This is an optimization exercise on Yosys and OpenROAD, whose aim is small area, not a production implementation. RTL that was checked went through simulation tests only; none was proved equivalent to the original. The series may have gaps, and a smaller design here may also do less where the tests do not look. Function not checked in run 2: the RTL went through the layout flow alone. Power figures rest on the tool's default switching activity, not on a simulated workload.

==> design.v <==
module DFF (input clk, input rst, input ce, input in, output reg out);
always @ (posedge clk)
begin
if (rst)
out <= 1'b0;
else if (ce)
out <= in;
end
endmodule
module synch (input clk, input rst, input ce, input in, output out);
wire meta;
DFF d4(clk,rst,ce,in,meta);
DFF d5 (clk,rst,ce,meta,out);
endmodule
module Debouncer (input clk, input rst, input ce, input in, output out);
wire q1,q2,q3;
DFF d1 (clk,rst,ce,in,q1);
DFF d2 (clk,rst,ce,q1,q2);
DFF d3 (clk,rst,ce,q2,q3);
assign out = q1&q2&q3;
endmodule
module Edge_Detector(input clk, input reset, input level, output reg tick);
localparam [1:0]
zero = 2'b00,
edg = 2'b01,
one = 2'b10;
reg [1:0] state_reg, state_next;
always @(posedge clk)
    if(reset)
        state_reg <= zero;
         else
         state_reg <= state_next;
always @* begin
    state_next = state_reg;        
         tick = 1'b0;              
         case (state_reg)
             zero:
                 if(level)
                     state_next = edg;
             edg:
                 begin
                     tick = 1'b1;
                     if(level)
                         state_next = one;
                     else
                         state_next = zero;
                 end
             one:
                 if(~level)
                     state_next = zero;
             default:
                state_next = zero;
         endcase
     end
endmodule
module Clock_Divider #(parameter n=500000) (input clk,rst, output clk_out, output tick);
reg [31:0]count;
reg clk_ou;
always @(posedge clk) begin
        if (rst == 1'b1) begin
       count <= 32'b0;
       clk_ou <= 1'b0;
end
else if (count ==n-1)begin
       count <=32'b0;
   clk_ou<=~clk_ou;
end
else
     count<=count+1;
end
assign clk_out=clk_ou;
assign tick = (count == n-1) && (clk_ou == 1'b0);
endmodule
module Binary_Counter #(parameter n=4)(input clk, reset, ce, UpDown, Inc, output [n-1:0]count);
reg [n-1:0]temp;
always @(posedge clk) begin
 if (reset == 1)
 temp <= 0; 
 else if (ce == 1) begin
    if((UpDown ==1)&&(Inc == 0) )
        temp <= temp-1;
    else if ((UpDown ==1)&&(Inc ==1))
             temp <= temp-2;
     else if((UpDown ==0)&&(Inc == 0))
        temp <= temp + 1;
     else
            temp <= temp + 2;
            end
end
assign count =temp;
endmodule
module UART #(parameter reset_key = 8'b01100001) (  
input clk,  
input rst,  
input RxD,  
output [7:0] RxData,  
output output_level);  
reg [3:0] bitcounter;  
reg [1:0] samplecounter;  
reg clear_bitcounter, inc_bitcounter, inc_samplecounter, clear_samplecounter;  
reg [13:0] counter;  
reg state;  
reg nextstate;  
reg shift;  
reg [9:0] rxshiftreg;  
reg output_reset;  
reg [31:0] time_counter;  
parameter clk_freq = 16_000;  
parameter baud_rate = 1_000;  
parameter oversamples = 4;  
parameter reset_counter = clk_freq/(baud_rate*oversamples);  
parameter counter_mid_sample = (oversamples/2);  
parameter num_bit = 10;  
parameter reset_high_seconds = 1;
parameter reset_time_counter = clk_freq*reset_high_seconds;
assign RxData = rxshiftreg [8:1];  
assign output_level = output_reset;
always @ (posedge clk) begin
if (rst) begin
counter <= 0;
state <= 0;
rxshiftreg <= 0;
samplecounter <= 0;
bitcounter <= 0;
output_reset <= 0;
time_counter <= 0;
end else begin
counter <= counter +1;  
if (counter >= reset_counter-1) begin  
counter <=0;  
state <= nextstate;  
if (shift)rxshiftreg <= {RxD,rxshiftreg[9:1]};  
if (clear_samplecounter) samplecounter <=0;  
if (inc_samplecounter) samplecounter <= samplecounter +1;  
if (clear_bitcounter) bitcounter <=0;  
if (inc_bitcounter)bitcounter <= bitcounter +1;  
end
if (output_reset == 0 && rxshiftreg[8:1] == reset_key)
output_reset <= 1;
if (output_reset == 1)
if (time_counter >= reset_time_counter) begin
time_counter <= 0;
output_reset <= 0;
rxshiftreg[8:1] <= 0;
end
else time_counter <= time_counter +1;
end
end
always @ (posedge clk) begin  
if (rst) begin
shift <= 0;
clear_samplecounter <= 0;
inc_samplecounter <= 0;
clear_bitcounter <= 0;
inc_bitcounter <= 0;
nextstate <= 0;
end else begin
shift <= 0;  
clear_samplecounter <=0;  
inc_samplecounter <=0;  
clear_bitcounter <=0;  
inc_bitcounter <=0;  
nextstate <=0;  
case (state)
0: begin  
if (RxD)  
nextstate <=0;  
else begin  
nextstate <=1;  
clear_bitcounter <=1;  
clear_samplecounter <=1;  
end
end
1: begin  
nextstate <= 1;  
if (samplecounter == counter_mid_sample - 1) shift <= 1;  
if (samplecounter == oversamples - 1) begin  
if (bitcounter == num_bit - 1)  
nextstate <= 0;  
inc_bitcounter <=1;  
clear_samplecounter <=1;  
end
else inc_samplecounter <=1;  
end
default: nextstate <=0;  
endcase
end
end
endmodule
module fsm(input one,five,ten, input stop, input reset,input clk, input rst, output reg[4:0] number,output reg water_indicator,output reg w,x,y, output [4:0] outLED);
localparam [4:0]
State_zero = 5'b00000,
State_one = 5'b00001,
State_two = 5'b00010,
State_three = 5'b00011,
State_four = 5'b00100,
State_five = 5'b00101,
State_six = 5'b00110,
State_seven = 5'b00111,
State_eight = 5'b01000,
State_nine = 5'b01001,
State_ten = 5'b01010,
State_eleven = 5'b01011,
State_twelve = 5'b01100,
State_thirteen = 5'b01101,
State_fourteen = 5'b01110,
State_fifteen = 5'b01111,
State_sixteen = 5'b10000,
State_seventeen = 5'b10001,
State_eighteen = 5'b10010,
State_nineteen = 5'b10011,
State_twenty = 5'b10100,
State_twenty_one = 5'b10101,
State_twenty_two = 5'b10110,
State_twenty_three = 5'b10111,
State_twenty_four = 5'b11000,
State_twenty_five = 5'b11001,
State_twenty_six = 5'b11010,
State_twenty_seven = 5'b11011,
State_twenty_eight = 5'b11100,
State_twenty_nine = 5'b11101;
reg [4:0] state, next_state;
wire clk_out1, tick1;
Clock_Divider #(500) cd2 (clk, rst, clk_out1, tick1); 
wire[4:0] count;
assign outLED = count;
reg reseter;
Binary_Counter #(5) bc2 (clk, reseter | rst, tick1, 1'b0,1'b0, count);
always @ (*)
begin
if(one || five || ten || stop||reset)
begin
reseter <= 1;
end
else
begin
reseter <= 0;
end
end
always @(*)
begin
case(state)
State_zero: begin
water_indicator <= 1'b0;
if(one)
next_state <= State_one;
else if (five)
next_state <= State_five;
else if (ten)
next_state <= State_ten;
else
next_state <= State_zero;
end
State_one: begin
water_indicator <= 1'b0;
if(one)
next_state <= State_two;
else if (five)
next_state <= State_six;
else if (ten)
next_state <= State_eleven;
else
next_state <= State_one;
end
State_two: begin
water_indicator <= 1'b0;
if(one)
next_state <= State_three;
else if (five)
next_state <= State_seven;
else if (ten)
next_state <= State_twelve;
else
next_state <= State_two;
end
State_three: begin
water_indicator <= 1'b0;
if(one)
next_state <= State_four;
else if (five)
next_state <= State_eight;
else if (ten)
next_state <= State_thirteen;
else
next_state <= State_three;
end
State_four: begin
water_indicator <= 1'b0;
if(one)
next_state <= State_five;
else if (five)
next_state <= State_nine;
else if (ten)
next_state <= State_fourteen;
else
next_state <= State_four;
end
State_five: begin
water_indicator <= 1'b0;
if(one)
next_state <= State_six;
else if (five)
next_state <= State_ten;
else if (ten)
next_state <= State_fifteen;
else
next_state <= State_five;
end
State_six: begin
water_indicator <= 1'b0;
if(one)
next_state <= State_seven;
else if (five)
next_state <= State_eleven;
else if (ten)
next_state <= State_sixteen;
else
next_state <= State_six;
end
State_seven: begin
water_indicator <= 1'b0;
if(one)
next_state <= State_eight;
else if (five)
next_state <= State_twelve;
else if (ten)
next_state <= State_seventeen;
else
next_state <= State_seven;
end
State_eight: begin
water_indicator <= 1'b0;
if(one)
next_state <= State_nine;
else if (five)
next_state <= State_thirteen;
else if (ten)
next_state <= State_eighteen;
else
next_state <= State_eight;
end
State_nine: begin
water_indicator <= 1'b0;
if(one)
next_state <= State_ten;
else if (five)
next_state <= State_fourteen;
else if (ten)
next_state <= State_nineteen;
else
next_state <= State_nine;
end
State_ten: begin
water_indicator <= 1'b0;
if(one)
next_state <= State_eleven;
else if (five)
next_state <= State_fifteen;
else if (ten)
next_state <= State_twenty;
else
next_state <= State_ten;
end
State_eleven: begin
water_indicator <= 1'b0;
if(one)
next_state <= State_twelve;
else if (five)
next_state <= State_sixteen;
else if (ten)
next_state <= State_twenty_one;
else
next_state <= State_eleven;
end
State_twelve: begin
water_indicator <= 1'b0;
if(one)
next_state <= State_thirteen;
else if (five)
next_state <= State_seventeen;
else if (ten)
next_state <= State_twenty_two;
else
next_state <= State_twelve;
end
State_thirteen: begin
water_indicator <= 1'b0;
if(one)
next_state <= State_fourteen;
else if (five)
next_state <= State_eighteen;
else if (ten)
next_state <= State_twenty_three;
else
next_state <= State_thirteen;
end
State_fourteen: begin
water_indicator <= 1'b0;
if(one)
next_state <= State_fifteen;
else if (five)
next_state <= State_nineteen;
else if (ten)
next_state <= State_twenty_four;
else
next_state <= State_fourteen;
end
State_fifteen: begin
water_indicator <= 1'b0;
if(one)
next_state <= State_sixteen;
else if (five)
next_state <= State_twenty;
else if (ten)
next_state <= State_twenty_five;
else
next_state <= State_fifteen;
end
State_sixteen: begin
water_indicator <= 1'b0;
if(one)
next_state <= State_seventeen;
else if (five)
next_state <= State_twenty_one;
else if (ten)
next_state <= State_twenty_six;
else
next_state <= State_sixteen;
end
State_seventeen: begin
water_indicator <= 1'b0;
if(one)
next_state <= State_eighteen;
else if (five)
next_state <= State_twenty_two;
else if (ten)
next_state <= State_twenty_seven;
else
next_state <= State_seventeen;
end
State_eighteen: begin
water_indicator <= 1'b0;
if(one)
next_state <= State_nineteen;
else if (five)
next_state <= State_twenty_three;
else if (ten)
next_state <= State_twenty_eight;
else
next_state <= State_eighteen;
end
State_nineteen: begin
water_indicator <= 1'b0;
if(one)
next_state <= State_twenty;
else if (five)
next_state <= State_twenty_four;
else if (ten)
next_state <= State_twenty_nine;
else
next_state <= State_nineteen;
end
State_twenty: begin
water_indicator <= 1'b1;
if(stop)
begin
next_state<=State_zero;
end
else
begin
next_state <= state;
end
end
State_twenty_one: begin
water_indicator <= 1'b1;
if(stop)
begin
next_state<=State_one;
end
else
begin
next_state <= state;
end
end
State_twenty_two: begin
water_indicator <= 1'b1;
if(stop)
begin
next_state<=State_two;
end
else
begin
next_state <= state;
end
end
State_twenty_three: begin
water_indicator <= 1'b1;
if(stop)
begin
next_state<=State_three;
end
else
begin
next_state <= state;
end
end
State_twenty_four: begin
water_indicator <= 1'b1;
if(stop)
begin
next_state<=State_four;
end
else
begin
next_state <= state;
end
end
State_twenty_five: begin
water_indicator <= 1'b1;
if(stop)
begin
next_state<=State_five;
end
else
begin
next_state <= state;
end
end
State_twenty_six: begin
water_indicator <= 1'b1;
if(stop)
begin
next_state<=State_six;
end
else
begin
next_state <= state;
end
end
State_twenty_seven: begin
water_indicator <= 1'b1;
if(stop)
begin
next_state<=State_seven;
end
else
begin
next_state <= state;
end
end
State_twenty_eight: begin
water_indicator <= 1'b1;
if(stop)
begin
next_state<=State_eight;
end
else
begin
next_state <= state;
end
end
State_twenty_nine: begin
water_indicator <= 1'b1;
if(stop)
begin
next_state<=State_nine;
end
else
begin
next_state <= state;
end
end
default: begin
water_indicator <= 1'b0;
next_state <= State_zero;
end
endcase
end
always @ (posedge clk)
begin
if (rst) begin
state <= State_zero;
number <= 5'd0;
end else begin
state <= next_state;
if(reset)
state <= State_zero;
else 
begin
if(count == 30)
begin
state<=State_zero;
end
case(state)
State_zero: begin
number<= 5'd0;
end
State_one: begin
number<= 5'd1;
end
State_two: begin
number<= 5'd2;
end
State_three: begin
number<= 5'd3;
end
State_four: begin
number<= 5'd4;
end
State_five: begin
number<= 5'd5;
end
State_six: begin
number<= 5'd6;
end
State_seven: begin
number<= 5'd7;
end
State_eight: begin
number<= 5'd8;
end
State_nine: begin
number<= 5'd9;
end
State_ten: begin
number<= 5'd10;
end
State_eleven: begin
number<= 5'd11;
end
State_twelve: begin
number<= 5'd12;
end
State_thirteen: begin
number<= 5'd13;
end
State_fourteen: begin
number<= 5'd14;
end
State_fifteen: begin
number<= 5'd15;
end
State_sixteen: begin
number<= 5'd16;
end
State_seventeen: begin
number<= 5'd17;
end
State_eighteen: begin
number<= 5'd18;
end
State_nineteen: begin
number<= 5'd19;
end
State_twenty: begin
number<= 5'd20;
end
State_twenty_one: begin
number<= 5'd1;
end
State_twenty_two: begin
number<= 5'd2;
end
State_twenty_three: begin
number<= 5'd3;
end
State_twenty_four: begin
number<= 5'd4;
end
State_twenty_five: begin
number<= 5'd5;
end
State_twenty_six: begin
number<= 5'd6;
end
State_twenty_seven: begin
number<= 5'd7;
end
State_twenty_eight: begin
number<= 5'd8;
end
State_twenty_nine: begin
number<= 5'd9;
end
endcase
end
end
end
always @(*)begin
w<= (state==State_zero);
x<= (state==State_one);
y<= (state==State_two);
end
endmodule
module Splitter (input [4:0] number, output reg[3:0] b1,output reg[3:0]b2);
always @ (number)
begin
b1 = number[4:0] % 4'b1010;
b2 = (number[4:0]/4'b1010) % 4'b1010;
end
endmodule
module BCD (in, en,temp);
input wire [3:0] in;
input wire en;
output reg [6:0] temp;
            always @(*) begin
            temp = 7'b1111111;
            if (en==1) begin
                case(in)
                    4'b0000:
                    temp = 7'b0000001;
                    4'b0001:
                    temp = 7'b1001111;
                    4'b0010:
                    temp = 7'b0010010;
                    4'b0011:
                    temp = 7'b0000110;
                    4'b0100:
                    temp = 7'b1001100;
                    4'b0101:
                    temp = 7'b0100100;
                    4'b0110:
                    temp = 7'b0100000;
                    4'b0111:
                    temp = 7'b0001111;
                    4'b1000:
                    temp = 7'b0000000;
                    4'b1001:
                    temp = 7'b0000100;
                    4'b1010:
                    temp = 7'b0001000;
                    4'b1011:
                    temp = 7'b1100000;
                    4'b1100:
                    temp = 7'b0110001;
                    4'b1101:
                    temp = 7'b1000010;
                    4'b1110:
                    temp = 7'b0110000;
                    4'b1111:
                    temp = 7'b0111000;
                endcase
           end
end  
endmodule
module Decoder(input in, output [3:0]out);
assign out[0]= ~(~in);
assign out[1]= ~(in);
assign out[2]= 1;
assign out[3]= 1;
endmodule
module MUX(input [6:0]in1, in2, input sel , output reg [6:0] inseg );
always @(in1,in2,sel) begin
if(sel)
inseg = in2;
else
inseg = in1;
end
endmodule
module Vending_Machine(input clk,input rst,input RxD, output [6:0] out, output [3:0] en, output reg indicator);
wire A,B,C,S,R;
wire As,Bs,Cs,Ss,Rs;
wire Ad,Bd,Cd,Sd,Rd;
wire one, five, ten, stop, reset;
wire clk_out;
wire tick;
wire count;
wire [6:0] bcd_out1;
wire [6:0] bcd_out2;
wire [3:0] b1;
wire [3:0] b2;
wire[4:0] number;
wire water_indicator;
wire w,x,y;
wire[4:0] outLED;
wire [7:0] out1, out2, out3, out4, out5;
Clock_Divider #(100) cd (clk, rst, clk_out, tick);
UART #(8'd97)U1 (clk, rst, RxD,out1, A);
UART #(8'd98)U2 (clk, rst, RxD,out2, B);
UART #(8'd99)U3 (clk, rst, RxD,out3, C);
UART #(8'd115)U4 (clk, rst, RxD,out4, S);
UART #(8'd114)U5 (clk, rst, RxD,out5, R);
synch s1 (clk, rst, tick, A,As);
synch s2 (clk, rst, tick, B,Bs);
synch s3 (clk, rst, tick, C,Cs);
synch s4 (clk, rst, tick, S,Ss);
synch s5 (clk, rst, tick, R,Rs);
Debouncer d1 (clk, rst, tick, As,Ad);
Debouncer d2 (clk, rst, tick, Bs,Bd);
Debouncer d3 (clk, rst, tick, Cs,Cd);
Debouncer d4 (clk, rst, tick, Ss,Sd);
Debouncer d5 (clk, rst, tick, Rs,Rd);
Edge_Detector e1 (clk, rst, Ad, one);
Edge_Detector e2 (clk, rst, Bd, five);
Edge_Detector e3 (clk, rst, Cd, ten);
Edge_Detector e4 (clk, rst, Sd, stop);
Edge_Detector e5 (clk, rst, Rd, reset);
fsm f (one,five,ten,stop,reset,clk,rst,number,water_indicator,w,x,y,outLED);
always @(water_indicator)begin
if(water_indicator == 1'b1)
begin
indicator <= 1;
end
else
begin
indicator <= 0;
end
end
Splitter Sp (number, b1, b2);
Binary_Counter #(1) bc (clk, rst, tick, 1'b0,1'b0, count);
BCD bcd1 (b1, 1'b1, bcd_out1);
BCD bcd2 (b2, 1'b1, bcd_out2);
Decoder d (count, en);
MUX M (bcd_out1, bcd_out2, count, out);
endmodule
==> run.sh <==
#!/bin/bash
# synth_recipe.tcl (not shown) runs the flow's synth.tcl, then flattens the netlist and writes it again
# the make line also repeats each setting of config.mk as NAME=value (left out here)
make -C /OpenROAD-flow-scripts/flow DESIGN_CONFIG=/design/flow/config.mk WORK_HOME=/design/flow/orfs CLKGATE_MAP_FILE= SYNTH_SCRIPT=/design/flow/synth_recipe.tcl finish
==> config.mk <==
export PLATFORM = sky130hd
export DESIGN_NAME = Vending_Machine
export DESIGN_NICKNAME = Vending_Machine
export VERILOG_FILES = /design/flow/design.v
export SDC_FILE = /design/flow/constraint.sdc
export NUM_CORES = 4
export LEC_CHECK = 0
export CAP_MARGIN = 20
export CORE_MARGIN = 2
export CORE_UTILIZATION = 40
export SLEW_MARGIN = 20
==> constraint.sdc <==
create_clock -name core_clock -period 10.0 [get_ports {clk}]
set_input_delay 2.0000 -clock core_clock [delete_from_list [all_inputs] [get_ports {clk}]]
set_output_delay 2.0000 -clock core_clock [all_outputs]
set_load 0.01 [all_outputs]
Fig. 1: run 1, critical path on the layout
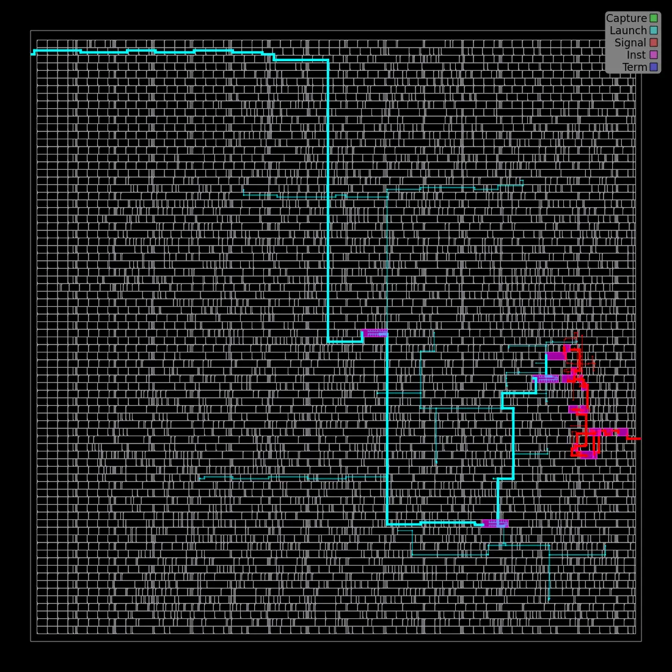
Worst Setup Slack, final: 3.90 ns
final critical delay including setup and external delays: 6.10 ns
number of standard cells in the layout, taps in and fillers out: 2772
setup TNS: 0 ns

Fig. 2: run 1, nets reached from selected ports
The bar under the picture is 50 um long.
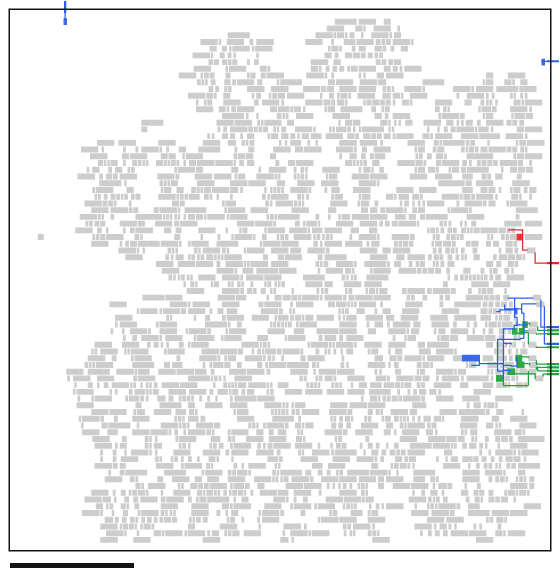
indicator -> red  # bits 1, direction output, end cells 1, buffers 1, wire 25.9 um
en -> blue  # bits 4, direction output, end cells 4, buffers 2, wire 188 um
out -> green  # bits 7, direction output, end cells 7, buffers 7, wire 91.7 um

==> summary.md, run 1 <==
| Metric | Value |
|---|---|
| Setup slack, reg-to-reg | `7.63 ns` |
| Final-report max-slew violation count | `0` |
| Synth Area in Adders | `3.20%` |
| Post-CTS Setup Repair Bufs | `0` |
| Gr usage total | `14.1%` |
| Number of signal-net inverters in the final layout | `50` |
| Area fraction in and, or, nand and nor cells after synthesis | `25.9%` |
| Placed standard-cell area | `19200 um2` |
| # Max-Cap Violations | `0` |
| Main power group | `sequential cells` |
| Seq cells | `462` |
| Final Wtd Congestion | `0.807` |
| Count of endpoints failing setup in the final report | `0` |
| Slew of the pin with the lowest slew margin | `0.904 ns` |
| Relative max-transition margin | `39.3%` |
| Commonest cells after routing, fill and taps aside | `sky130_fd_sc_hd__dfxtp_1 (462), sky130_fd_sc_hd__nor2_1 (399), sky130_fd_sc_hd__nand2_1 (213), sky130_fd_sc_hd__a21oi_1 (124), sky130_fd_sc_hd__xor2_1 (89)` |
| FILL cells | `4321` |
| H-tree levels | `2` |
| Met2 usage | `23.5%` |
| Internal portion of total power | `3.00 mW` |
| Number of ports placed on the die boundary | `15` |
| Number of storage elements in the synthesis netlist | `462` |
| Cells traversed along the worst timing path | `nor2b_1 -> a21oi_1 -> ha_1 -> nor2_1 -> o21ai_0 -> a21boi_0 -> xnor2_1 -> inv_1 -> ha_1 -> mux2_2 -> nand2_1 -> o311ai_0 -> clkdlybuf4s50_1` |
| Largest vdd supply drop | `0.000122 V` |
| Post-synthesis instance area | `18400 um2` |
| Post-route worst hold slack | `0.433 ns` |
| Share of the synthesized area in compound gates (AO/OA/AOI/OAI) | `8.79%` |
| Non-Filler Cell Area, Final | `20900 um2` |
| Switching part of the total power | `20.7%` |
| Hold endpoint | `U2.counter[0]` |
| Seq. pwr | `1.87 mW` |
| Die width | `218 um` |
| Clock-pin transition on the worst setup and hold timing paths | `0.06 ns` |
| Type of the tightest min-delay check | `flip-flop to flip-flop` |
| Leakage | `7.68 nW` |
| DR vias/cell | `5.01` |
| Area leader, netlist | `sky130_fd_sc_hd__dfxtp_1` |
| Non-clock buffer count | `19` |
| Most utilized layer in the global route result | `met2` |
| Clock insertion delay at the later pin of the skew report | `0.60 ns` |
| Critical Path Start Type | `flip-flop` |
| Endpoint of the lowest-slack register-to-register path | `U4.time_counter[27]` |
| Share of the clock period used by the worst path | `61.0%` |
| Synth cell count leaders | `sky130_fd_sc_hd__dfxtp_1 (462), sky130_fd_sc_hd__nor2_1 (399), sky130_fd_sc_hd__nand2_1 (213), sky130_fd_sc_hd__a21oi_1 (124), sky130_fd_sc_hd__xor2_1 (89)` |
| Largest net degree at the start of global routing | `64` |
| Net count of the finished layout | `2186` |
| DR vias | `13900` |
| Post-route ant nets | `0` |
| Final routed DRC violation total | `0` |
| Net switching power figure | `0.786 mW` |
| Cell depth of the worst hold path | `1` |
| Worst-case clock skew | `0.0186 ns` |
| Most used standard cell by instance count after synthesis | `sky130_fd_sc_hd__dfxtp_1` |
| Estimated wirelength of the detail-placed design | `21.5 mm` |
| Number of global-route vias before repair | `13151` |
| Violation count after the first detailed-routing iteration | `759` |
| Mean instance size in the synthesized netlist | `8.80 um2` |
| Multiplexer area fraction after synthesis | `1.97%` |
| Count of cells along the worst register-to-register path | `5` |
| Antenna diodes | `0` |
| Worst path buffer plus inverter count | `2` |
| Largest class | `flip-flops and latches` |
| Crit path top cell by count | `sky130_fd_sc_hd__ha_1` |
| Part of the total power dissipated in combinational logic | `1.3%` |
| Top sig layer | `met4` |
| Highest attainable clock frequency | `164 MHz` |
| Wire length of the first global-routing pass | `58.2 mm` |
| Worst path max stage delay | `0.52 ns` |
| Register fraction of the total cell area | `44.3%` |
| Number of buffers created by CTS | `49` |
| Area share of the largest cell type after synthesis | `50.4%` |
| Most common cell after layout, fill and taps aside | `sky130_fd_sc_hd__dfxtp_1` |
| GR met1 Demand/Resource | `17.9%` |
| Clock tree cell share of total cell area | `8.15%` |
| Count of different cell masters after synthesis | `67` |
| Number of standard cells after synthesis | `2087` |
| Power dissipated in combinational cells | `0.0500 mW` |
| Ratio of cells with drive above 1 in the final layout | `5.25%` |
| Combinational family with the most area after synthesis | `simple AND/OR/NAND/NOR gates` |
| Layout clock buffer count | `69` |
| Effective utilization at floorplan | `40.5%` |
| Slowest cell on crit path | `sky130_fd_sc_hd__clkdlybuf4s50_1` |
| Antenna violations before repair | `0` |
| CTS tree | `done` |
| Synth-to-layout area growth | `13.8%` |
| Number of tap cells added at floorplan | `600` |
| I/O Buffers | `12` |
| Final core area utilization | `46.0%` |
| Sequential-to-total area share from yosys stat | `50.4%` |
| Die height | `218 um` |
| Worst reg2reg startpoint | `U4.output_reset` |
| Number of optimization iterations in the first detailed-route pass | `5` |
| Required time at the worst-slack endpoint | `8.00 ns` |
| Hold bufs inserted after CTS | `0` |
| Cell Rows | `78` |
| Power density over the cells | `181 nW/um2` |
| Floorplan die area | `47600 um2` |
| Number of placed instances with taps included | `2685` |
| Post-synthesis share of cell area spent on xor and xnor gates | `6.87%` |
| Worst setup startpoint | `f.number[4]` |
| Share of power burned in the clock network | `49.3%` |
| Unrepaired setup endpoints after global routing | `false` |
| Delay-heaviest family, CP | `compound AO/OA/AOI/OAI gates` |
| Sort of element at the end of the critical path | `output pin` |
| Routed length per placed instance | `11.9 um` |
| Main flop type after synthesis | `sky130_fd_sc_hd__dfxtp_1` |
| Endpoints failing hold | `0` |
| Multi-input gate share of the layout cell area | `42.3%` |
| Max Buffers Root-to-Sink | `3` |
| Clock sink total | `462` |
| Post-Place Setup Slack | `4.51 ns` |
| Outcome | `finished clean` |
| Met3 wire length | `1.26 mm` |
| CTS-repair resized insts | `0` |
| Most area-consuming cells after synthesis | `sky130_fd_sc_hd__dfxtp_1 (50%), sky130_fd_sc_hd__nor2_1 (8.2%), sky130_fd_sc_hd__nand2_1 (4.4%)` |
| Total length of routed wires | `33.0 mm` |
| Area used by multi-input combinational logic | `8830 um2` |
| Worst Hold Launch | `U2.counter[0]` |
| Met1 layer wirelength in the final routing | `16.1 mm` |
| Overall power consumption | `3.79 mW` |
| Met3 Track Usage GR | `3.20%` |
| Warning count from the yosys run | `16` |
| EDFF count, synth | `0` |
| Critical Path Stages | `13` |
| Core region area | `45400 um2` |
| Critical path destination | `out[3]` |
Fig. 3: run 1, met1 routing
The bar under the picture is 50 um long. Supply wires on this layer in grey.
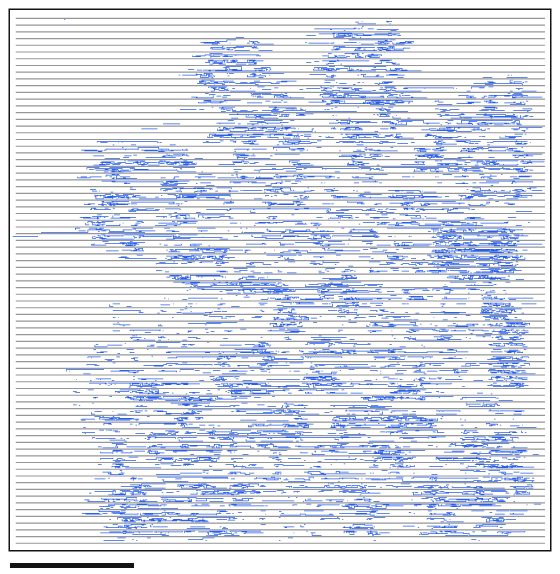
share of all routed wire = 49%
main direction = horizontal
longest straight run = 46.0 um
wire length on this layer = 16100 um

==> run 2: changes to the inputs <==
==> design.v (replaced) <==
module UART #(parameter [7:0] KEY = 8'd97) (
  input clk, input rst,
  input [8:1] S,    
  input sh,         
  input ph1, ph3,   
  input tk,         
  input evc,        
  output ev);
reg P, f;
reg [11:0] u;
reg m;
integer j;
always @* begin
  m = 1'b1;
  for (j = 1; j <= 8; j = j + 1) begin
    if (j == 1) begin
      if (KEY[0]) m = m & S[1] & u[3];
      else        m = m & (~S[1] | ~u[3]);
    end else begin
      if (KEY[j-1]) m = m & S[j] & (u[3] | (u[2:0] >= 9 - j));
      else          m = m & (~S[j] | ~(u[3] | (u[2:0] >= 9 - j)));
    end
  end
end
wire match = ~P & m;
assign ev = evc & P & ~f & (u >= 12'd296);
wire inc = P ? ph1 : (sh & ~u[3]);
wire [12:0] nx = {P, u} + {12'd0, inc};
always @(posedge clk) begin
  u <= match ? 12'd95 : nx[11:0];
  P <= ~rst & (match | nx[12]);
  f <= ~rst & ~(tk & ~P) & (f | ev);
end
endmodule
module Vending_Machine(input clk, input rst, input RxD, output [6:0] out, output [3:0] en, output indicator);
reg [7:0] c;
wire tk = &c;
wire ph3 = c[1] & c[0];
wire ph1 = ~c[1] & c[0];
wire evc = (c == 8'd57);           
always @(posedge clk)
  if (rst) c <= 8'd156;
  else c <= (c + 8'd1) | {2'b00, {3{tk}}, 3'b000};
reg [2:0] q;
reg sel;
wire tick1 = tk & q[2];
always @(posedge clk)
  if (rst) begin q <= 3'd2; sel <= 1'b0; end
  else if (tk) begin q <= q[2] ? 3'd0 : q + 3'd1; sel <= ~sel; end
reg r;
reg [5:0] p;
reg [9:1] S;
wire idle = p[5] & p[3];
wire sh = ph3 & ~idle & (p[1:0] == 2'b01);
always @(posedge clk) begin
  r <= RxD;
  if (rst) p <= 6'd40;
  else if (ph3) begin
    if (idle) begin if (~r) p <= 6'd0; end
    else p <= p + 6'd1;
  end
  if (rst) S <= 9'd0;
  else if (sh) S <= {RxD, S[9:2]};
end
wire one, five, ten, stop, reset;
UART #(8'd97)  U1 (clk, rst, S[8:1], sh, ph1, ph3, tk, evc, one);
UART #(8'd98)  U2 (clk, rst, S[8:1], sh, ph1, ph3, tk, evc, five);
UART #(8'd99)  U3 (clk, rst, S[8:1], sh, ph1, ph3, tk, evc, ten);
UART #(8'd115) U4 (clk, rst, S[8:1], sh, ph1, ph3, tk, evc, stop);
UART #(8'd114) U5 (clk, rst, S[8:1], sh, ph1, ph3, tk, evc, reset);
reg [1:0] t, nt;
reg [3:0] o, no;
reg [4:0] cnt;
wire any = one | five | ten | stop | reset;
wire o9 = o[3] & o[0];
wire o5 = o[3] | (o[2] & (o[1] | o[0]));
always @(posedge clk) begin
  if (rst | any) cnt <= 5'd0;
  else if (tick1) cnt <= cnt + 5'd1;
  if (rst | reset | (cnt == 5'd30)) begin t <= 2'd0; o <= 4'd0; end
  else if (~t[1]) begin
    if (one) begin
      if (o9) begin t <= t + 2'd1; o <= 4'd0; end else o <= o + 4'd1;
    end else if (five) begin
      if (o5) begin t <= t + 2'd1; o <= o - 4'd5; end else o <= o + 4'd5;
    end else if (ten) t <= t + 2'd1;
  end else if (stop) t <= 2'd0;
  if (rst) begin nt <= 2'd0; no <= 4'd0; end
  else if (~reset) begin no <= o; nt <= (t[1] & (o != 4'd0)) ? 2'd0 : t; end
end
assign indicator = t[1];
wire [3:0] dig = sel ? {2'b00, nt} : no;
reg [6:0] seg;
always @* begin
  case (dig)
    4'd0: seg = 7'b0000001;
    4'd1: seg = 7'b1001111;
    4'd2: seg = 7'b0010010;
    4'd3: seg = 7'b0000110;
    4'd4: seg = 7'b1001100;
    4'd5: seg = 7'b0100100;
    4'd6: seg = 7'b0100000;
    4'd7: seg = 7'b0001111;
    4'd8: seg = 7'b0000000;
    default: seg = 7'b0000100;
  endcase
end
assign out = seg;
assign en = {2'b11, ~sel, sel};
endmodule
--- a/config.mk
+++ b/config.mk
@@ -9,3 +9,4 @@
 export CORE_MARGIN = 2
-export CORE_UTILIZATION = 40
+export CORE_UTILIZATION = 70
+export CTS_BUF_LIST = sky130_fd_sc_hd__clkbuf_4
 export SLEW_MARGIN = 20
Fig. 4: run 2, nets reached from selected ports
The bar under the picture is 20 um long.
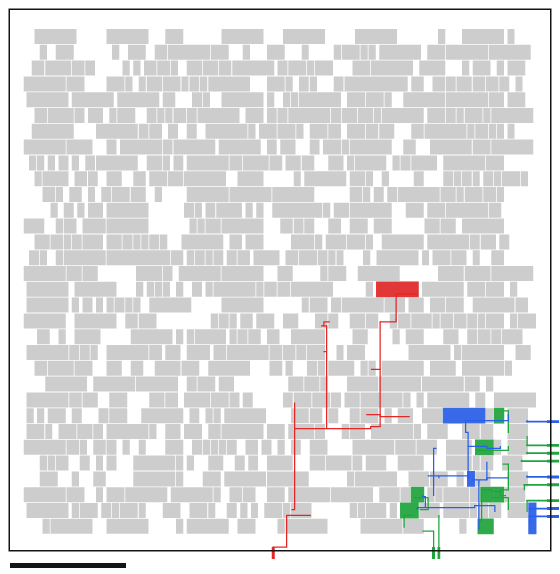
en -> blue  # bits 4, direction output, end cells 4, buffers 2, wire 92.2 um
out -> green  # bits 7, direction output, end cells 7, buffers 7, wire 76.2 um
indicator -> red  # bits 1, direction output, end cells 1, buffers 1, wire 105 um

Fig. 5: run 2, power grid
Pins as bars on the die edge.
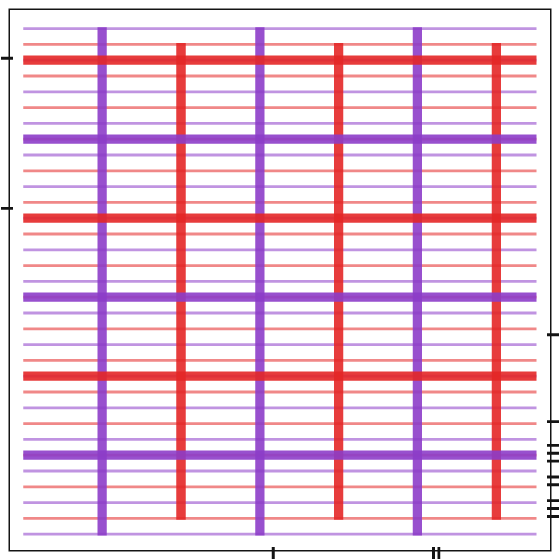
VSS -> purple
VDD -> red
signal pins = 15
met5 straps = 6
met1 rails = 33

Fig. 6: run 2, cells by drive strength
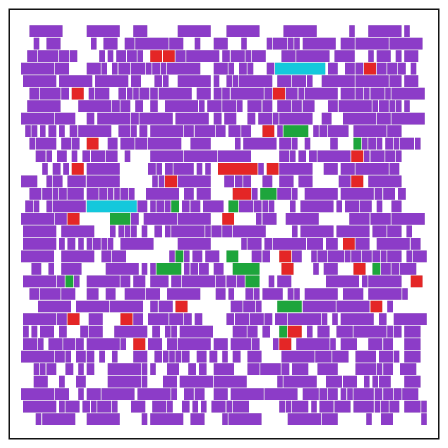
_2 cells -> green  # cells 15, share 2.3%, most used clkinv_2
_3 and _4 cells -> red  # cells 28, share 4.2%, most used clkbuf_4
_6 and larger -> cyan  # cells 2, share 0.30%, most used bufinv_16
_0 and _1 cells -> purple  # cells 615, share 93%, most used dfxtp_1

Fig. 7: run 2, met1 routing
The bar under the picture is 20 um long. Supply wires on this layer in grey.
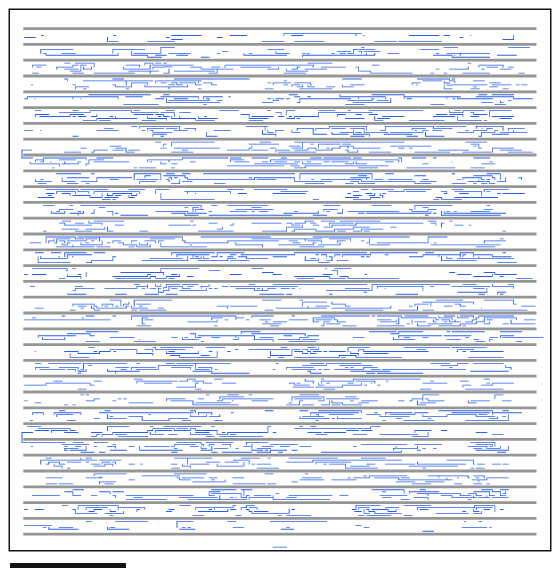
share of all routed wire = 45%
wire length on this layer = 4800 um
nets with wire on the layer = 627
longest straight run = 22.1 um
main direction = horizontal

==> run 2 against run 1 <==
Largest power group unchanged. Critical endpoint unchanged. Critical path depth shrank 6. Highest routed layer unchanged. Die area shrank 82%. Global-route usage grew 12 points. Power shrank 79%.
==> summary.md, run 2 <==
| Metric | Value |
|---|---|
| Combinational family with the most area after synthesis | `simple AND/OR/NAND/NOR gates` |
| Number of tap cells added at floorplan | `102 (-83%)` |
| Antenna violations before repair | `0 (unchanged)` |
| Delay-heaviest family, CP | `buffers and inverters` |
| Net count of the finished layout | `677 (-69%)` |
| Met3 Track Usage GR | `6.75% (+3.6 points)` |
| Share of the synthesized area in compound gates (AO/OA/AOI/OAI) | `12.6% (+3.9 points)` |
| I/O Buffers | `12 (unchanged)` |
| Switching part of the total power | `22.9% (+2.1 points)` |
| Share of power burned in the clock network | `40.3% (-9.0 points)` |
| Violation count after the first detailed-routing iteration | `178 (-77%)` |
| Seq cells | `115 (-75%)` |
| Register fraction of the total cell area | `38.6% (-5.6 points)` |
| Die width | `93.0 um (-57%)` |
| Mean instance size in the synthesized netlist | `8.67 um2 (-1.5%)` |
| Critical Path Start Type | `flip-flop` |
| Area share of the largest cell type after synthesis | `41.6% (-8.8 points)` |
| Count of different cell masters after synthesis | `63 (-6.0%)` |
| Slew of the pin with the lowest slew margin | `0.732 ns (-0.172 ns)` |
| Main power group | `sequential cells` |
| CTS tree | `done` |
| Max Buffers Root-to-Sink | `2 (-1)` |
| Clock insertion delay at the later pin of the skew report | `0.55 ns (-0.05 ns)` |
| Share of the clock period used by the worst path | `47.5% (-13 points)` |
| Worst reg2reg startpoint | `c[0]` |
| Wire length of the first global-routing pass | `18.2 mm (-69%)` |
| Antenna diodes | `0 (unchanged)` |
| Worst setup startpoint | `sel` |
| Sequential-to-total area share from yosys stat | `41.6% (-8.8 points)` |
| CTS-repair resized insts | `0 (unchanged)` |
| Post-route ant nets | `0 (unchanged)` |
| Largest net degree at the start of global routing | `45 (-30%)` |
| Power density over the cells | `136 nW/um2 (-25%)` |
| Endpoint of the lowest-slack register-to-register path | `U5.P` |
| Slowest cell on crit path | `sky130_fd_sc_hd__dfxtp_1` |
| Outcome | `finished clean` |
| Clock tree cell share of total cell area | `4.54% (-3.6 points)` |
| Largest vdd supply drop | `0.000159 V (+30%)` |
| Seq. pwr | `0.468 mW (-75%)` |
| Total length of routed wires | `10.6 mm (-68%)` |
| Final-report max-slew violation count | `0 (unchanged)` |
| Met3 wire length | `350 um (-72%)` |
| Number of storage elements in the synthesis netlist | `115 (-75%)` |
| Most area-consuming cells after synthesis | `sky130_fd_sc_hd__dfxtp_1 (42%), sky130_fd_sc_hd__xor2_1 (6.0%), sky130_fd_sc_hd__ha_1 (5.9%)` |
| Hold endpoint | `S[5]` |
| Net switching power figure | `0.186 mW (-76%)` |
| Ratio of cells with drive above 1 in the final layout | `6.82% (+1.6 points)` |
| Number of optimization iterations in the first detailed-route pass | `5 (unchanged)` |
| DR vias | `4414 (-68%)` |
| Clock sink total | `115 (-75%)` |
| Endpoints failing hold | `0 (unchanged)` |
| FILL cells | `550 (-87%)` |
| Overall power consumption | `0.812 mW (-79%)` |
| Worst path max stage delay | `0.53 ns (about the same)` |
| Floorplan die area | `8640 um2 (-82%)` |
| Commonest cells after routing, fill and taps aside | `sky130_fd_sc_hd__dfxtp_1 (115), sky130_fd_sc_hd__nand2_1 (83), sky130_fd_sc_hd__nor2_1 (70), sky130_fd_sc_hd__xor2_1 (38), sky130_fd_sc_hd__nand3_1 (30)` |
| Main flop type after synthesis | `sky130_fd_sc_hd__dfxtp_1` |
| # Max-Cap Violations | `0 (unchanged)` |
| H-tree levels | `4 (+2)` |
| Unrepaired setup endpoints after global routing | `false` |
| Most utilized layer in the global route result | `met2` |
| Clock-pin transition on the worst setup and hold timing paths | `0.10 ns (+0.04 ns)` |
| Most common cell after layout, fill and taps aside | `sky130_fd_sc_hd__dfxtp_1` |
| Worst path buffer plus inverter count | `2 (unchanged)` |
| Top sig layer | `met4` |
| Area fraction in and, or, nand and nor cells after synthesis | `24.7% (-1.3 points)` |
| Number of global-route vias before repair | `4224 (-68%)` |
| Non-Filler Cell Area, Final | `5960 um2 (-71%)` |
| Estimated wirelength of the detail-placed design | `7.32 mm (-66%)` |
| Leakage | `2.42 nW (-69%)` |
| Gr usage total | `26.3% (+12 points)` |
| Post-CTS Setup Repair Bufs | `0 (unchanged)` |
| Part of the total power dissipated in combinational logic | `2.1% (+0.8 points)` |
| Critical Path Stages | `7 (-6)` |
| Synth Area in Adders | `6.23% (+3.0 points)` |
| Area leader, netlist | `sky130_fd_sc_hd__dfxtp_1` |
| Number of ports placed on the die boundary | `15 (unchanged)` |
| Area used by multi-input combinational logic | `3060 um2 (-65%)` |
| Number of buffers created by CTS | `17 (-65%)` |
| Warning count from the yosys run | `6 (-10)` |
| Multi-input gate share of the layout cell area | `51.3% (+9.1 points)` |
| Worst Hold Launch | `S[6]` |
| Final Wtd Congestion | `0.823 (+1.9%)` |
| Number of placed instances with taps included | `730 (-73%)` |
| Routed length per placed instance | `13.9 um (+17%)` |
| Count of cells along the worst register-to-register path | `11 (+6)` |
| Effective utilization at floorplan | `72.1% (+32 points)` |
| Type of the tightest min-delay check | `flip-flop to flip-flop` |
| Post-route worst hold slack | `0.469 ns (+0.0356 ns)` |
| Synth cell count leaders | `sky130_fd_sc_hd__dfxtp_1 (115), sky130_fd_sc_hd__nand2_1 (83), sky130_fd_sc_hd__nor2_1 (70), sky130_fd_sc_hd__xor2_1 (38), sky130_fd_sc_hd__nand3_1 (30)` |
| Placed standard-cell area | `5680 um2 (-70%)` |
| Post-synthesis share of cell area spent on xor and xnor gates | `9.80% (+2.9 points)` |
| Met1 layer wirelength in the final routing | `4.80 mm (-70%)` |
| Core region area | `7690 um2 (-83%)` |
| DR vias/cell | `5.79 (+16%)` |
| Number of standard cells after synthesis | `639 (-69%)` |
| Post-Place Setup Slack | `5.79 ns (+1.28 ns)` |
| Met2 usage | `44.9% (+21 points)` |
| Highest attainable clock frequency | `210 MHz (+28%)` |
| Cells traversed along the worst timing path | `mux2i_1 -> inv_1 -> ha_1 -> nor2b_1 -> a31oi_1 -> o21ai_0 -> clkdlybuf4s50_1` |
| Power dissipated in combinational cells | `0.0172 mW` |
| Multiplexer area fraction after synthesis | `1.63% (-0.34 points)` |
| Final critical delay including setup and external delays | `4.75 ns (-1.35 ns)` |
| GR met1 Demand/Resource | `31.1% (+13 points)` |
| Sort of element at the end of the critical path | `output pin` |
| Number of signal-net inverters in the final layout | `19 (-62%)` |
| Cell depth of the worst hold path | `2 (+1)` |
| Cell Rows | `32 (-59%)` |
==> run 3: changes to the inputs <==
--- a/design.v
+++ b/design.v
@@ -25,8 +25,9 @@
 wire match = ~P & m;
-assign ev = evc & P & ~f & (u >= 12'd296);
-wire inc = P ? ph1 : (sh & ~u[3]);
-wire [12:0] nx = {P, u} + {12'd0, inc};
+wire fin = P & ph1 & (&u[11:7]) & u[5];    
+assign ev = evc & P & ~f & (u >= 12'd201);
+wire clr = rst | match | fin;
+wire inc = ph3 & (P | (sh & ~u[3]));
 always @(posedge clk) begin
-  u <= match ? 12'd95 : nx[11:0];
-  P <= ~rst & (match | nx[12]);
+  u <= clr ? 12'd0 : u + {11'd0, inc};
+  P <= ~rst & (match | (P & ~fin));
   f <= ~rst & ~(tk & ~P) & (f | ev);
@@ -70,8 +71,4 @@
 UART #(8'd114) U5 (clk, rst, S[8:1], sh, ph1, ph3, tk, evc, reset);
-reg [1:0] t, nt;
-reg [3:0] o, no;
-reg [4:0] cnt;
+reg [4:0] st, num, cnt;
 wire any = one | five | ten | stop | reset;
-wire o9 = o[3] & o[0];
-wire o5 = o[3] | (o[2] & (o[1] | o[0]));
 always @(posedge clk) begin
@@ -79,15 +76,12 @@
   else if (tick1) cnt <= cnt + 5'd1;
-  if (rst | reset | (cnt == 5'd30)) begin t <= 2'd0; o <= 4'd0; end
-  else if (~t[1]) begin
-    if (one) begin
-      if (o9) begin t <= t + 2'd1; o <= 4'd0; end else o <= o + 4'd1;
-    end else if (five) begin
-      if (o5) begin t <= t + 2'd1; o <= o - 4'd5; end else o <= o + 4'd5;
-    end else if (ten) t <= t + 2'd1;
-  end else if (stop) t <= 2'd0;
-  if (rst) begin nt <= 2'd0; no <= 4'd0; end
-  else if (~reset) begin no <= o; nt <= (t[1] & (o != 4'd0)) ? 2'd0 : t; end
+  if (rst | reset | (cnt == 5'd30)) st <= 5'd0;
+  else if (st < 5'd20) st <= one ? st + 5'd1 : five ? st + 5'd5 : ten ? st + 5'd10 : st;
+  else if (stop) st <= st - 5'd20;
+  if (rst) num <= 5'd0;
+  else if (~reset) num <= (st > 5'd20) ? st - 5'd20 : st;
 end
-assign indicator = t[1];
-wire [3:0] dig = sel ? {2'b00, nt} : no;
+assign indicator = (st >= 5'd20);
+wire [3:0] ones = num % 5'd10;
+wire [3:0] tens = num / 5'd10;
+wire [3:0] dig = sel ? tens : ones;
 reg [6:0] seg;
--- a/config.mk
+++ b/config.mk
@@ -9,4 +9,3 @@
 export CORE_MARGIN = 2
-export CORE_UTILIZATION = 70
-export CTS_BUF_LIST = sky130_fd_sc_hd__clkbuf_4
+export CORE_UTILIZATION = 40
 export SLEW_MARGIN = 20
Fig. 8: run 3, critical path on the layout
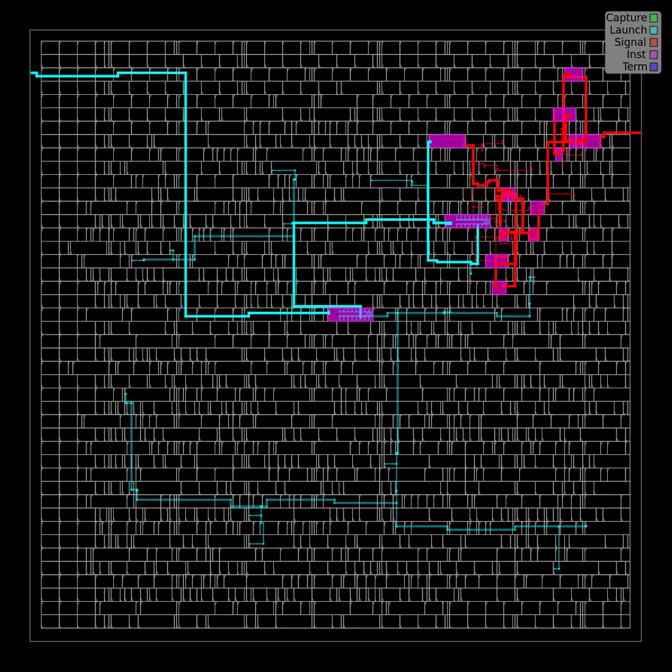
final critical delay including setup and external delays: 5.86 ns
Worst Setup Slack, final: 4.14 ns
number of standard cells in the layout, taps in and fillers out: 919
final core area utilization: 46.3%

Fig. 9: run 3, power grid
Pins as bars on the die edge.
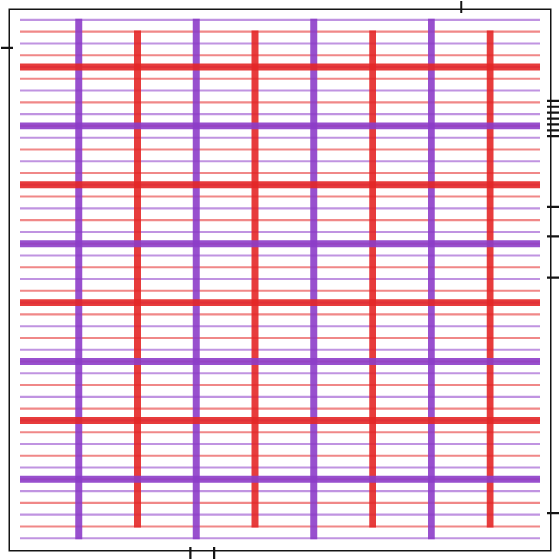
VDD -> red
VSS -> purple
met4 straps = 8
met5 straps = 8
met1 rails = 45
rows = 44

Fig. 10: run 3, nets reached from selected ports
The bar under the picture is 20 um long.
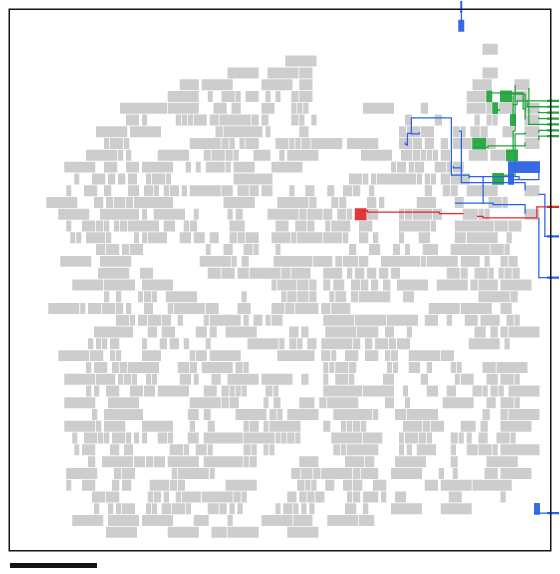
en -> blue  # bits 4, direction output, end cells 4, buffers 2, wire 149 um
out -> green  # bits 7, direction output, end cells 7, buffers 7, wire 113 um
indicator -> red  # bits 1, direction output, end cells 1, buffers 1, wire 43.4 um

Fig. 11: run 3, met1 routing
The bar under the picture is 20 um long. Supply wires on this layer in grey.
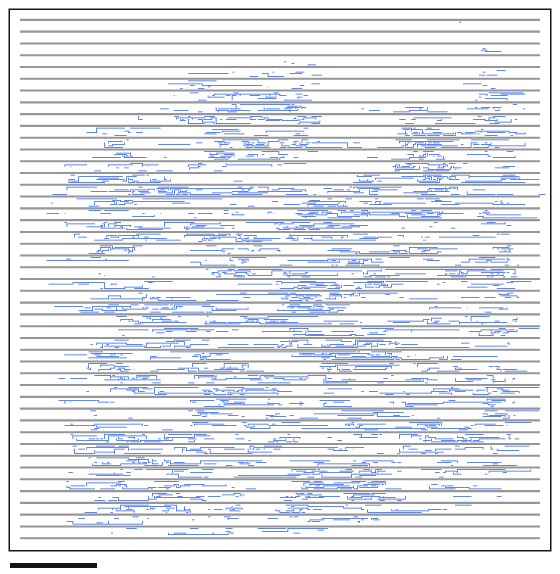
nets with wire on the layer = 716
longest straight run = 42.8 um

==> run 3 against run 2 <==
Final cell count is 21% higher. Clock-buffer cell count is 1 lower. Design area is 12% higher. Sequential cell count is 2 lower. Clock power is about 70% higher. Sequential power is 3% lower. Via count is 8.8% higher. Power is 27% higher. Critical endpoint unchanged.
==> summary.md, run 3 <==
| Metric | Value |
|---|---|
| DR vias | `4802 (+8.8%)` |
| Max Buffers Root-to-Sink | `2 (unchanged)` |
| Met3 wire length | `537 um (+53%)` |
| Endpoint of the lowest-slack register-to-register path | `U2.u[10]` |
| Met3 Track Usage GR | `5.15% (-1.6 points)` |
| Post-CTS Setup Repair Bufs | `0 (unchanged)` |
| # Max-Cap Violations | `0 (unchanged)` |
| Most utilized layer in the global route result | `met2` |
| Share of power burned in the clock network | `53.8% (+13 points)` |
| Sequential-to-total area share from yosys stat | `38.8% (-2.7 points)` |
| Worst path max stage delay | `0.54 ns (about the same)` |
| Number of placed instances with taps included | `888 (+22%)` |
| Power dissipated in combinational cells | `0.0210 mW (+22%)` |
| Area share of the largest cell type after synthesis | `38.8% (-2.7 points)` |
| Post-synthesis share of cell area spent on xor and xnor gates | `9.02% (-0.78 points)` |
| Placed standard-cell area | `6110 um2 (+7.6%)` |
| Slew of the pin with the lowest slew margin | `0.965 ns (+0.232 ns)` |
| Antenna diodes | `0 (unchanged)` |
| Crit path top cell by count | `sky130_fd_sc_hd__inv_1` |
| Post-route worst hold slack | `0.452 ns (-0.0166 ns)` |
| Total length of routed wires | `12.2 mm (+16%)` |
| Most common cell after layout, fill and taps aside | `sky130_fd_sc_hd__nor2_1` |
| Estimated wirelength of the detail-placed design | `8.70 mm (+19%)` |
| Met2 usage | `26.8% (-18 points)` |
| Unrepaired setup endpoints after global routing | `false` |
| Area used by multi-input combinational logic | `3330 um2 (+8.7%)` |
| Number of optimization iterations in the first detailed-route pass | `5 (unchanged)` |
| Cell depth of the worst hold path | `2 (unchanged)` |
| Count of cells along the worst register-to-register path | `12 (+1)` |
| Multi-input gate share of the layout cell area | `50.0% (-1.4 points)` |
| Critical Path Start Type | `flip-flop` |
| Routed length per placed instance | `13.3 um (-4.0%)` |
| Wire length of the first global-routing pass | `21.4 mm (+18%)` |
| Met1 layer wirelength in the final routing | `5.83 mm (+21%)` |
| Post-route ant nets | `0 (unchanged)` |
| CTS-repair resized insts | `0 (unchanged)` |
| Number of tap cells added at floorplan | `184 (+80%)` |
| Synth cell count leaders | `sky130_fd_sc_hd__nor2_1 (126), sky130_fd_sc_hd__dfxtp_1 (113), sky130_fd_sc_hd__nand2_1 (59), sky130_fd_sc_hd__nand3_1 (48), sky130_fd_sc_hd__xnor2_1 (37)` |
| Power density over the cells | `155 nW/um2 (+14%)` |
| Worst Hold Launch | `S[9]` |
| Count of different cell masters after synthesis | `61 (-3.2%)` |
| Die width | `125 um (+34%)` |
| Number of buffers created by CTS | `17 (unchanged)` |
| Floorplan die area | `15500 um2 (+80%)` |
| Clock-pin transition on the worst setup and hold timing paths | `0.05 ns (-0.05 ns)` |
| Number of ports placed on the die boundary | `15 (unchanged)` |
| Most area-consuming cells after synthesis | `sky130_fd_sc_hd__dfxtp_1 (39%), sky130_fd_sc_hd__nor2_1 (8.1%), sky130_fd_sc_hd__ha_1 (6.9%)` |
| H-tree levels | `4 (unchanged)` |
| Final-report max-slew violation count | `0 (unchanged)` |
| Slowest cell on crit path | `sky130_fd_sc_hd__clkdlybuf4s50_1` |
| Clock insertion delay at the later pin of the skew report | `0.42 ns (-0.13 ns)` |
| Net count of the finished layout | `758 (+12%)` |
| Top sig layer | `met4` |
| Type of the tightest min-delay check | `flip-flop to flip-flop` |
| Antenna violations before repair | `0 (unchanged)` |
| Delay-heaviest family, CP | `compound AO/OA/AOI/OAI gates` |
| Number of standard cells after synthesis | `710 (+11%)` |
| Main power group | `the clock network` |
| Area leader, netlist | `sky130_fd_sc_hd__dfxtp_1` |
| Largest net degree at the start of global routing | `44 (-2.2%)` |
| Post-Place Setup Slack | `4.58 ns (-1.21 ns)` |
| Synth Area in Adders | `6.87% (+0.64 points)` |
| Core region area | `14400 um2 (+87%)` |
| Net switching power figure | `0.223 mW (+20%)` |
| Effective utilization at floorplan | `40.5% (-32 points)` |
| Outcome | `finished clean` |
| Number of signal-net inverters in the final layout | `34 (+15)` |
| Share of the synthesized area in compound gates (AO/OA/AOI/OAI) | `13.6% (+0.99 points)` |
| Critical Path Stages | `13 (+6)` |
| GR met1 Demand/Resource | `21.1% (-10 points)` |
| Area fraction in and, or, nand and nor cells after synthesis | `26.4% (+1.7 points)` |
| Cell Rows | `44 (+38%)` |
| DR vias/cell | `5.23 (-9.8%)` |
| Main flop type after synthesis | `sky130_fd_sc_hd__dfxtp_1` |
| Overall power consumption | `1.03 mW (+27%)` |
| Seq cells | `113 (-1.7%)` |
| Worst setup startpoint | `num[3]` |
| CTS tree | `done` |
| Leakage | `2.39 nW (-0.97%)` |
| Highest attainable clock frequency | `171 MHz (-19%)` |
| Cells traversed along the worst timing path | `inv_1 -> nor3_1 -> nor2_1 -> ha_1 -> o31ai_1 -> a21oi_1 -> o31ai_1 -> inv_1 -> ha_1 -> inv_1 -> mux2i_1 -> nor2_1 -> clkdlybuf4s50_1` |
| Non-Filler Cell Area, Final | `6660 um2 (+12%)` |
| Seq. pwr | `0.456 mW (-3%)` |
| Commonest cells after routing, fill and taps aside | `sky130_fd_sc_hd__nor2_1 (126), sky130_fd_sc_hd__dfxtp_1 (113), sky130_fd_sc_hd__nand2_1 (59), sky130_fd_sc_hd__nand3_1 (48), sky130_fd_sc_hd__xnor2_1 (37)` |
| I/O Buffers | `12 (unchanged)` |
| Largest vdd supply drop | `0.000123 V (-23%)` |
| Switching part of the total power | `21.6% (-1.3 points)` |
| Share of the clock period used by the worst path | `58.6% (+11 points)` |
| Number of global-route vias before repair | `4707 (+11%)` |
| Ratio of cells with drive above 1 in the final layout | `6.39% (-0.42 points)` |
| Clock sink total | `113 (-1.7%)` |
==> run 4: changes to the inputs <==
--- a/design.v
+++ b/design.v
@@ -25,9 +25,8 @@
 wire match = ~P & m;
-wire fin = P & ph1 & (&u[11:7]) & u[5];    
-assign ev = evc & P & ~f & (u >= 12'd201);
-wire clr = rst | match | fin;
-wire inc = ph3 & (P | (sh & ~u[3]));
+assign ev = evc & P & ~f & u[8] & (u[6] | (u[5] & (u[4] | u[3])));
+wire inc = P ? ph1 : (sh & ~u[3]);
+wire [12:0] nx = {P, u} + {12'd0, inc};
 always @(posedge clk) begin
-  u <= clr ? 12'd0 : u + {11'd0, inc};
-  P <= ~rst & (match | (P & ~fin));
+  u <= match ? 12'd95 : nx[11:0];
+  P <= ~rst & (match | nx[12]);
   f <= ~rst & ~(tk & ~P) & (f | ev);
@@ -71,4 +70,8 @@
 UART #(8'd114) U5 (clk, rst, S[8:1], sh, ph1, ph3, tk, evc, reset);
-reg [4:0] st, num, cnt;
+reg [1:0] t, nt;
+reg h, nh;
+reg [2:0] l, nl;
+reg [4:0] cnt;
 wire any = one | five | ten | stop | reset;
+wire l4 = l[2];
 always @(posedge clk) begin
@@ -76,27 +79,32 @@
   else if (tick1) cnt <= cnt + 5'd1;
-  if (rst | reset | (cnt == 5'd30)) st <= 5'd0;
-  else if (st < 5'd20) st <= one ? st + 5'd1 : five ? st + 5'd5 : ten ? st + 5'd10 : st;
-  else if (stop) st <= st - 5'd20;
-  if (rst) num <= 5'd0;
-  else if (~reset) num <= (st > 5'd20) ? st - 5'd20 : st;
+  if (rst | reset | (cnt == 5'd30)) begin t <= 2'd0; h <= 1'b0; l <= 3'd0; end
+  else if (~t[1]) begin
+    if (one) begin
+      l <= l4 ? 3'd0 : l + 3'd1;
+      if (l4) begin h <= ~h; if (h) t <= t + 2'd1; end
+    end else if (five) begin
+      h <= ~h; if (h) t <= t + 2'd1;
+    end else if (ten) t <= t + 2'd1;
+  end else if (stop) t <= 2'd0;
+  if (rst) begin nt <= 2'd0; nh <= 1'b0; nl <= 3'd0; end
+  else if (~reset) begin nh <= h; nl <= l; nt <= (t[1] & (h | (l != 3'd0))) ? 2'd0 : t; end
 end
-assign indicator = (st >= 5'd20);
-wire [3:0] ones = num % 5'd10;
-wire [3:0] tens = num / 5'd10;
-wire [3:0] dig = sel ? tens : ones;
-reg [6:0] seg;
-always @* begin
-  case (dig)
-    4'd0: seg = 7'b0000001;
-    4'd1: seg = 7'b1001111;
-    4'd2: seg = 7'b0010010;
-    4'd3: seg = 7'b0000110;
-    4'd4: seg = 7'b1001100;
-    4'd5: seg = 7'b0100100;
-    4'd6: seg = 7'b0100000;
-    4'd7: seg = 7'b0001111;
-    4'd8: seg = 7'b0000000;
-    default: seg = 7'b0000100;
+assign indicator = t[1];
+function [6:0] seg7(input [3:0] d);
+  case (d)
+    4'd0: seg7 = 7'b0000001;
+    4'd1: seg7 = 7'b1001111;
+    4'd2: seg7 = 7'b0010010;
+    4'd3: seg7 = 7'b0000110;
+    4'd4: seg7 = 7'b1001100;
+    4'd5: seg7 = 7'b0100100;
+    4'd6: seg7 = 7'b0100000;
+    4'd7: seg7 = 7'b0001111;
+    4'd8: seg7 = 7'b0000000;
+    default: seg7 = 7'b0000100;
   endcase
-end
+endfunction
+wire nl34 = nl[2] | (nl[1] & nl[0]);
+wire [3:0] d1 = {nh & nl34, nh ? ~nl34 : nl[2], nh ? nl[1] ^ nl[0] : nl[1], nh ^ nl[0]};
+wire [6:0] seg = seg7(sel ? {2'b00, nt} : d1);
 assign out = seg;
--- a/config.mk
+++ b/config.mk
@@ -9,3 +9,5 @@
 export CORE_MARGIN = 2
-export CORE_UTILIZATION = 40
+export CORE_UTILIZATION = 85
+export CTS_BUF_LIST = sky130_fd_sc_hd__clkbuf_8
+export CTS_CLUSTER_SIZE = 30
 export SLEW_MARGIN = 20
==> run 4 against run 3 <==
The run now fails in 4_1_cts. Synthesized cell count fell by 14%. Synthesized area fell by 8.3%.
==> summary.md, run 4 <==
| Metric | Value |
|---|---|
| Number of storage elements in the synthesis netlist | `115` |
| Die height | `83.3 um` |
| CTS-repair resized insts | `0 (unchanged)` |
| Area share of the largest cell type after synthesis | `43.1% (+4.3 points)` |
| Placed standard-cell area | `5440 um2 (-11%)` |
| Die width | `83.3 um (-33%)` |
| Sequential-to-total area share from yosys stat | `43.1% (+4.3 points)` |
| Synth Area in Adders | `5.85% (-1.0 points)` |
| Post-synthesis instance area | `5340 um2` |
| Outcome | `did not finish` |
| Combinational family with the most area after synthesis | `simple AND/OR/NAND/NOR gates` |
| Post-synthesis share of cell area spent on xor and xnor gates | `10.2% (+1.1 points)` |
| Max Buffers Root-to-Sink | `2 (unchanged)` |
| Share of the synthesized area in compound gates (AO/OA/AOI/OAI) | `9.84% (-3.8 points)` |
| EDFF count, synth | `0` |
| Post-CTS Setup Repair Bufs | `0 (unchanged)` |
| Synth cell count leaders | `sky130_fd_sc_hd__dfxtp_1 (115), sky130_fd_sc_hd__nand2_1 (81), sky130_fd_sc_hd__nor2_1 (80), sky130_fd_sc_hd__xor2_1 (36), sky130_fd_sc_hd__a21oi_1 (32)` |
| Most used standard cell by instance count after synthesis | `sky130_fd_sc_hd__dfxtp_1` |
| Number of ports placed on the die boundary | `15 (unchanged)` |
| Hold bufs inserted after CTS | `0` |
| H-tree levels | `4 (unchanged)` |
| Cell Rows | `28 (-36%)` |
| Stage where the flow stopped | `4_1_cts` |
| Number of buffers created by CTS | `17 (unchanged)` |
| Mean instance size in the synthesized netlist | `8.74 um2` |
| Share of async-settable or async-resettable flops after synthesis | `0%` |
| Effective utilization at floorplan | `89.2% (+49 points)` |
| I/O Buffers | `12 (unchanged)` |
| Multiplexer area fraction after synthesis | `1.69%` |
| Main flop type after synthesis | `sky130_fd_sc_hd__dfxtp_1` |
| Most area-consuming cells after synthesis | `sky130_fd_sc_hd__dfxtp_1 (43%), sky130_fd_sc_hd__xor2_1 (5.9%), sky130_fd_sc_hd__ha_1 (5.9%)` |
| CTS Root Buffer Type | `sky130_fd_sc_hd__clkbuf_8` |
| Post-Place Setup Slack | `5.56 ns (+0.975 ns)` |
| Number of placed instances with taps included | `676 (-24%)` |
| Count of different cell masters after synthesis | `54 (-11%)` |
| Area fraction in and, or, nand and nor cells after synthesis | `25.3% (-1.1 points)` |
| Final Wtd Congestion | `0.813` |
| Estimated wirelength of the detail-placed design | `8.06 mm (-7.4%)` |
| Number of standard cells after synthesis | `611 (-14%)` |
| Area leader, netlist | `sky130_fd_sc_hd__dfxtp_1` |
| Clock sink total | `115 (+1.8%)` |
| First error | `[ERROR DPL-0033] detailed placement checks failed during check placement.` |
| Warning count from the yosys run | `6` |
==> run 5: changes to the inputs <==
--- a/config.mk
+++ b/config.mk
@@ -9,5 +9,5 @@
 export CORE_MARGIN = 2
-export CORE_UTILIZATION = 85
-export CTS_BUF_LIST = sky130_fd_sc_hd__clkbuf_8
-export CTS_CLUSTER_SIZE = 30
+export CORE_UTILIZATION = 80
+export CTS_BUF_LIST = sky130_fd_sc_hd__clkbuf_4
+export CTS_CLUSTER_SIZE = 20
 export SLEW_MARGIN = 20
Fig. 12: run 5, cells by drive strength
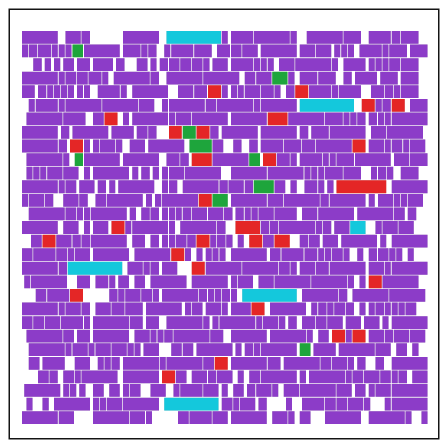
_2 cells -> green  # cells 9, share 1.4%, most used or2_2
_3 and _4 cells -> red  # cells 29, share 4.6%, most used clkbuf_4
_0 and _1 cells -> purple  # cells 589, share 93%, most used dfxtp_1
_6 and larger -> cyan  # cells 6, share 0.95%, most used bufinv_16

Fig. 13: run 5, power grid
Pins as bars on the die edge.
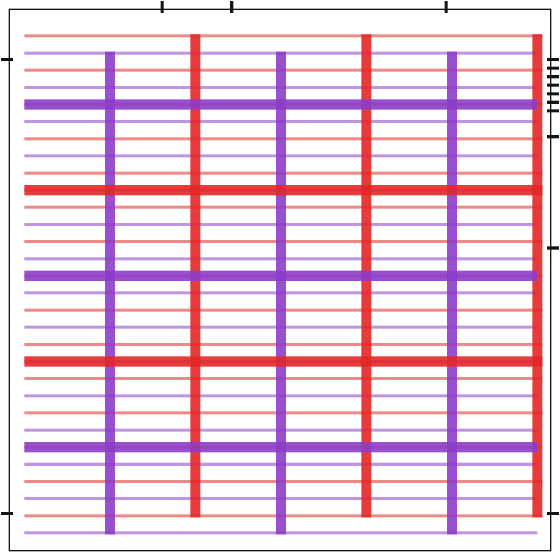
VDD -> red
VSS -> purple
rows = 29
met4 straps = 6
met5 straps = 5
signal pins = 15
met1 rails = 30

Fig. 14: run 5, critical path on the layout
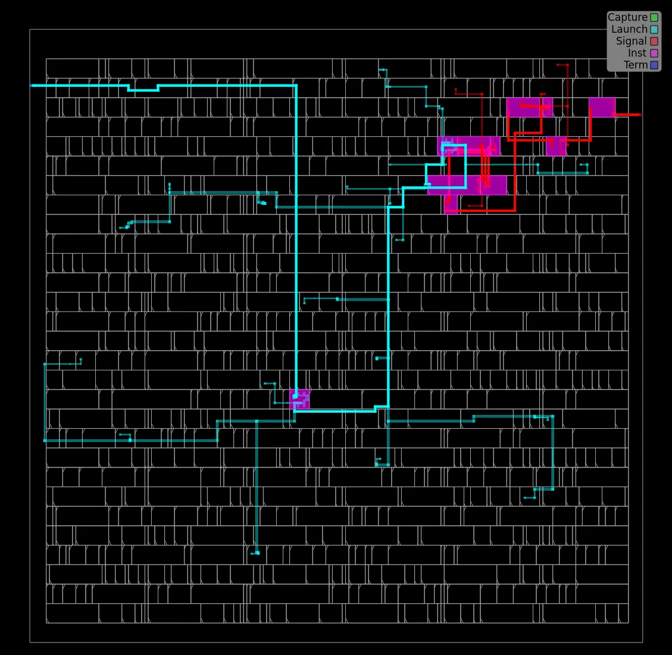
Worst Setup Slack, final: 5.03 ns
final core area utilization: 90.0%

Fig. 15: run 5, nets reached from selected ports
The bar under the picture is 20 um long.
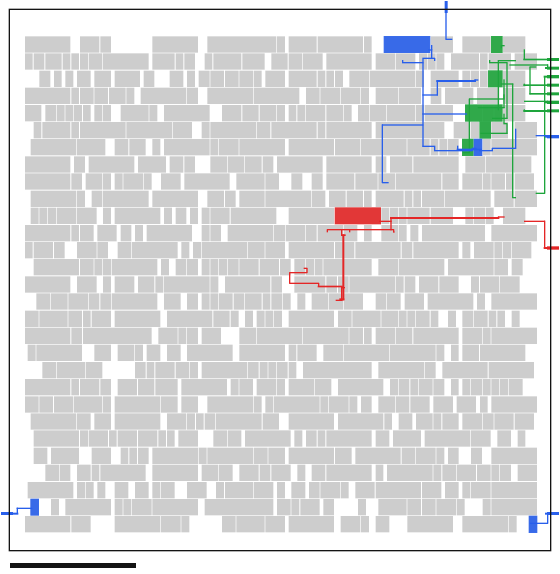
en -> blue  # bits 4, direction output, end cells 4, buffers 2, wire 95.5 um
out -> green  # bits 7, direction output, end cells 7, buffers 7, wire 129 um
indicator -> red  # bits 1, direction output, end cells 1, buffers 1, wire 70.6 um

==> run 5 against run 4 <==
The run now finishes clean. Synthesized cell count is the same. Synthesized area is the same.
==> summary.md, run 5 <==
| Metric | Value |
|---|---|
| Main power group | `sequential cells` |
| Most area-consuming cells after synthesis | `sky130_fd_sc_hd__dfxtp_1 (43%), sky130_fd_sc_hd__xor2_1 (5.9%), sky130_fd_sc_hd__ha_1 (5.9%)` |
| Mean instance size in the synthesized netlist | `8.74 um2 (unchanged)` |
| Number of storage elements in the synthesis netlist | `115 (unchanged)` |
| Synth Area in Adders | `5.85% (unchanged)` |
| Highest attainable clock frequency | `201 MHz` |
| Final routed DRC violation total | `0` |
| Area leader, netlist | `sky130_fd_sc_hd__dfxtp_1` |
| Outcome | `finished clean` |
| Commonest cells after routing, fill and taps aside | `sky130_fd_sc_hd__dfxtp_1 (115), sky130_fd_sc_hd__nand2_1 (81), sky130_fd_sc_hd__nor2_1 (80), sky130_fd_sc_hd__xor2_1 (36), sky130_fd_sc_hd__a21oi_1 (32)` |
| Worst path max stage delay | `0.58 ns` |
| Multiplexer area fraction after synthesis | `1.69% (unchanged)` |
| Sort of element at the end of the critical path | `output pin` |
| Met2 usage | `58.7%` |
| Post-synthesis share of cell area spent on xor and xnor gates | `10.2% (unchanged)` |
| Routed length per placed instance | `16.3 um` |
| Seq. pwr | `0.468 mW` |
| Wire length of the first global-routing pass | `19.3 mm` |
| Power dissipated in combinational cells | `0.0174 mW` |
| Violation count after the first detailed-routing iteration | `338` |
| Count of different cell masters after synthesis | `54 (unchanged)` |
| Relative max-transition margin | `23.1%` |
| Met3 Track Usage GR | `8.76%` |
| Hold bufs inserted after CTS | `0 (unchanged)` |
| Warning count from the yosys run | `6 (unchanged)` |
| Layout clock buffer count | `18` |
| Final global-route overflow total | `0` |
| Endpoint of the lowest-slack register-to-register path | `U1.u[8]` |
| Most utilized layer in the global route result | `met2` |
| Slowest cell on crit path | `sky130_fd_sc_hd__clkdlybuf4s50_1` |
| Cells traversed along the worst timing path | `ha_1 -> mux2i_1 -> nor2_1 -> a21oi_1 -> inv_1 -> ha_1 -> o31ai_1 -> clkdlybuf4s50_1` |
| Endpoints failing hold | `0` |
| Top sig layer | `met4` |
| Seq cells | `115` |
| Post-CTS Setup Repair Bufs | `0 (unchanged)` |
| Worst setup startpoint | `nl[0]` |
| Worst reg2reg startpoint | `c[0]` |
| Estimated wirelength of the detail-placed design | `7.30 mm (-9.4%)` |
| Max Buffers Root-to-Sink | `2 (unchanged)` |
| Net count of the finished layout | `648` |
| Overall power consumption | `0.895 mW` |
| Required time at the worst-slack endpoint | `8.00 ns` |
| Main flop type after synthesis | `sky130_fd_sc_hd__dfxtp_1` |
| Total clock network power | `0.409 mW` |
| Net switching power figure | `0.199 mW` |
| Largest net degree at the start of global routing | `45` |
| GR met1 Demand/Resource | `37.3%` |
| Post-route worst hold slack | `0.478 ns` |
| Core region area | `6420 um2` |
| Slew of the pin with the lowest slew margin | `1.12 ns` |
| Number of buffers created by CTS | `17 (unchanged)` |
| Placed standard-cell area | `5440 um2 (about the same)` |
| Area fraction in and, or, nand and nor cells after synthesis | `25.3% (unchanged)` |
| Final critical delay including setup and external delays | `4.97 ns` |
| Critical path destination | `out[3]` |
| Non-Filler Cell Area, Final | `5780 um2` |
| Sequential-to-total area share from yosys stat | `43.1% (unchanged)` |
| Share of the clock period used by the worst path | `49.7%` |
| Type of the tightest min-delay check | `flip-flop to flip-flop` |
| Antenna diodes | `0` |
| Share of power burned in the clock network | `45.7%` |
| Post-synthesis instance area | `5340 um2 (unchanged)` |
| Clock sink total | `115 (unchanged)` |
| Share of the synthesized area in compound gates (AO/OA/AOI/OAI) | `9.84% (unchanged)` |
| Final Wtd Congestion | `0.807 (-0.84%)` |
| Ratio of cells with drive above 1 in the final layout | `6.95%` |
| Clock tree cell share of total cell area | `5.97%` |
| Signal buffers share of area | `2.34%` |
| Cell Rows | `29 (+3.6%)` |
| DR vias | `4424` |
| Number of optimization iterations in the first detailed-route pass | `21` |
| EDFF count, synth | `0 (unchanged)` |
| Clock insertion delay at the later pin of the skew report | `0.53 ns` |
| Post-route ant nets | `0` |
| I/O Buffers | `12 (unchanged)` |
| Register Area | `2300 um2` |
| Worst Hold Launch | `S[8]` |
| # Max-Cap Violations | `0` |
| Gr usage total | `33.3%` |
| Class of the most critical setup path | `flip-flop to output pin` |
| Detailed route wirelength on metal2 | `5.91 mm` |
| Critical Path Start Type | `flip-flop` |
| Final-report max-slew violation count | `0` |
| Area used by multi-input combinational logic | `2830 um2` |
| Combinational family with the most area after synthesis | `simple AND/OR/NAND/NOR gates` |
| CTS-repair resized insts | `0 (unchanged)` |
| FILL cells | `290` |
| Non-clock buffer count | `14` |
| Die height | `85.7 um (+2.9%)` |
| Crit path top cell by count | `sky130_fd_sc_hd__ha_1` |
| Most common cell after layout, fill and taps aside | `sky130_fd_sc_hd__dfxtp_1` |
| Multi-input gate share of the layout cell area | `49.0%` |
| Number of tap cells added at floorplan | `77` |
| Share of async-settable or async-resettable flops after synthesis | `0% (unchanged)` |
| Clock-pin transition on the worst setup and hold timing paths | `0.11 ns` |
| Area share of the largest cell type after synthesis | `43.1% (unchanged)` |
| Leakage | `2.47 nW` |
| DR vias/cell | `6.23` |
| Switching part of the total power | `22.2%` |
| Largest vdd supply drop | `0.000145 V` |
| H-tree levels | `4 (unchanged)` |
| CTS tree | `done` |
| Power density over the cells | `155 nW/um2` |
| Internal portion of total power | `0.696 mW` |
| Arrival time of data at the critical path endpoint | `2.97 ns` |
| Number of signal-net inverters in the final layout | `19` |
| Critical Path Stages | `8` |
| Effective utilization at floorplan | `83.2% (-6.0 points)` |
| Synth cell count leaders | `sky130_fd_sc_hd__dfxtp_1 (115), sky130_fd_sc_hd__nand2_1 (81), sky130_fd_sc_hd__nor2_1 (80), sky130_fd_sc_hd__xor2_1 (36), sky130_fd_sc_hd__a21oi_1 (32)` |
| Part of the total power dissipated in combinational logic | `1.9%` |
| Setup TNS | `0 ns` |
| Number of global-route vias before repair | `4331` |
| Number of standard cells in the layout, taps in and fillers out | `710` |
| Met1 layer wirelength in the final routing | `4.74 mm` |
| Post-Place Setup Slack | `5.68 ns (+0.117 ns)` |
| Floorplan die area | `7350 um2` |
| Delay-heaviest family, CP | `buffers and inverters` |
| Largest class | `multi-input combinational cells` |
| Total length of routed wires | `11.6 mm` |
| Number of placed instances with taps included | `678 (+0.30%)` |
| Cell depth of the worst hold path | `2` |
| Antenna violations before repair | `0` |
| Synth-to-layout area growth | `8.24%` |
| Number of combinational gates with multiple inputs | `453` |
| Count of cells along the worst register-to-register path | `11` |
| Worst-case clock skew | `0.0191 ns` |
| Sequential Power Share | `52.3%` |
| Unrepaired setup endpoints after global routing | `false` |
| CTS Root Buffer Type | `sky130_fd_sc_hd__clkbuf_4` |
| Most used standard cell by instance count after synthesis | `sky130_fd_sc_hd__dfxtp_1` |
| Hold endpoint | `S[7]` |
| Met3 wire length | `614 um` |
| Number of ports placed on the die boundary | `15 (unchanged)` |
| Number of standard cells after synthesis | `611 (unchanged)` |
| CP max FO | `4` |
| Die width | `85.7 um (+2.9%)` |
| Worst path buffer plus inverter count | `2` |
| Setup slack, reg-to-reg | `6.26 ns` |
| Register fraction of the total cell area | `39.8%` |
| Count of endpoints failing setup in the final report | `0` |
## Run 6: files that changed since run 5, shown whole
removed: run.sh
==> design.v <==
module Vending_Machine(input clk, input rst, input RxD, output [6:0] out, output [3:0] en, output indicator);
reg [3:0] j;
reg [4:0] m;
wire m24 = m[4] & m[3];
wire ph3 = j[3] ^ j[2];
wire ph1 = j[1] ^ j[0];
wire tk = ~j[3] & j[2] & m24;
wire evc = j[1] & ~j[0] & (m == 5'd1);
always @(posedge clk) begin
  if (rst) j <= 4'd0;
  else j <= {j[2:0], ~j[3]};
  if (rst | m24) m <= 5'd0;
  else m <= m + 5'd1;
end
reg [2:0] q;
reg sel;
wire tick1 = tk & q[2];
always @(posedge clk)
  if (rst) begin q <= 3'd2; sel <= 1'b0; end
  else if (tk) begin q <= q[2] ? 3'd0 : q + 3'd1; sel <= ~sel; end
reg r;
reg [5:0] p;
reg [9:1] S;
wire idle = p[5] & p[3];
wire sh = ph3 & ~idle & (p[1:0] == 2'b01);
always @(posedge clk) begin
  r <= RxD;
  if (rst) p <= 6'd40;
  else if (ph3) begin
    if (idle) begin if (~r) p <= 6'd0; end
    else p <= p + 6'd1;
  end
  if (rst) S <= 9'd0;
  else if (sh) S <= {RxD, S[9:2]};
end
localparam [39:0] KEYS = {8'd114, 8'd115, 8'd99, 8'd98, 8'd97};
wire [4:0] ev;
genvar g;
generate for (g = 0; g < 5; g = g + 1) begin : key
  localparam [7:0] K = KEYS[8*g +: 8];
  reg P, f;
  reg [11:0] u;
  reg mt;
  integer i;
  always @* begin
    mt = 1'b1;
    for (i = 1; i <= 8; i = i + 1) begin
      if (i == 1) begin
        if (K[0]) mt = mt & S[1] & u[3];
        else      mt = mt & (~S[1] | ~u[3]);
      end else begin
        if (K[i-1]) mt = mt & S[i] & (u[3] | (u[2:0] >= 9 - i));
        else        mt = mt & (~S[i] | ~(u[3] | (u[2:0] >= 9 - i)));
      end
    end
  end
  wire match = ~P & mt;
  wire inc = P ? ph1 : (sh & ~u[3]);
  wire [12:0] nx = {P, u} + {12'd0, inc};
  assign ev[g] = evc & P & ~f & u[8] & (u[6] | (u[5] & (u[4] | u[3])));
  always @(posedge clk) begin
    u <= match ? 12'd95 : nx[11:0];
    P <= ~rst & (match | nx[12]);
    f <= ~rst & ~(tk & ~P) & (f | ev[g]);
  end
end endgenerate
wire one = ev[0], five = ev[1], ten = ev[2], stop = ev[3], reset = ev[4];
reg [1:0] t, nt;
reg h, nh;
reg [2:0] l, nl;
reg [4:0] cnt;
wire any = one | five | ten | stop | reset;
wire l4 = l[2];
always @(posedge clk) begin
  if (rst | any) cnt <= 5'd0;
  else if (tick1) cnt <= cnt + 5'd1;
  if (rst | reset | (cnt == 5'd30)) begin t <= 2'd0; h <= 1'b0; l <= 3'd0; end
  else if (~t[1]) begin
    if (one) begin
      l <= l4 ? 3'd0 : l + 3'd1;
      if (l4) begin h <= ~h; if (h) t <= t + 2'd1; end
    end else if (five) begin
      h <= ~h; if (h) t <= t + 2'd1;
    end else if (ten) t <= t + 2'd1;
  end else if (stop) t <= 2'd0;
  if (rst) begin nt <= 2'd0; nh <= 1'b0; nl <= 3'd0; end
  else if (~reset) begin nh <= h; nl <= l; nt <= (t[1] & (h | (l != 3'd0))) ? 2'd0 : t; end
end
assign indicator = t[1];
function [6:0] seg7(input [3:0] d);
  case (d)
    4'd0: seg7 = 7'b0000001;
    4'd1: seg7 = 7'b1001111;
    4'd2: seg7 = 7'b0010010;
    4'd3: seg7 = 7'b0000110;
    4'd4: seg7 = 7'b1001100;
    4'd5: seg7 = 7'b0100100;
    4'd6: seg7 = 7'b0100000;
    4'd7: seg7 = 7'b0001111;
    4'd8: seg7 = 7'b0000000;
    default: seg7 = 7'b0000100;
  endcase
endfunction
wire nl34 = nl[2] | (nl[1] & nl[0]);
wire [3:0] d1 = {nh & nl34, nh ? ~nl34 : nl[2], nh ? nl[1] ^ nl[0] : nl[1], nh ^ nl[0]};
assign out = seg7(sel ? {2'b00, nt} : d1);
assign en = {2'b11, ~sel, sel};
endmodule
==> flow/run.sh <==
#!/bin/bash
# Own layout flow: the standard ORFS flow (standard.sh), with two changes:
#  - synthesis maps the logic with an area-oriented ABC script (flow/abc_area.script)
#    instead of ORFS's delay-oriented one; registers are unchanged
#  - clock tree synthesis does not insert dummy loads
# Each tool's output is in orfs/logs/...; make's output is in flow_make.log.
set -euo pipefail
W=$(pwd)
rm -rf "$W/scripts"
cp -r "$FLOW_HOME/scripts" "$W/scripts"
cp "$W/flow/abc_area.script" "$W/scripts/abc_speed.script"
export SCRIPTS_DIR="$W/scripts"
export CTS_ARGS="-sink_clustering_enable -repair_clock_nets -dont_use_dummy_load -buf_list sky130_fd_sc_hd__clkbuf_4 -sink_clustering_size 20"
bash "$W/standard.sh" > "$W/flow_make.log" 2>&1
==> flow/abc_area.script <==
strash
balance
rewrite
refactor
balance
rewrite
rewrite -z
balance
refactor -z
rewrite -z
balance
&get -n
&st
&dch -f
&nf -R 1000
&put
topo
stime -c
==> standard.sh <==
#!/bin/bash
# synth_recipe.tcl (not shown) runs the flow's synth.tcl, then flattens the netlist and writes it again
# the make line also repeats each setting of config.mk as NAME=value (left out here)
make -C /OpenROAD-flow-scripts/flow DESIGN_CONFIG=/design/flow/config.mk WORK_HOME=/design/flow/orfs CLKGATE_MAP_FILE= SYNTH_SCRIPT=/design/flow/synth_recipe.tcl "${@:-finish}"
==> config.mk <==
export PLATFORM = sky130hd
export DESIGN_NAME = Vending_Machine
export DESIGN_NICKNAME = Vending_Machine
export VERILOG_FILES = /design/flow/design.v
export SDC_FILE = /design/flow/constraint.sdc
export NUM_CORES = 4
export LEC_CHECK = 0
export CAP_MARGIN = 20
export CORE_MARGIN = 2
export CORE_UTILIZATION = 80
export SLEW_MARGIN = 20
Fig. 16: run 6, power grid
Pins as bars on the die edge.
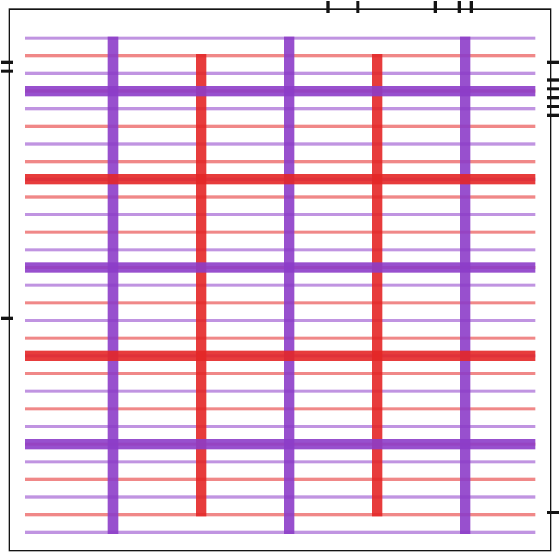
VSS -> purple
VDD -> red
met5 straps = 5
met4 straps = 5

Fig. 17: run 6, critical path on the layout
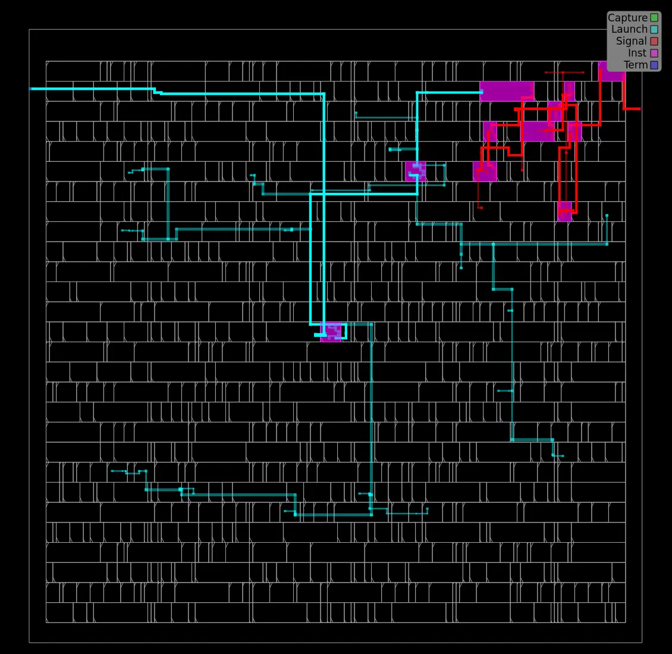
final core area utilization: 89.5%
number of standard cells in the layout, taps in and fillers out: 679
final critical delay including setup and external delays: 4.94 ns
Worst Setup Slack, final: 5.06 ns

Fig. 18: run 6, nets reached from selected ports
The bar under the picture is 20 um long.
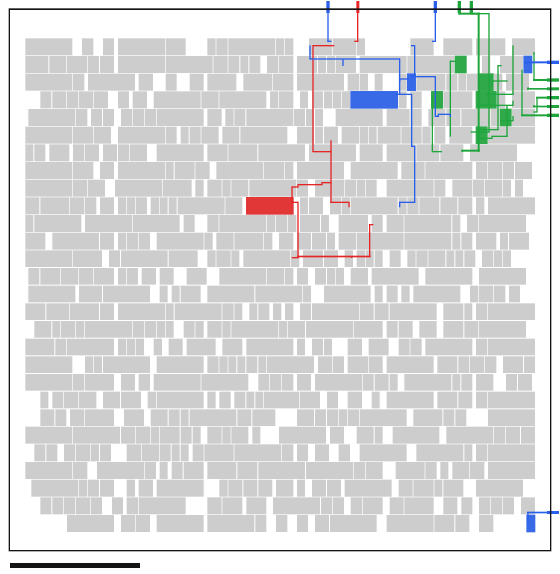
indicator -> red  # bits 1, direction output, end cells 1, buffers 1, wire 76.3 um
out -> green  # bits 7, direction output, end cells 7, buffers 7, wire 147 um
en -> blue  # bits 4, direction output, end cells 4, buffers 2, wire 82.7 um

Fig. 19: run 6, met1 routing
The bar under the picture is 20 um long. Supply wires on this layer in grey.
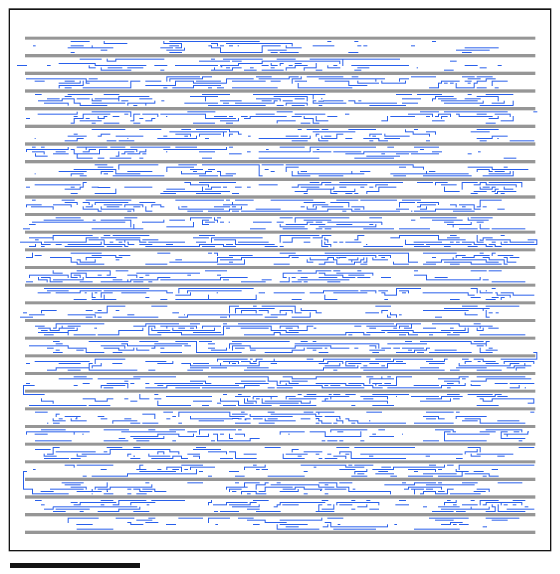
nets with wire on the layer = 601
share of all routed wire = 42%
wire length on this layer = 4610 um
main direction = horizontal
longest straight run = 23.9 um

==> run 6 against run 5 <==
Still clean. Sequential power increased by 3%. Critical endpoint is now out[2]. Largest power group unchanged. Highest routed layer unchanged. Sequential share of layout area up 3.5 points. Clock-buffer cell count fell by 1. Routed wire length shrank 4.9%. Sequential cell count up 1. Clock power down 47%. Register-to-register slack got worse by 0.32 ns.
==> summary.md, run 6 <==
| Metric | Value |
|---|---|
| Outcome | `finished clean` |
| CTS tree | `done` |
| Main flop type after synthesis | `sky130_fd_sc_hd__dfxtp_1` |
| Combinational family with the most area after synthesis | `simple AND/OR/NAND/NOR gates` |
| Most area-consuming cells after synthesis | `sky130_fd_sc_hd__dfxtp_1 (46%), sky130_fd_sc_hd__ha_1 (6.7%), sky130_fd_sc_hd__a21oi_1 (6.5%)` |
| Setup slack, reg-to-reg | `5.94 ns (-0.32 ns)` |
| Share of power burned in the clock network | `29.8% (-16 points)` |
| Synth cell count leaders | `sky130_fd_sc_hd__dfxtp_1 (116), sky130_fd_sc_hd__a21oi_1 (65), sky130_fd_sc_hd__nand2_1 (58), sky130_fd_sc_hd__nor2_1 (57), sky130_fd_sc_hd__o21ai_0 (36)` |
| Total clock network power | `0.217 mW (-47%)` |
| Worst path max stage delay | `0.55 ns (-0.03 ns)` |
| Type of the tightest min-delay check | `flip-flop to flip-flop` |
| Relative max-transition margin | `51.1% (+28 points)` |
| Register fraction of the total cell area | `43.3% (+3.5 points)` |
| Synth-to-layout area growth | `6.86%` |
| Endpoints failing hold | `0 (unchanged)` |
| Non-Filler Cell Area, Final | `5360 um2 (-7.3%)` |
| Number of tap cells added at floorplan | `75 (-2.6%)` |
| Met3 Track Usage GR | `7.65% (-1.1 points)` |
| Seq cells | `116 (+0.87%)` |
| Highest attainable clock frequency | `202 MHz (+0.55%)` |
| Mean instance size in the synthesized netlist | `8.73 um2 (-0.18%)` |
| Share of the synthesized area in compound gates (AO/OA/AOI/OAI) | `16.6% (+6.8 points)` |
| Met1 layer wirelength in the final routing | `4.61 mm (-2.8%)` |
| Clock sink total | `116 (+0.87%)` |
| Multi-input gate share of the layout cell area | `48.9% (-0.13 points)` |
| Estimated wirelength of the detail-placed design | `7.64 mm (+4.6%)` |
| Gr usage total | `33.2% (-0.12 points)` |
| Number of ports placed on the die boundary | `15 (unchanged)` |
| Class of the most critical setup path | `flip-flop to output pin` |
| Sort of element at the end of the critical path | `output pin` |
| Cell Rows | `28 (-3.4%)` |
| Required time at the worst-slack endpoint | `8.00 ns (about the same)` |
| Antenna diodes | `0 (unchanged)` |
| EDFF count, synth | `0 (unchanged)` |
| Area leader, netlist | `sky130_fd_sc_hd__dfxtp_1` |
| Net count of the finished layout | `636 (-1.9%)` |
| Number of global-route vias before repair | `4361 (+0.69%)` |
| Endpoint of the lowest-slack register-to-register path | `key[2].P` |
| Worst setup startpoint | `nh` |
| Seq. pwr | `0.484 mW (+3%)` |
| Post-Place Setup Slack | `5.60 ns (-0.0728 ns)` |
| Cell depth of the worst hold path | `2 (unchanged)` |
| Worst path buffer plus inverter count | `2 (unchanged)` |
| Effective utilization at floorplan | `83.8% (+0.58 points)` |
| Post-synthesis share of cell area spent on xor and xnor gates | `3.32% (-6.8 points)` |
| Area fraction in and, or, nand and nor cells after synthesis | `24.3% (-1.1 points)` |
| Worst Hold Launch | `j[0]` |
| Number of combinational gates with multiple inputs | `440 (-2.9%)` |
| Area used by multi-input combinational logic | `2620 um2 (-7.5%)` |
| Register Area | `2320 um2 (+0.87%)` |
| CP max FO | `5 (+1)` |
| Overall power consumption | `0.726 mW (-19%)` |
| Slowest cell on crit path | `sky130_fd_sc_hd__clkdlybuf4s50_1` |
| Final routed DRC violation total | `0 (unchanged)` |
| Number of signal-net inverters in the final layout | `17 (-2)` |
| Share of async-settable or async-resettable flops after synthesis | `0% (unchanged)` |
| Setup TNS | `0 ns (unchanged)` |
| FILL cells | `282 (-2.8%)` |
| # Max-Cap Violations | `0 (unchanged)` |
| Signal buffers share of area | `2.52% (+0.18 points)` |
| Area share of the largest cell type after synthesis | `46.3% (+3.2 points)` |
| Final-report max-slew violation count | `0 (unchanged)` |
| Worst reg2reg startpoint | `j[3]` |
| Placed standard-cell area | `5230 um2 (-3.8%)` |
| Leakage | `2.13 nW (-14%)` |
| Antenna violations before repair | `0 (unchanged)` |
| Post-route worst hold slack | `0.438 ns (-0.0406 ns)` |
| Arrival time of data at the critical path endpoint | `2.94 ns (-0.03 ns)` |
| Met2 usage | `58.7% (-0.085 points)` |
| Count of cells along the worst register-to-register path | `16 (+5)` |
| Critical Path Start Type | `flip-flop` |
| Hold bufs inserted after CTS | `0 (unchanged)` |
| Part of the total power dissipated in combinational logic | `3.5% (+1.6 points)` |
| H-tree levels | `4 (unchanged)` |
| Hold endpoint | `j[1]` |
| Number of optimization iterations in the first detailed-route pass | `5 (-76%)` |
| Net switching power figure | `0.162 mW (-19%)` |
| Floorplan die area | `6920 um2 (-5.8%)` |
| Post-CTS Setup Repair Bufs | `0 (unchanged)` |
| Slew of the pin with the lowest slew margin | `0.733 ns (-0.392 ns)` |
| Critical path destination | `out[2]` |
| Total length of routed wires | `11.0 mm (-4.9%)` |
| GR met1 Demand/Resource | `38.8% (+1.5 points)` |
| Power dissipated in combinational cells | `0.0254 mW (+46%)` |
| Worst-case clock skew | `0.0309 ns (+0.0118 ns)` |
| Wire length of the first global-routing pass | `18.9 mm (-2.0%)` |
| Sequential-to-total area share from yosys stat | `46.3% (+3.2 points)` |
| Clock tree cell share of total cell area | `2.38% (-3.6 points)` |
| I/O Buffers | `12 (unchanged)` |
| Post-route ant nets | `0 (unchanged)` |
| Power density over the cells | `135 nW/um2 (-13%)` |
| CTS-repair resized insts | `0 (unchanged)` |
| Detailed route wirelength on metal2 | `5.55 mm (-6.1%)` |
| Clock insertion delay at the later pin of the skew report | `0.50 ns (-0.03 ns)` |
| Internal portion of total power | `0.564 mW (-19%)` |
| Unrepaired setup endpoints after global routing | `false` |
| Delay-heaviest family, CP | `compound AO/OA/AOI/OAI gates` |
==> run 7: changes to the inputs <==
==> flow/run.sh (replaced) <==
#!/bin/bash
# Own layout flow: the standard ORFS flow (standard.sh) with these changes:
#  - synthesis leaves adders to ABC (no ADDER_MAP_FILE) and maps the logic with an
#    area-oriented ABC script (flow/abc_area.script) instead of ORFS's delay-oriented
#    one; the registers are the standard synthesis's
#  - ports are buffered with sky130_fd_sc_hd__buf_1
#  - clock tree synthesis uses clkbuf_4/clkbuf_8 and no dummy loads
# Each tool writes its own log under orfs/logs/; make's output is in flow_make.log.
set -euo pipefail
W=$(pwd)
rm -rf "$W/scripts"
cp -r "$FLOW_HOME/scripts" "$W/scripts"
cp "$W/flow/abc_area.script" "$W/scripts/abc_speed.script"
export CTS_ARGS="-sink_clustering_enable -repair_clock_nets -dont_use_dummy_load -buf_list {sky130_fd_sc_hd__clkbuf_4 sky130_fd_sc_hd__clkbuf_8} -sink_clustering_size 20"
export BUFFER_PORTS_ARGS="-buffer_cell sky130_fd_sc_hd__buf_1"
bash "$W/standard.sh" "SCRIPTS_DIR=$W/scripts" "ADDER_MAP_FILE=" finish > "$W/flow_make.log" 2>&1
--- a/flow/abc_area.script
+++ b/flow/abc_area.script
@@ -1,2 +1,6 @@
 strash
+&get -n
+&st
+&deepsyn -T 20
+&put
 balance
--- a/config.mk
+++ b/config.mk
@@ -9,3 +9,4 @@
 export CORE_MARGIN = 2
-export CORE_UTILIZATION = 80
+export CORE_UTILIZATION = 70
+export GPL_TIMING_DRIVEN = 0
 export SLEW_MARGIN = 20
Fig. 20: run 7, nets reached from selected ports
The bar under the picture is 20 um long.
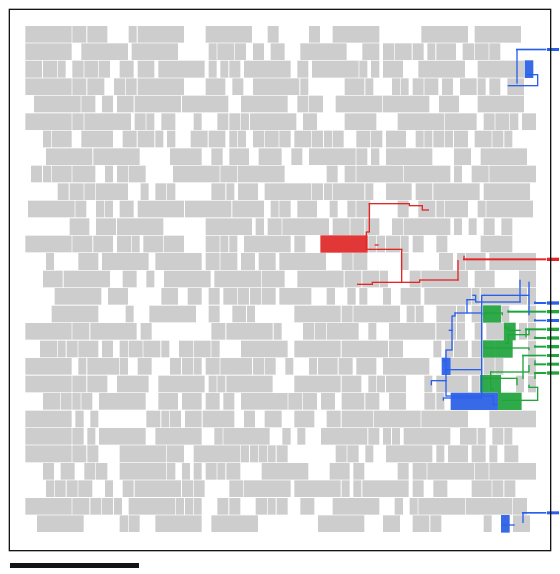
indicator -> red  # bits 1, direction output, end cells 1, buffers 1, wire 61.4 um
out -> green  # bits 7, direction output, end cells 7, buffers 7, wire 71.0 um
en -> blue  # bits 4, direction output, end cells 4, buffers 5, wire 116 um

Fig. 21: run 7, power grid
Pins as bars on the die edge.
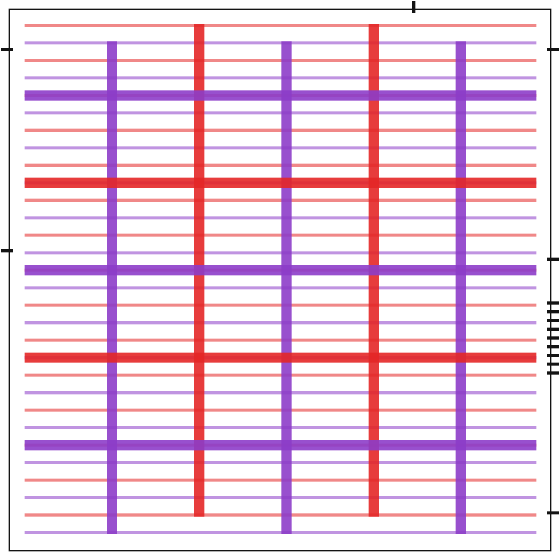
VSS -> purple
VDD -> red
met1 rails = 30
met4 straps = 5
met5 straps = 5
rows = 29

Fig. 22: run 7, met1 routing
The bar under the picture is 20 um long. Supply wires on this layer in grey.
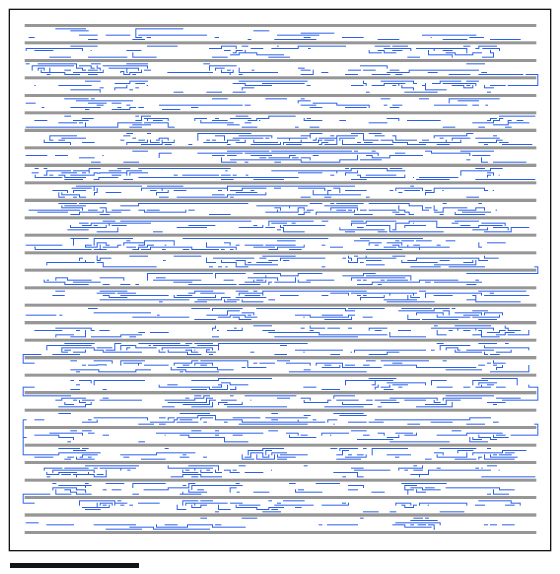
wire length on this layer = 4010 um
share of all routed wire = 48%

Fig. 23: run 7, critical path on the layout
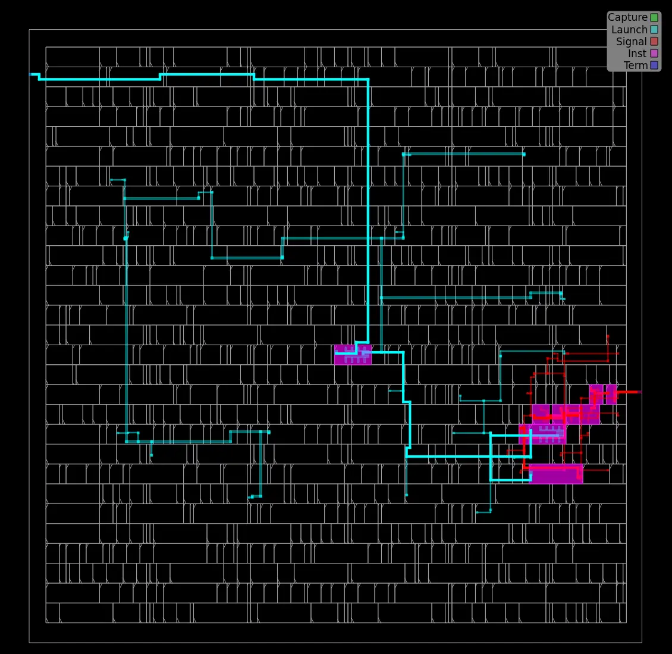
final critical delay including setup and external delays: 4.11 ns
final core area utilization: 77.4%
Worst Setup Slack, final: 5.89 ns
number of standard cells in the layout, taps in and fillers out: 612

==> run 7 against run 6 <==
Synthesized cell count shrank 12%. Combinational power shrank 26%. Synthesized area shrank 11%. Clock skew shrank 0.010 ns. Critical path depth shrank 1. Worst setup slack gained 0.83 ns. Die area grew 1.9%. Worst hold slack gained 0.013 ns.
==> summary.md, run 7 <==
| Metric | Value |
|---|---|
| Outcome | `finished clean` |
| Synth Area in Adders | `0%` |
| Effective utilization at floorplan | `71.4% (-12 points)` |
| Number of standard cells after synthesis | `505` |
| Post-route ant nets | `0 (unchanged)` |
| Biggest register | `key.u` |
| Seq. pwr | `0.477 mW (-1%)` |
| Endpoint of the lowest-slack register-to-register path | `key[1].P` |
| Met2 usage | `38.4% (-20 points)` |
| Sequential Power Share | `60.5%` |
| Non-clock buffer count | `15` |
| Slew of the pin with the lowest slew margin | `1.01 ns (+0.275 ns)` |
| Type of the tightest min-delay check | `flip-flop to flip-flop` |
| Area fraction in and, or, nand and nor cells after synthesis | `23.8% (-0.41 points)` |
| Overall power consumption | `0.789 mW (+8.7%)` |
| Synth cell count leaders | `sky130_fd_sc_hd__dfxtp_1 (116), sky130_fd_sc_hd__nor2_1 (66), sky130_fd_sc_hd__a21oi_1 (47), sky130_fd_sc_hd__nand2_1 (42), sky130_fd_sc_hd__o21ai_0 (28)` |
| Post-route worst hold slack | `0.451 ns (+0.0132 ns)` |
| Slowest cell on crit path | `sky130_fd_sc_hd__dfxtp_1` |
| H-tree levels | `4 (unchanged)` |
| Worst setup startpoint | `sel` |
| Detailed route wirelength on metal2 | `3.87 mm (-30%)` |
| Ratio of cells with drive above 1 in the final layout | `3.93%` |
| EDFF count, synth | `0 (unchanged)` |
| Floorplan die area | `7060 um2 (+1.9%)` |
| Delay-heaviest family, CP | `compound AO/OA/AOI/OAI gates` |
| Synth-to-layout area growth | `8.49%` |
| Layout clock buffer count | `17` |
| Count of cells along the worst register-to-register path | `14 (-2)` |
| Net count of the finished layout | `540 (-15%)` |
| Largest net degree at the start of global routing | `27` |
| Part of the total power dissipated in combinational logic | `2.4% (-1.1 points)` |
| Gr usage total | `24.9% (-8.3 points)` |
| Total length of routed wires | `8.29 mm (-25%)` |
| Required time at the worst-slack endpoint | `8.00 ns (about the same)` |
| Estimated wirelength of the detail-placed design | `5.83 mm (-24%)` |
| Worst path buffer plus inverter count | `2 (unchanged)` |
| # Max-Cap Violations | `0 (unchanged)` |
| CTS-repair resized insts | `0 (unchanged)` |
| Number of placed instances with taps included | `595` |
| Highest attainable clock frequency | `243 MHz (+20%)` |
| Non-Filler Cell Area, Final | `4860 um2 (-9.4%)` |
| Power density over the cells | `162 nW/um2 (+20%)` |
| CP max FO | `7 (+2)` |
| Post-synthesis instance area | `4480 um2` |
| Clock sink total | `116 (unchanged)` |
| Net switching power figure | `0.162 mW (-0.10%)` |
| Worst path max stage delay | `0.45 ns (-0.10 ns)` |
| Unrepaired setup endpoints after global routing | `false` |
| Placed standard-cell area | `4630 um2 (-12%)` |
| Area share of the largest cell type after synthesis | `51.8% (+5.6 points)` |
| Switching part of the total power | `20.5%` |
| Final-report max-slew violation count | `0 (unchanged)` |
| Arrival time of data at the critical path endpoint | `2.11 ns (-0.83 ns)` |
| Register Area | `2320 um2 (unchanged)` |
| Number of ports placed on the die boundary | `15 (unchanged)` |
| Antenna diodes | `0 (unchanged)` |
| Clock tree cell share of total cell area | `4.81% (+2.4 points)` |
| Mean instance size in the synthesized netlist | `8.87 um2 (+1.7%)` |
| Area leader, netlist | `sky130_fd_sc_hd__dfxtp_1` |
| Met3 Track Usage GR | `8.21% (+0.56 points)` |
| Count of different cell masters after synthesis | `39` |
| Commonest cells after routing, fill and taps aside | `sky130_fd_sc_hd__dfxtp_1 (116), sky130_fd_sc_hd__nor2_1 (66), sky130_fd_sc_hd__a21oi_1 (47), sky130_fd_sc_hd__nand2_1 (42), sky130_fd_sc_hd__o21ai_0 (28)` |
| Class of the most critical setup path | `flip-flop to output pin` |
| FILL cells | `463 (+64%)` |
| Post-CTS Setup Repair Bufs | `0 (unchanged)` |
| Hold bufs inserted after CTS | `0 (unchanged)` |
| Cell depth of the worst hold path | `2 (unchanged)` |
| Sort of element at the end of the critical path | `output pin` |
| Power dissipated in combinational cells | `0.0187 mW (-26%)` |
| Combinational family with the most area after synthesis | `simple AND/OR/NAND/NOR gates` |
| Antenna violations before repair | `0 (unchanged)` |
| Endpoints failing hold | `0 (unchanged)` |
| Setup slack, reg-to-reg | `6.38 ns (+0.44 ns)` |
| CTS tree | `done` |
| Internal portion of total power | `0.627 mW (+11%)` |
| Post-synthesis share of cell area spent on xor and xnor gates | `3.32% (+0.0072 points)` |
| Largest class | `flip-flops and latches` |
| Wire length of the first global-routing pass | `14.1 mm (-26%)` |
| Die height | `84.0 um` |
| Cell Rows | `29 (+3.6%)` |
| Number of signal-net inverters in the final layout | `18 (+1)` |
| Most common cell after layout, fill and taps aside | `sky130_fd_sc_hd__dfxtp_1` |
| Count of endpoints failing setup in the final report | `0` |
| Most used standard cell by instance count after synthesis | `sky130_fd_sc_hd__dfxtp_1` |
| Hold endpoint | `nt[1]` |
| Worst-case clock skew | `0.0205 ns (-0.0104 ns)` |
| Critical Path Stages | `7` |
| Share of the synthesized area in compound gates (AO/OA/AOI/OAI) | `18.7% (+2.1 points)` |
| Total clock network power | `0.293 mW (+35%)` |
| Critical Path Start Type | `flip-flop` |
| Post-Place Setup Slack | `6.34 ns (+0.733 ns)` |
| Register fraction of the total cell area | `47.8% (+4.5 points)` |
| Top sig layer | `met4` |
| Clock insertion delay at the later pin of the skew report | `0.41 ns (-0.09 ns)` |
| Die width | `84.0 um` |
| Final global-route overflow total | `0` |
| Final routed DRC violation total | `0 (unchanged)` |
| Biggest registers after layout | `key.u: 60 flops, S: 9 flops, p: 6 flops` |
| Seq cells | `116 (unchanged)` |
| Relative max-transition margin | `32.2% (-19 points)` |
| Worst Hold Launch | `nt[1]` |
| Number of global-route vias before repair | `3214 (-26%)` |
| Most utilized layer in the global route result | `met2` |
| Leakage | `1.96 nW (-8.1%)` |
| DR vias/cell | `5.84` |
| Number of buffers created by CTS | `17` |
| Area used by multi-input combinational logic | `2070 um2 (-21%)` |
| Met1 layer wirelength in the final routing | `4.01 mm (-13%)` |
| Routed length per placed instance | `13.5 um` |
| Most area-consuming cells after synthesis | `sky130_fd_sc_hd__dfxtp_1 (52%), sky130_fd_sc_hd__nor2_1 (5.5%), sky130_fd_sc_hd__a21oi_1 (5.2%)` |
| Setup TNS | `0 ns (unchanged)` |
| Sequential-to-total area share from yosys stat | `51.8% (+5.6 points)` |
| Number of combinational gates with multiple inputs | `369 (-16%)` |
| Final Wtd Congestion | `0.876` |
| Multi-input gate share of the layout cell area | `42.6% (-6.2 points)` |
| Worst reg2reg startpoint | `j[3]` |
| GR met1 Demand/Resource | `32.3% (-6.6 points)` |
| Main flop type after synthesis | `sky130_fd_sc_hd__dfxtp_1` |
| Cells traversed along the worst timing path | `clkinv_1 -> o21ai_0 -> nand2b_1 -> a21oi_1 -> o21bai_1 -> nor3_1 -> buf_1` |
| Violation count after the first detailed-routing iteration | `139` |
| Critical path destination | `out[5]` |
| Warning count from the yosys run | `1` |
| Max Buffers Root-to-Sink | `2` |
| Multiplexer area fraction after synthesis | `0.223%` |
| Share of the clock period used by the worst path | `41.1%` |
| Main power group | `sequential cells` |
| I/O Buffers | `12 (unchanged)` |
| Signal buffers share of area | `1.42% (-1.1 points)` |
| Number of optimization iterations in the first detailed-route pass | `4 (-1)` |
| Share of async-settable or async-resettable flops after synthesis | `0% (unchanged)` |
| Number of tap cells added at floorplan | `77 (+2.7%)` |
| Share of power burned in the clock network | `37.2% (+7.4 points)` |
==> run 8: changes to the inputs <==
--- a/flow/run.sh
+++ b/flow/run.sh
@@ -6,3 +6,3 @@
 #  - ports are buffered with sky130_fd_sc_hd__buf_1
-#  - clock tree synthesis uses clkbuf_4/clkbuf_8 and no dummy loads
+#  - clock tree synthesis uses clkbuf_4 and no dummy loads
 # Each tool writes its own log under orfs/logs/; make's output is in flow_make.log.
@@ -13,3 +13,3 @@
 cp "$W/flow/abc_area.script" "$W/scripts/abc_speed.script"
-export CTS_ARGS="-sink_clustering_enable -repair_clock_nets -dont_use_dummy_load -buf_list {sky130_fd_sc_hd__clkbuf_4 sky130_fd_sc_hd__clkbuf_8} -sink_clustering_size 20"
+export CTS_ARGS="-sink_clustering_enable -repair_clock_nets -dont_use_dummy_load -buf_list sky130_fd_sc_hd__clkbuf_4"
 export BUFFER_PORTS_ARGS="-buffer_cell sky130_fd_sc_hd__buf_1"
Fig. 24: run 8, met1 routing
The bar under the picture is 20 um long. Supply wires on this layer in grey.
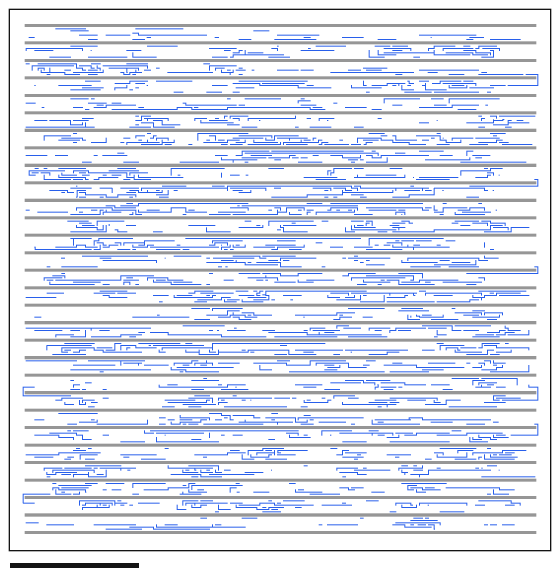
share of all routed wire = 48%
longest straight run = 27.1 um
main direction = horizontal
wire length on this layer = 3990 um
nets with wire on the layer = 515

Fig. 25: run 8, critical path on the layout
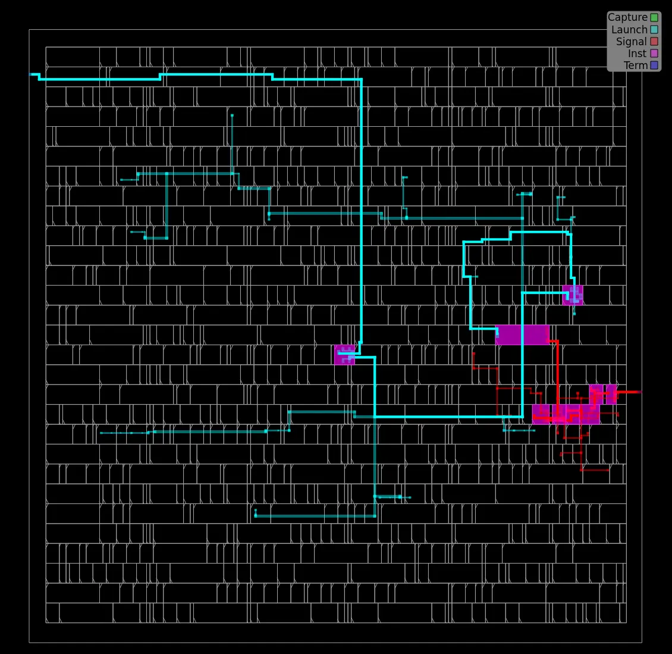
final core area utilization: 75.7%
final critical delay including setup and external delays: 4.21 ns
Worst Setup Slack, final: 5.79 ns

Fig. 26: run 8, cells by drive strength
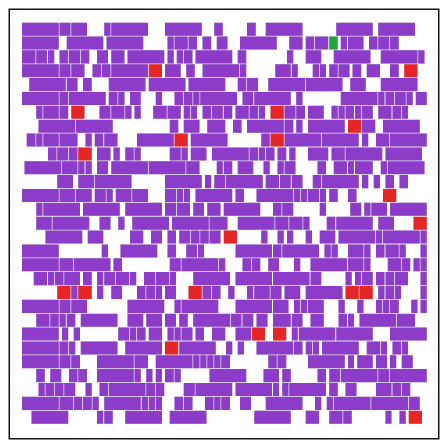
_3 and _4 cells -> red  # cells 20, share 3.7%, most used clkbuf_4
_0 and _1 cells -> purple  # cells 514, share 96%, most used dfxtp_1
_2 cells -> green  # cells 1, share 0.19%, most used buf_2

Fig. 27: run 8, nets reached from selected ports
The bar under the picture is 20 um long.
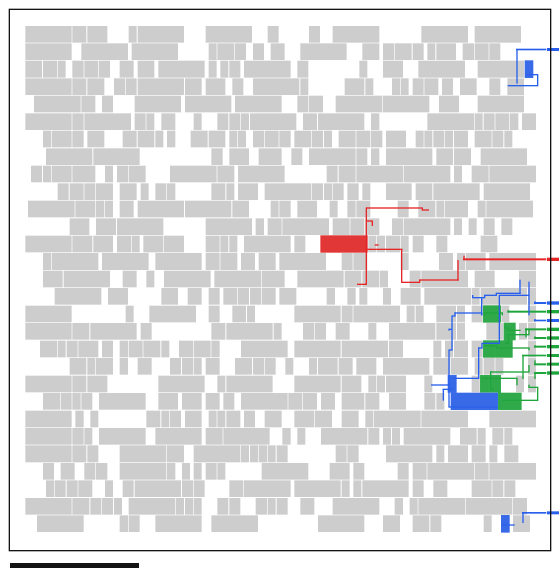
indicator -> red  # bits 1, direction output, end cells 1, buffers 1, wire 61.3 um
out -> green  # bits 7, direction output, end cells 7, buffers 7, wire 71.0 um
en -> blue  # bits 4, direction output, end cells 4, buffers 5, wire 105 um

==> run 8 against run 7 <==
Sequential cell count unchanged. Largest power group unchanged. Synthesized area did not move. Routed wire length rose by 0.17%. Synthesized cell count unchanged. Power is 10% lower.
==> summary.md, run 8 <==
| Metric | Value |
|---|---|
| Hold bufs inserted after CTS | `0 (unchanged)` |
| Max Buffers Root-to-Sink | `2 (unchanged)` |
| Worst reg2reg startpoint | `j[3]` |
| Worst-case clock skew | `0.0316 ns (+0.0111 ns)` |
| Area fraction in and, or, nand and nor cells after synthesis | `23.8% (unchanged)` |
| Worst path buffer plus inverter count | `1 (-1)` |
| Number of placed instances with taps included | `595 (unchanged)` |
| Estimated wirelength of the detail-placed design | `5.83 mm (unchanged)` |
| Largest net degree at the start of global routing | `27 (unchanged)` |
| Slew of the pin with the lowest slew margin | `0.981 ns (-0.0261 ns)` |
| GR met1 Demand/Resource | `31.9% (-0.40 points)` |
| Share of the clock period used by the worst path | `42.1% (+1.0 points)` |
| Multi-input gate share of the layout cell area | `43.6% (+0.95 points)` |
| Number of signal-net inverters in the final layout | `18 (unchanged)` |
| Number of standard cells in the layout, taps in and fillers out | `612 (unchanged)` |
| Synth-to-layout area growth | `6.12%` |
| Hold endpoint | `q[1]` |
| Critical path destination | `out[5]` |
| Met1 layer wirelength in the final routing | `3.99 mm (-0.40%)` |
| Antenna diodes | `0 (unchanged)` |
| Multiplexer area fraction after synthesis | `0.223% (unchanged)` |
| Number of combinational gates with multiple inputs | `369 (unchanged)` |
| Most used standard cell by instance count after synthesis | `sky130_fd_sc_hd__dfxtp_1` |
| Main flop type after synthesis | `sky130_fd_sc_hd__dfxtp_1` |
| Seq. pwr | `0.476 mW (about the same)` |
| Core region area | `6280 um2` |
| Cell depth of the worst hold path | `2 (unchanged)` |
| Cells traversed along the worst timing path | `o21ai_0 -> nand2b_1 -> a21oi_1 -> o21bai_1 -> nor3_1 -> buf_1` |
| Total clock network power | `0.212 mW (-28%)` |
| Max FFs per register | `60` |
| Sequential-to-total area share from yosys stat | `51.8% (unchanged)` |
| Layout clock buffer count | `17 (unchanged)` |
| Total length of routed wires | `8.30 mm (+0.17%)` |
| Clock insertion delay at the later pin of the skew report | `0.49 ns (+0.08 ns)` |
| Number of ports placed on the die boundary | `15 (unchanged)` |
| Warning count from the yosys run | `1 (unchanged)` |
| Register Area | `2320 um2 (unchanged)` |
| Area leader, netlist | `sky130_fd_sc_hd__dfxtp_1` |
| Antenna violations before repair | `0 (unchanged)` |
| Synth Area in Adders | `0% (unchanged)` |
| Biggest registers after layout | `key.u: 60 flops, S: 9 flops, p: 6 flops` |
| Outcome | `finished clean` |
| Ratio of cells with drive above 1 in the final layout | `3.93% (unchanged)` |
| Post-route ant nets | `0 (unchanged)` |
| CTS Root Buffer Type | `sky130_fd_sc_hd__clkbuf_4` |
| CP max FO | `6 (-1)` |
| Clock sink total | `116 (unchanged)` |
| Worst path max stage delay | `0.56 ns (+0.11 ns)` |
| Post-synthesis instance area | `4480 um2 (unchanged)` |
| Post-route worst hold slack | `0.458 ns (+0.00693 ns)` |
| Count of different cell masters after synthesis | `39 (unchanged)` |
| Required time at the worst-slack endpoint | `8.00 ns (about the same)` |
| Number of tap cells added at floorplan | `77 (unchanged)` |
| Worst setup startpoint | `nh` |
| Largest vdd supply drop | `0.000122 V` |
| Final-report max-slew violation count | `0 (unchanged)` |
| Final routed DRC violation total | `0 (unchanged)` |
| Sort of element at the end of the critical path | `output pin` |
| Top sig layer | `met4` |
| Part of the total power dissipated in combinational logic | `2.7% (+0.3 points)` |
| Non-Filler Cell Area, Final | `4750 um2 (-2.2%)` |
| Post-Place Setup Slack | `6.34 ns (unchanged)` |
| Synth cell count leaders | `sky130_fd_sc_hd__dfxtp_1 (116), sky130_fd_sc_hd__nor2_1 (66), sky130_fd_sc_hd__a21oi_1 (47), sky130_fd_sc_hd__nand2_1 (42), sky130_fd_sc_hd__o21ai_0 (28)` |
| Number of storage elements in the synthesis netlist | `116` |
| Endpoint of the lowest-slack register-to-register path | `key[1].P` |
| Post-synthesis share of cell area spent on xor and xnor gates | `3.32% (unchanged)` |
| Switching part of the total power | `21.5% (+0.94 points)` |
| Placed standard-cell area | `4630 um2 (unchanged)` |
| DR vias/cell | `5.87 (+0.48%)` |
| DR vias | `3592` |
| Die width | `84.0 um (unchanged)` |
| Arrival time of data at the critical path endpoint | `2.21 ns (+0.10 ns)` |
| Wire length of the first global-routing pass | `14.0 mm (-0.49%)` |
| Final Wtd Congestion | `0.876 (unchanged)` |
| CTS tree | `done` |
| H-tree levels | `4 (unchanged)` |
| Worst Hold Launch | `q[0]` |
| Setup TNS | `0 ns (unchanged)` |
| Area used by multi-input combinational logic | `2070 um2 (unchanged)` |
| Main power group | `sequential cells` |
| Most utilized layer in the global route result | `met2` |
| Critical Path Stages | `6 (-1)` |
| Met2 usage | `38.7% (+0.29 points)` |
| Delay-heaviest family, CP | `compound AO/OA/AOI/OAI gates` |
| Signal buffers share of area | `1.45% (+0.032 points)` |
| Die height | `84.0 um (unchanged)` |
| Commonest cells after routing, fill and taps aside | `sky130_fd_sc_hd__dfxtp_1 (116), sky130_fd_sc_hd__nor2_1 (66), sky130_fd_sc_hd__a21oi_1 (47), sky130_fd_sc_hd__nand2_1 (42), sky130_fd_sc_hd__o21ai_0 (28)` |
| EDFF count, synth | `0 (unchanged)` |
| Number of standard cells after synthesis | `505 (unchanged)` |
| Most area-consuming cells after synthesis | `sky130_fd_sc_hd__dfxtp_1 (52%), sky130_fd_sc_hd__nor2_1 (5.5%), sky130_fd_sc_hd__a21oi_1 (5.2%)` |
| Critical Path Start Type | `flip-flop` |
| Non-clock buffer count | `15 (unchanged)` |
| Net switching power figure | `0.152 mW (-6.3%)` |
| Area share of the largest cell type after synthesis | `51.8% (unchanged)` |
| Power dissipated in combinational cells | `0.0188 mW (about the same)` |
| Number of global-route vias before repair | `3207 (-0.22%)` |
| Share of async-settable or async-resettable flops after synthesis | `0% (unchanged)` |
| Class of the most critical setup path | `flip-flop to output pin` |
| Sequential Power Share | `67.3% (+6.8 points)` |
| Mean instance size in the synthesized netlist | `8.87 um2 (unchanged)` |
| Routed length per placed instance | `13.6 um (+0.17%)` |
| Number of optimization iterations in the first detailed-route pass | `4 (unchanged)` |
| Share of power burned in the clock network | `30.0% (-7.2 points)` |
| Type of the tightest min-delay check | `flip-flop to flip-flop` |
| Post-CTS Setup Repair Bufs | `0 (unchanged)` |
| CTS-repair resized insts | `0 (unchanged)` |
| Leakage | `1.91 nW (-2.2%)` |
| Most common cell after layout, fill and taps aside | `sky130_fd_sc_hd__dfxtp_1` |
| Count of endpoints failing setup in the final report | `0 (unchanged)` |
| Relative max-transition margin | `34.0% (+1.8 points)` |
| FILL cells | `479 (+3.5%)` |
| Count of cells along the worst register-to-register path | `14 (unchanged)` |
| # Max-Cap Violations | `0 (unchanged)` |
| Endpoints failing hold | `0 (unchanged)` |
| Internal portion of total power | `0.555 mW (-12%)` |
| Biggest register | `key.u` |
| Floorplan die area | `7060 um2 (unchanged)` |
| I/O Buffers | `12 (unchanged)` |
| Detailed route wirelength on metal2 | `3.80 mm (-1.9%)` |
| Met3 Track Usage GR | `8.70% (+0.49 points)` |
| Violation count after the first detailed-routing iteration | `161 (+16%)` |
| Unrepaired setup endpoints after global routing | `false` |
| Clock-pin transition on the worst setup and hold timing paths | `0.09 ns` |
| Met3 wire length | `370 um` |
| Power density over the cells | `149 nW/um2 (-8.4%)` |
| Combinational family with the most area after synthesis | `simple AND/OR/NAND/NOR gates` |
| Largest class | `flip-flops and latches` |
| Net count of the finished layout | `540 (unchanged)` |
| Effective utilization at floorplan | `71.4% (unchanged)` |
| Setup slack, reg-to-reg | `6.37 ns (about the same)` |
| Share of the synthesized area in compound gates (AO/OA/AOI/OAI) | `18.7% (unchanged)` |
| Highest attainable clock frequency | `238 MHz (-2.4%)` |
| Number of buffers created by CTS | `17 (unchanged)` |
| Seq cells | `116 (unchanged)` |
| Overall power consumption | `0.706 mW (-10%)` |
| Cell Rows | `29 (unchanged)` |
| Gr usage total | `24.8% (-0.11 points)` |
| Slowest cell on crit path | `sky130_fd_sc_hd__o21ai_0` |
| Clock tree cell share of total cell area | `2.68% (-2.1 points)` |
| Final global-route overflow total | `0 (unchanged)` |
| Register fraction of the total cell area | `48.8% (+1.1 points)` |

==> screenshots <==
Cells by drive strength.
shot_01.png
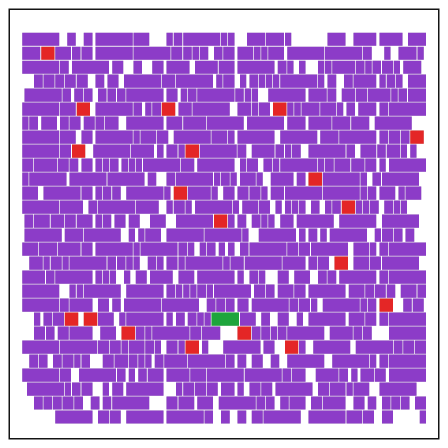
shot_02.png
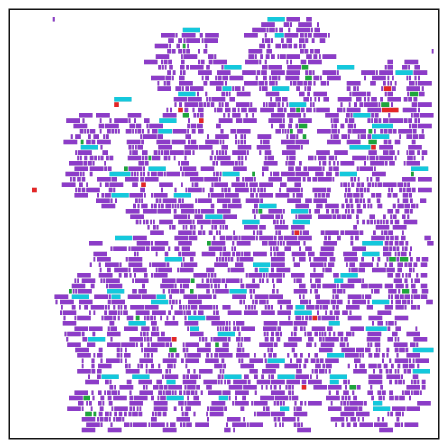
shot_03.png
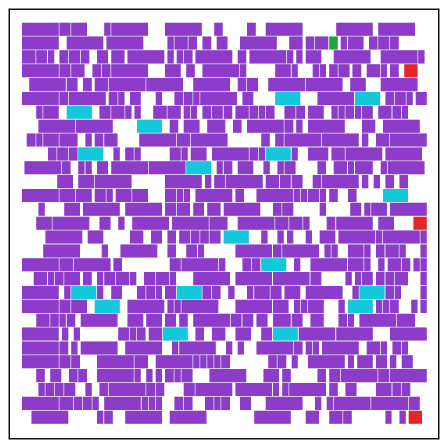
run 6: shot_01.png
run 7: shot_03.png
run 1: shot_02.png
The one with the most cells is shot_02.png.

Key to shot_03.png:
_0 and _1 cells -> purple  # cells 514, share 96%, most used dfxtp_1
_3 and _4 cells -> red  # cells 3, share 0.56%, most used buf_4
_6 and larger -> cyan  # cells 17, share 3.2%, most used clkbuf_8
_2 cells -> green  # cells 1, share 0.19%, most used buf_2

-- afterwards: timing with drivers on the ports --
In the flow no input, the clock included, has a driving cell. The finished layouts below were timed again as built, in two steps. Step 1 sets driving cells, clkbuf_16 on the clock port and buf_2 on the other inputs (assumed; they add their load-dependent delay and slew). Step 2 times the ports against the registers' clock, not the clock port: input delays grow and output delays shrink by t, the midpoint of the rising clock arrivals with the driver on. a / b / c = no drivers / after step 1 / after step 2; a / b = the first two.
run | t, ns | setup slack, ns | hold slack, ns
run 1 | 0.645 | 3.900 / 3.844 / 4.489 | 0.433 / 0.433 / 0.433
run 2 | 0.572 | 5.247 / 5.217 / 5.789 | 0.469 / 0.469 / 0.469
run 3 | 0.452 | 4.135 / 4.096 / 4.547 | 0.452 / 0.452 / 0.452
run 5 | 0.552 | 5.034 / 5.003 / 5.554 | 0.478 / 0.478 / 0.478
run 6 | 0.512 | 5.062 / 5.032 / 5.545 | 0.438 / 0.438 / 0.438
run 7 | 0.438 | 5.890 / 5.857 / 6.294 | 0.451 / 0.451 / 0.451
run 8 | 0.508 | 5.790 / 5.759 / 6.266 | 0.458 / 0.458 / 0.458
After both steps every run listed still meets setup and hold.
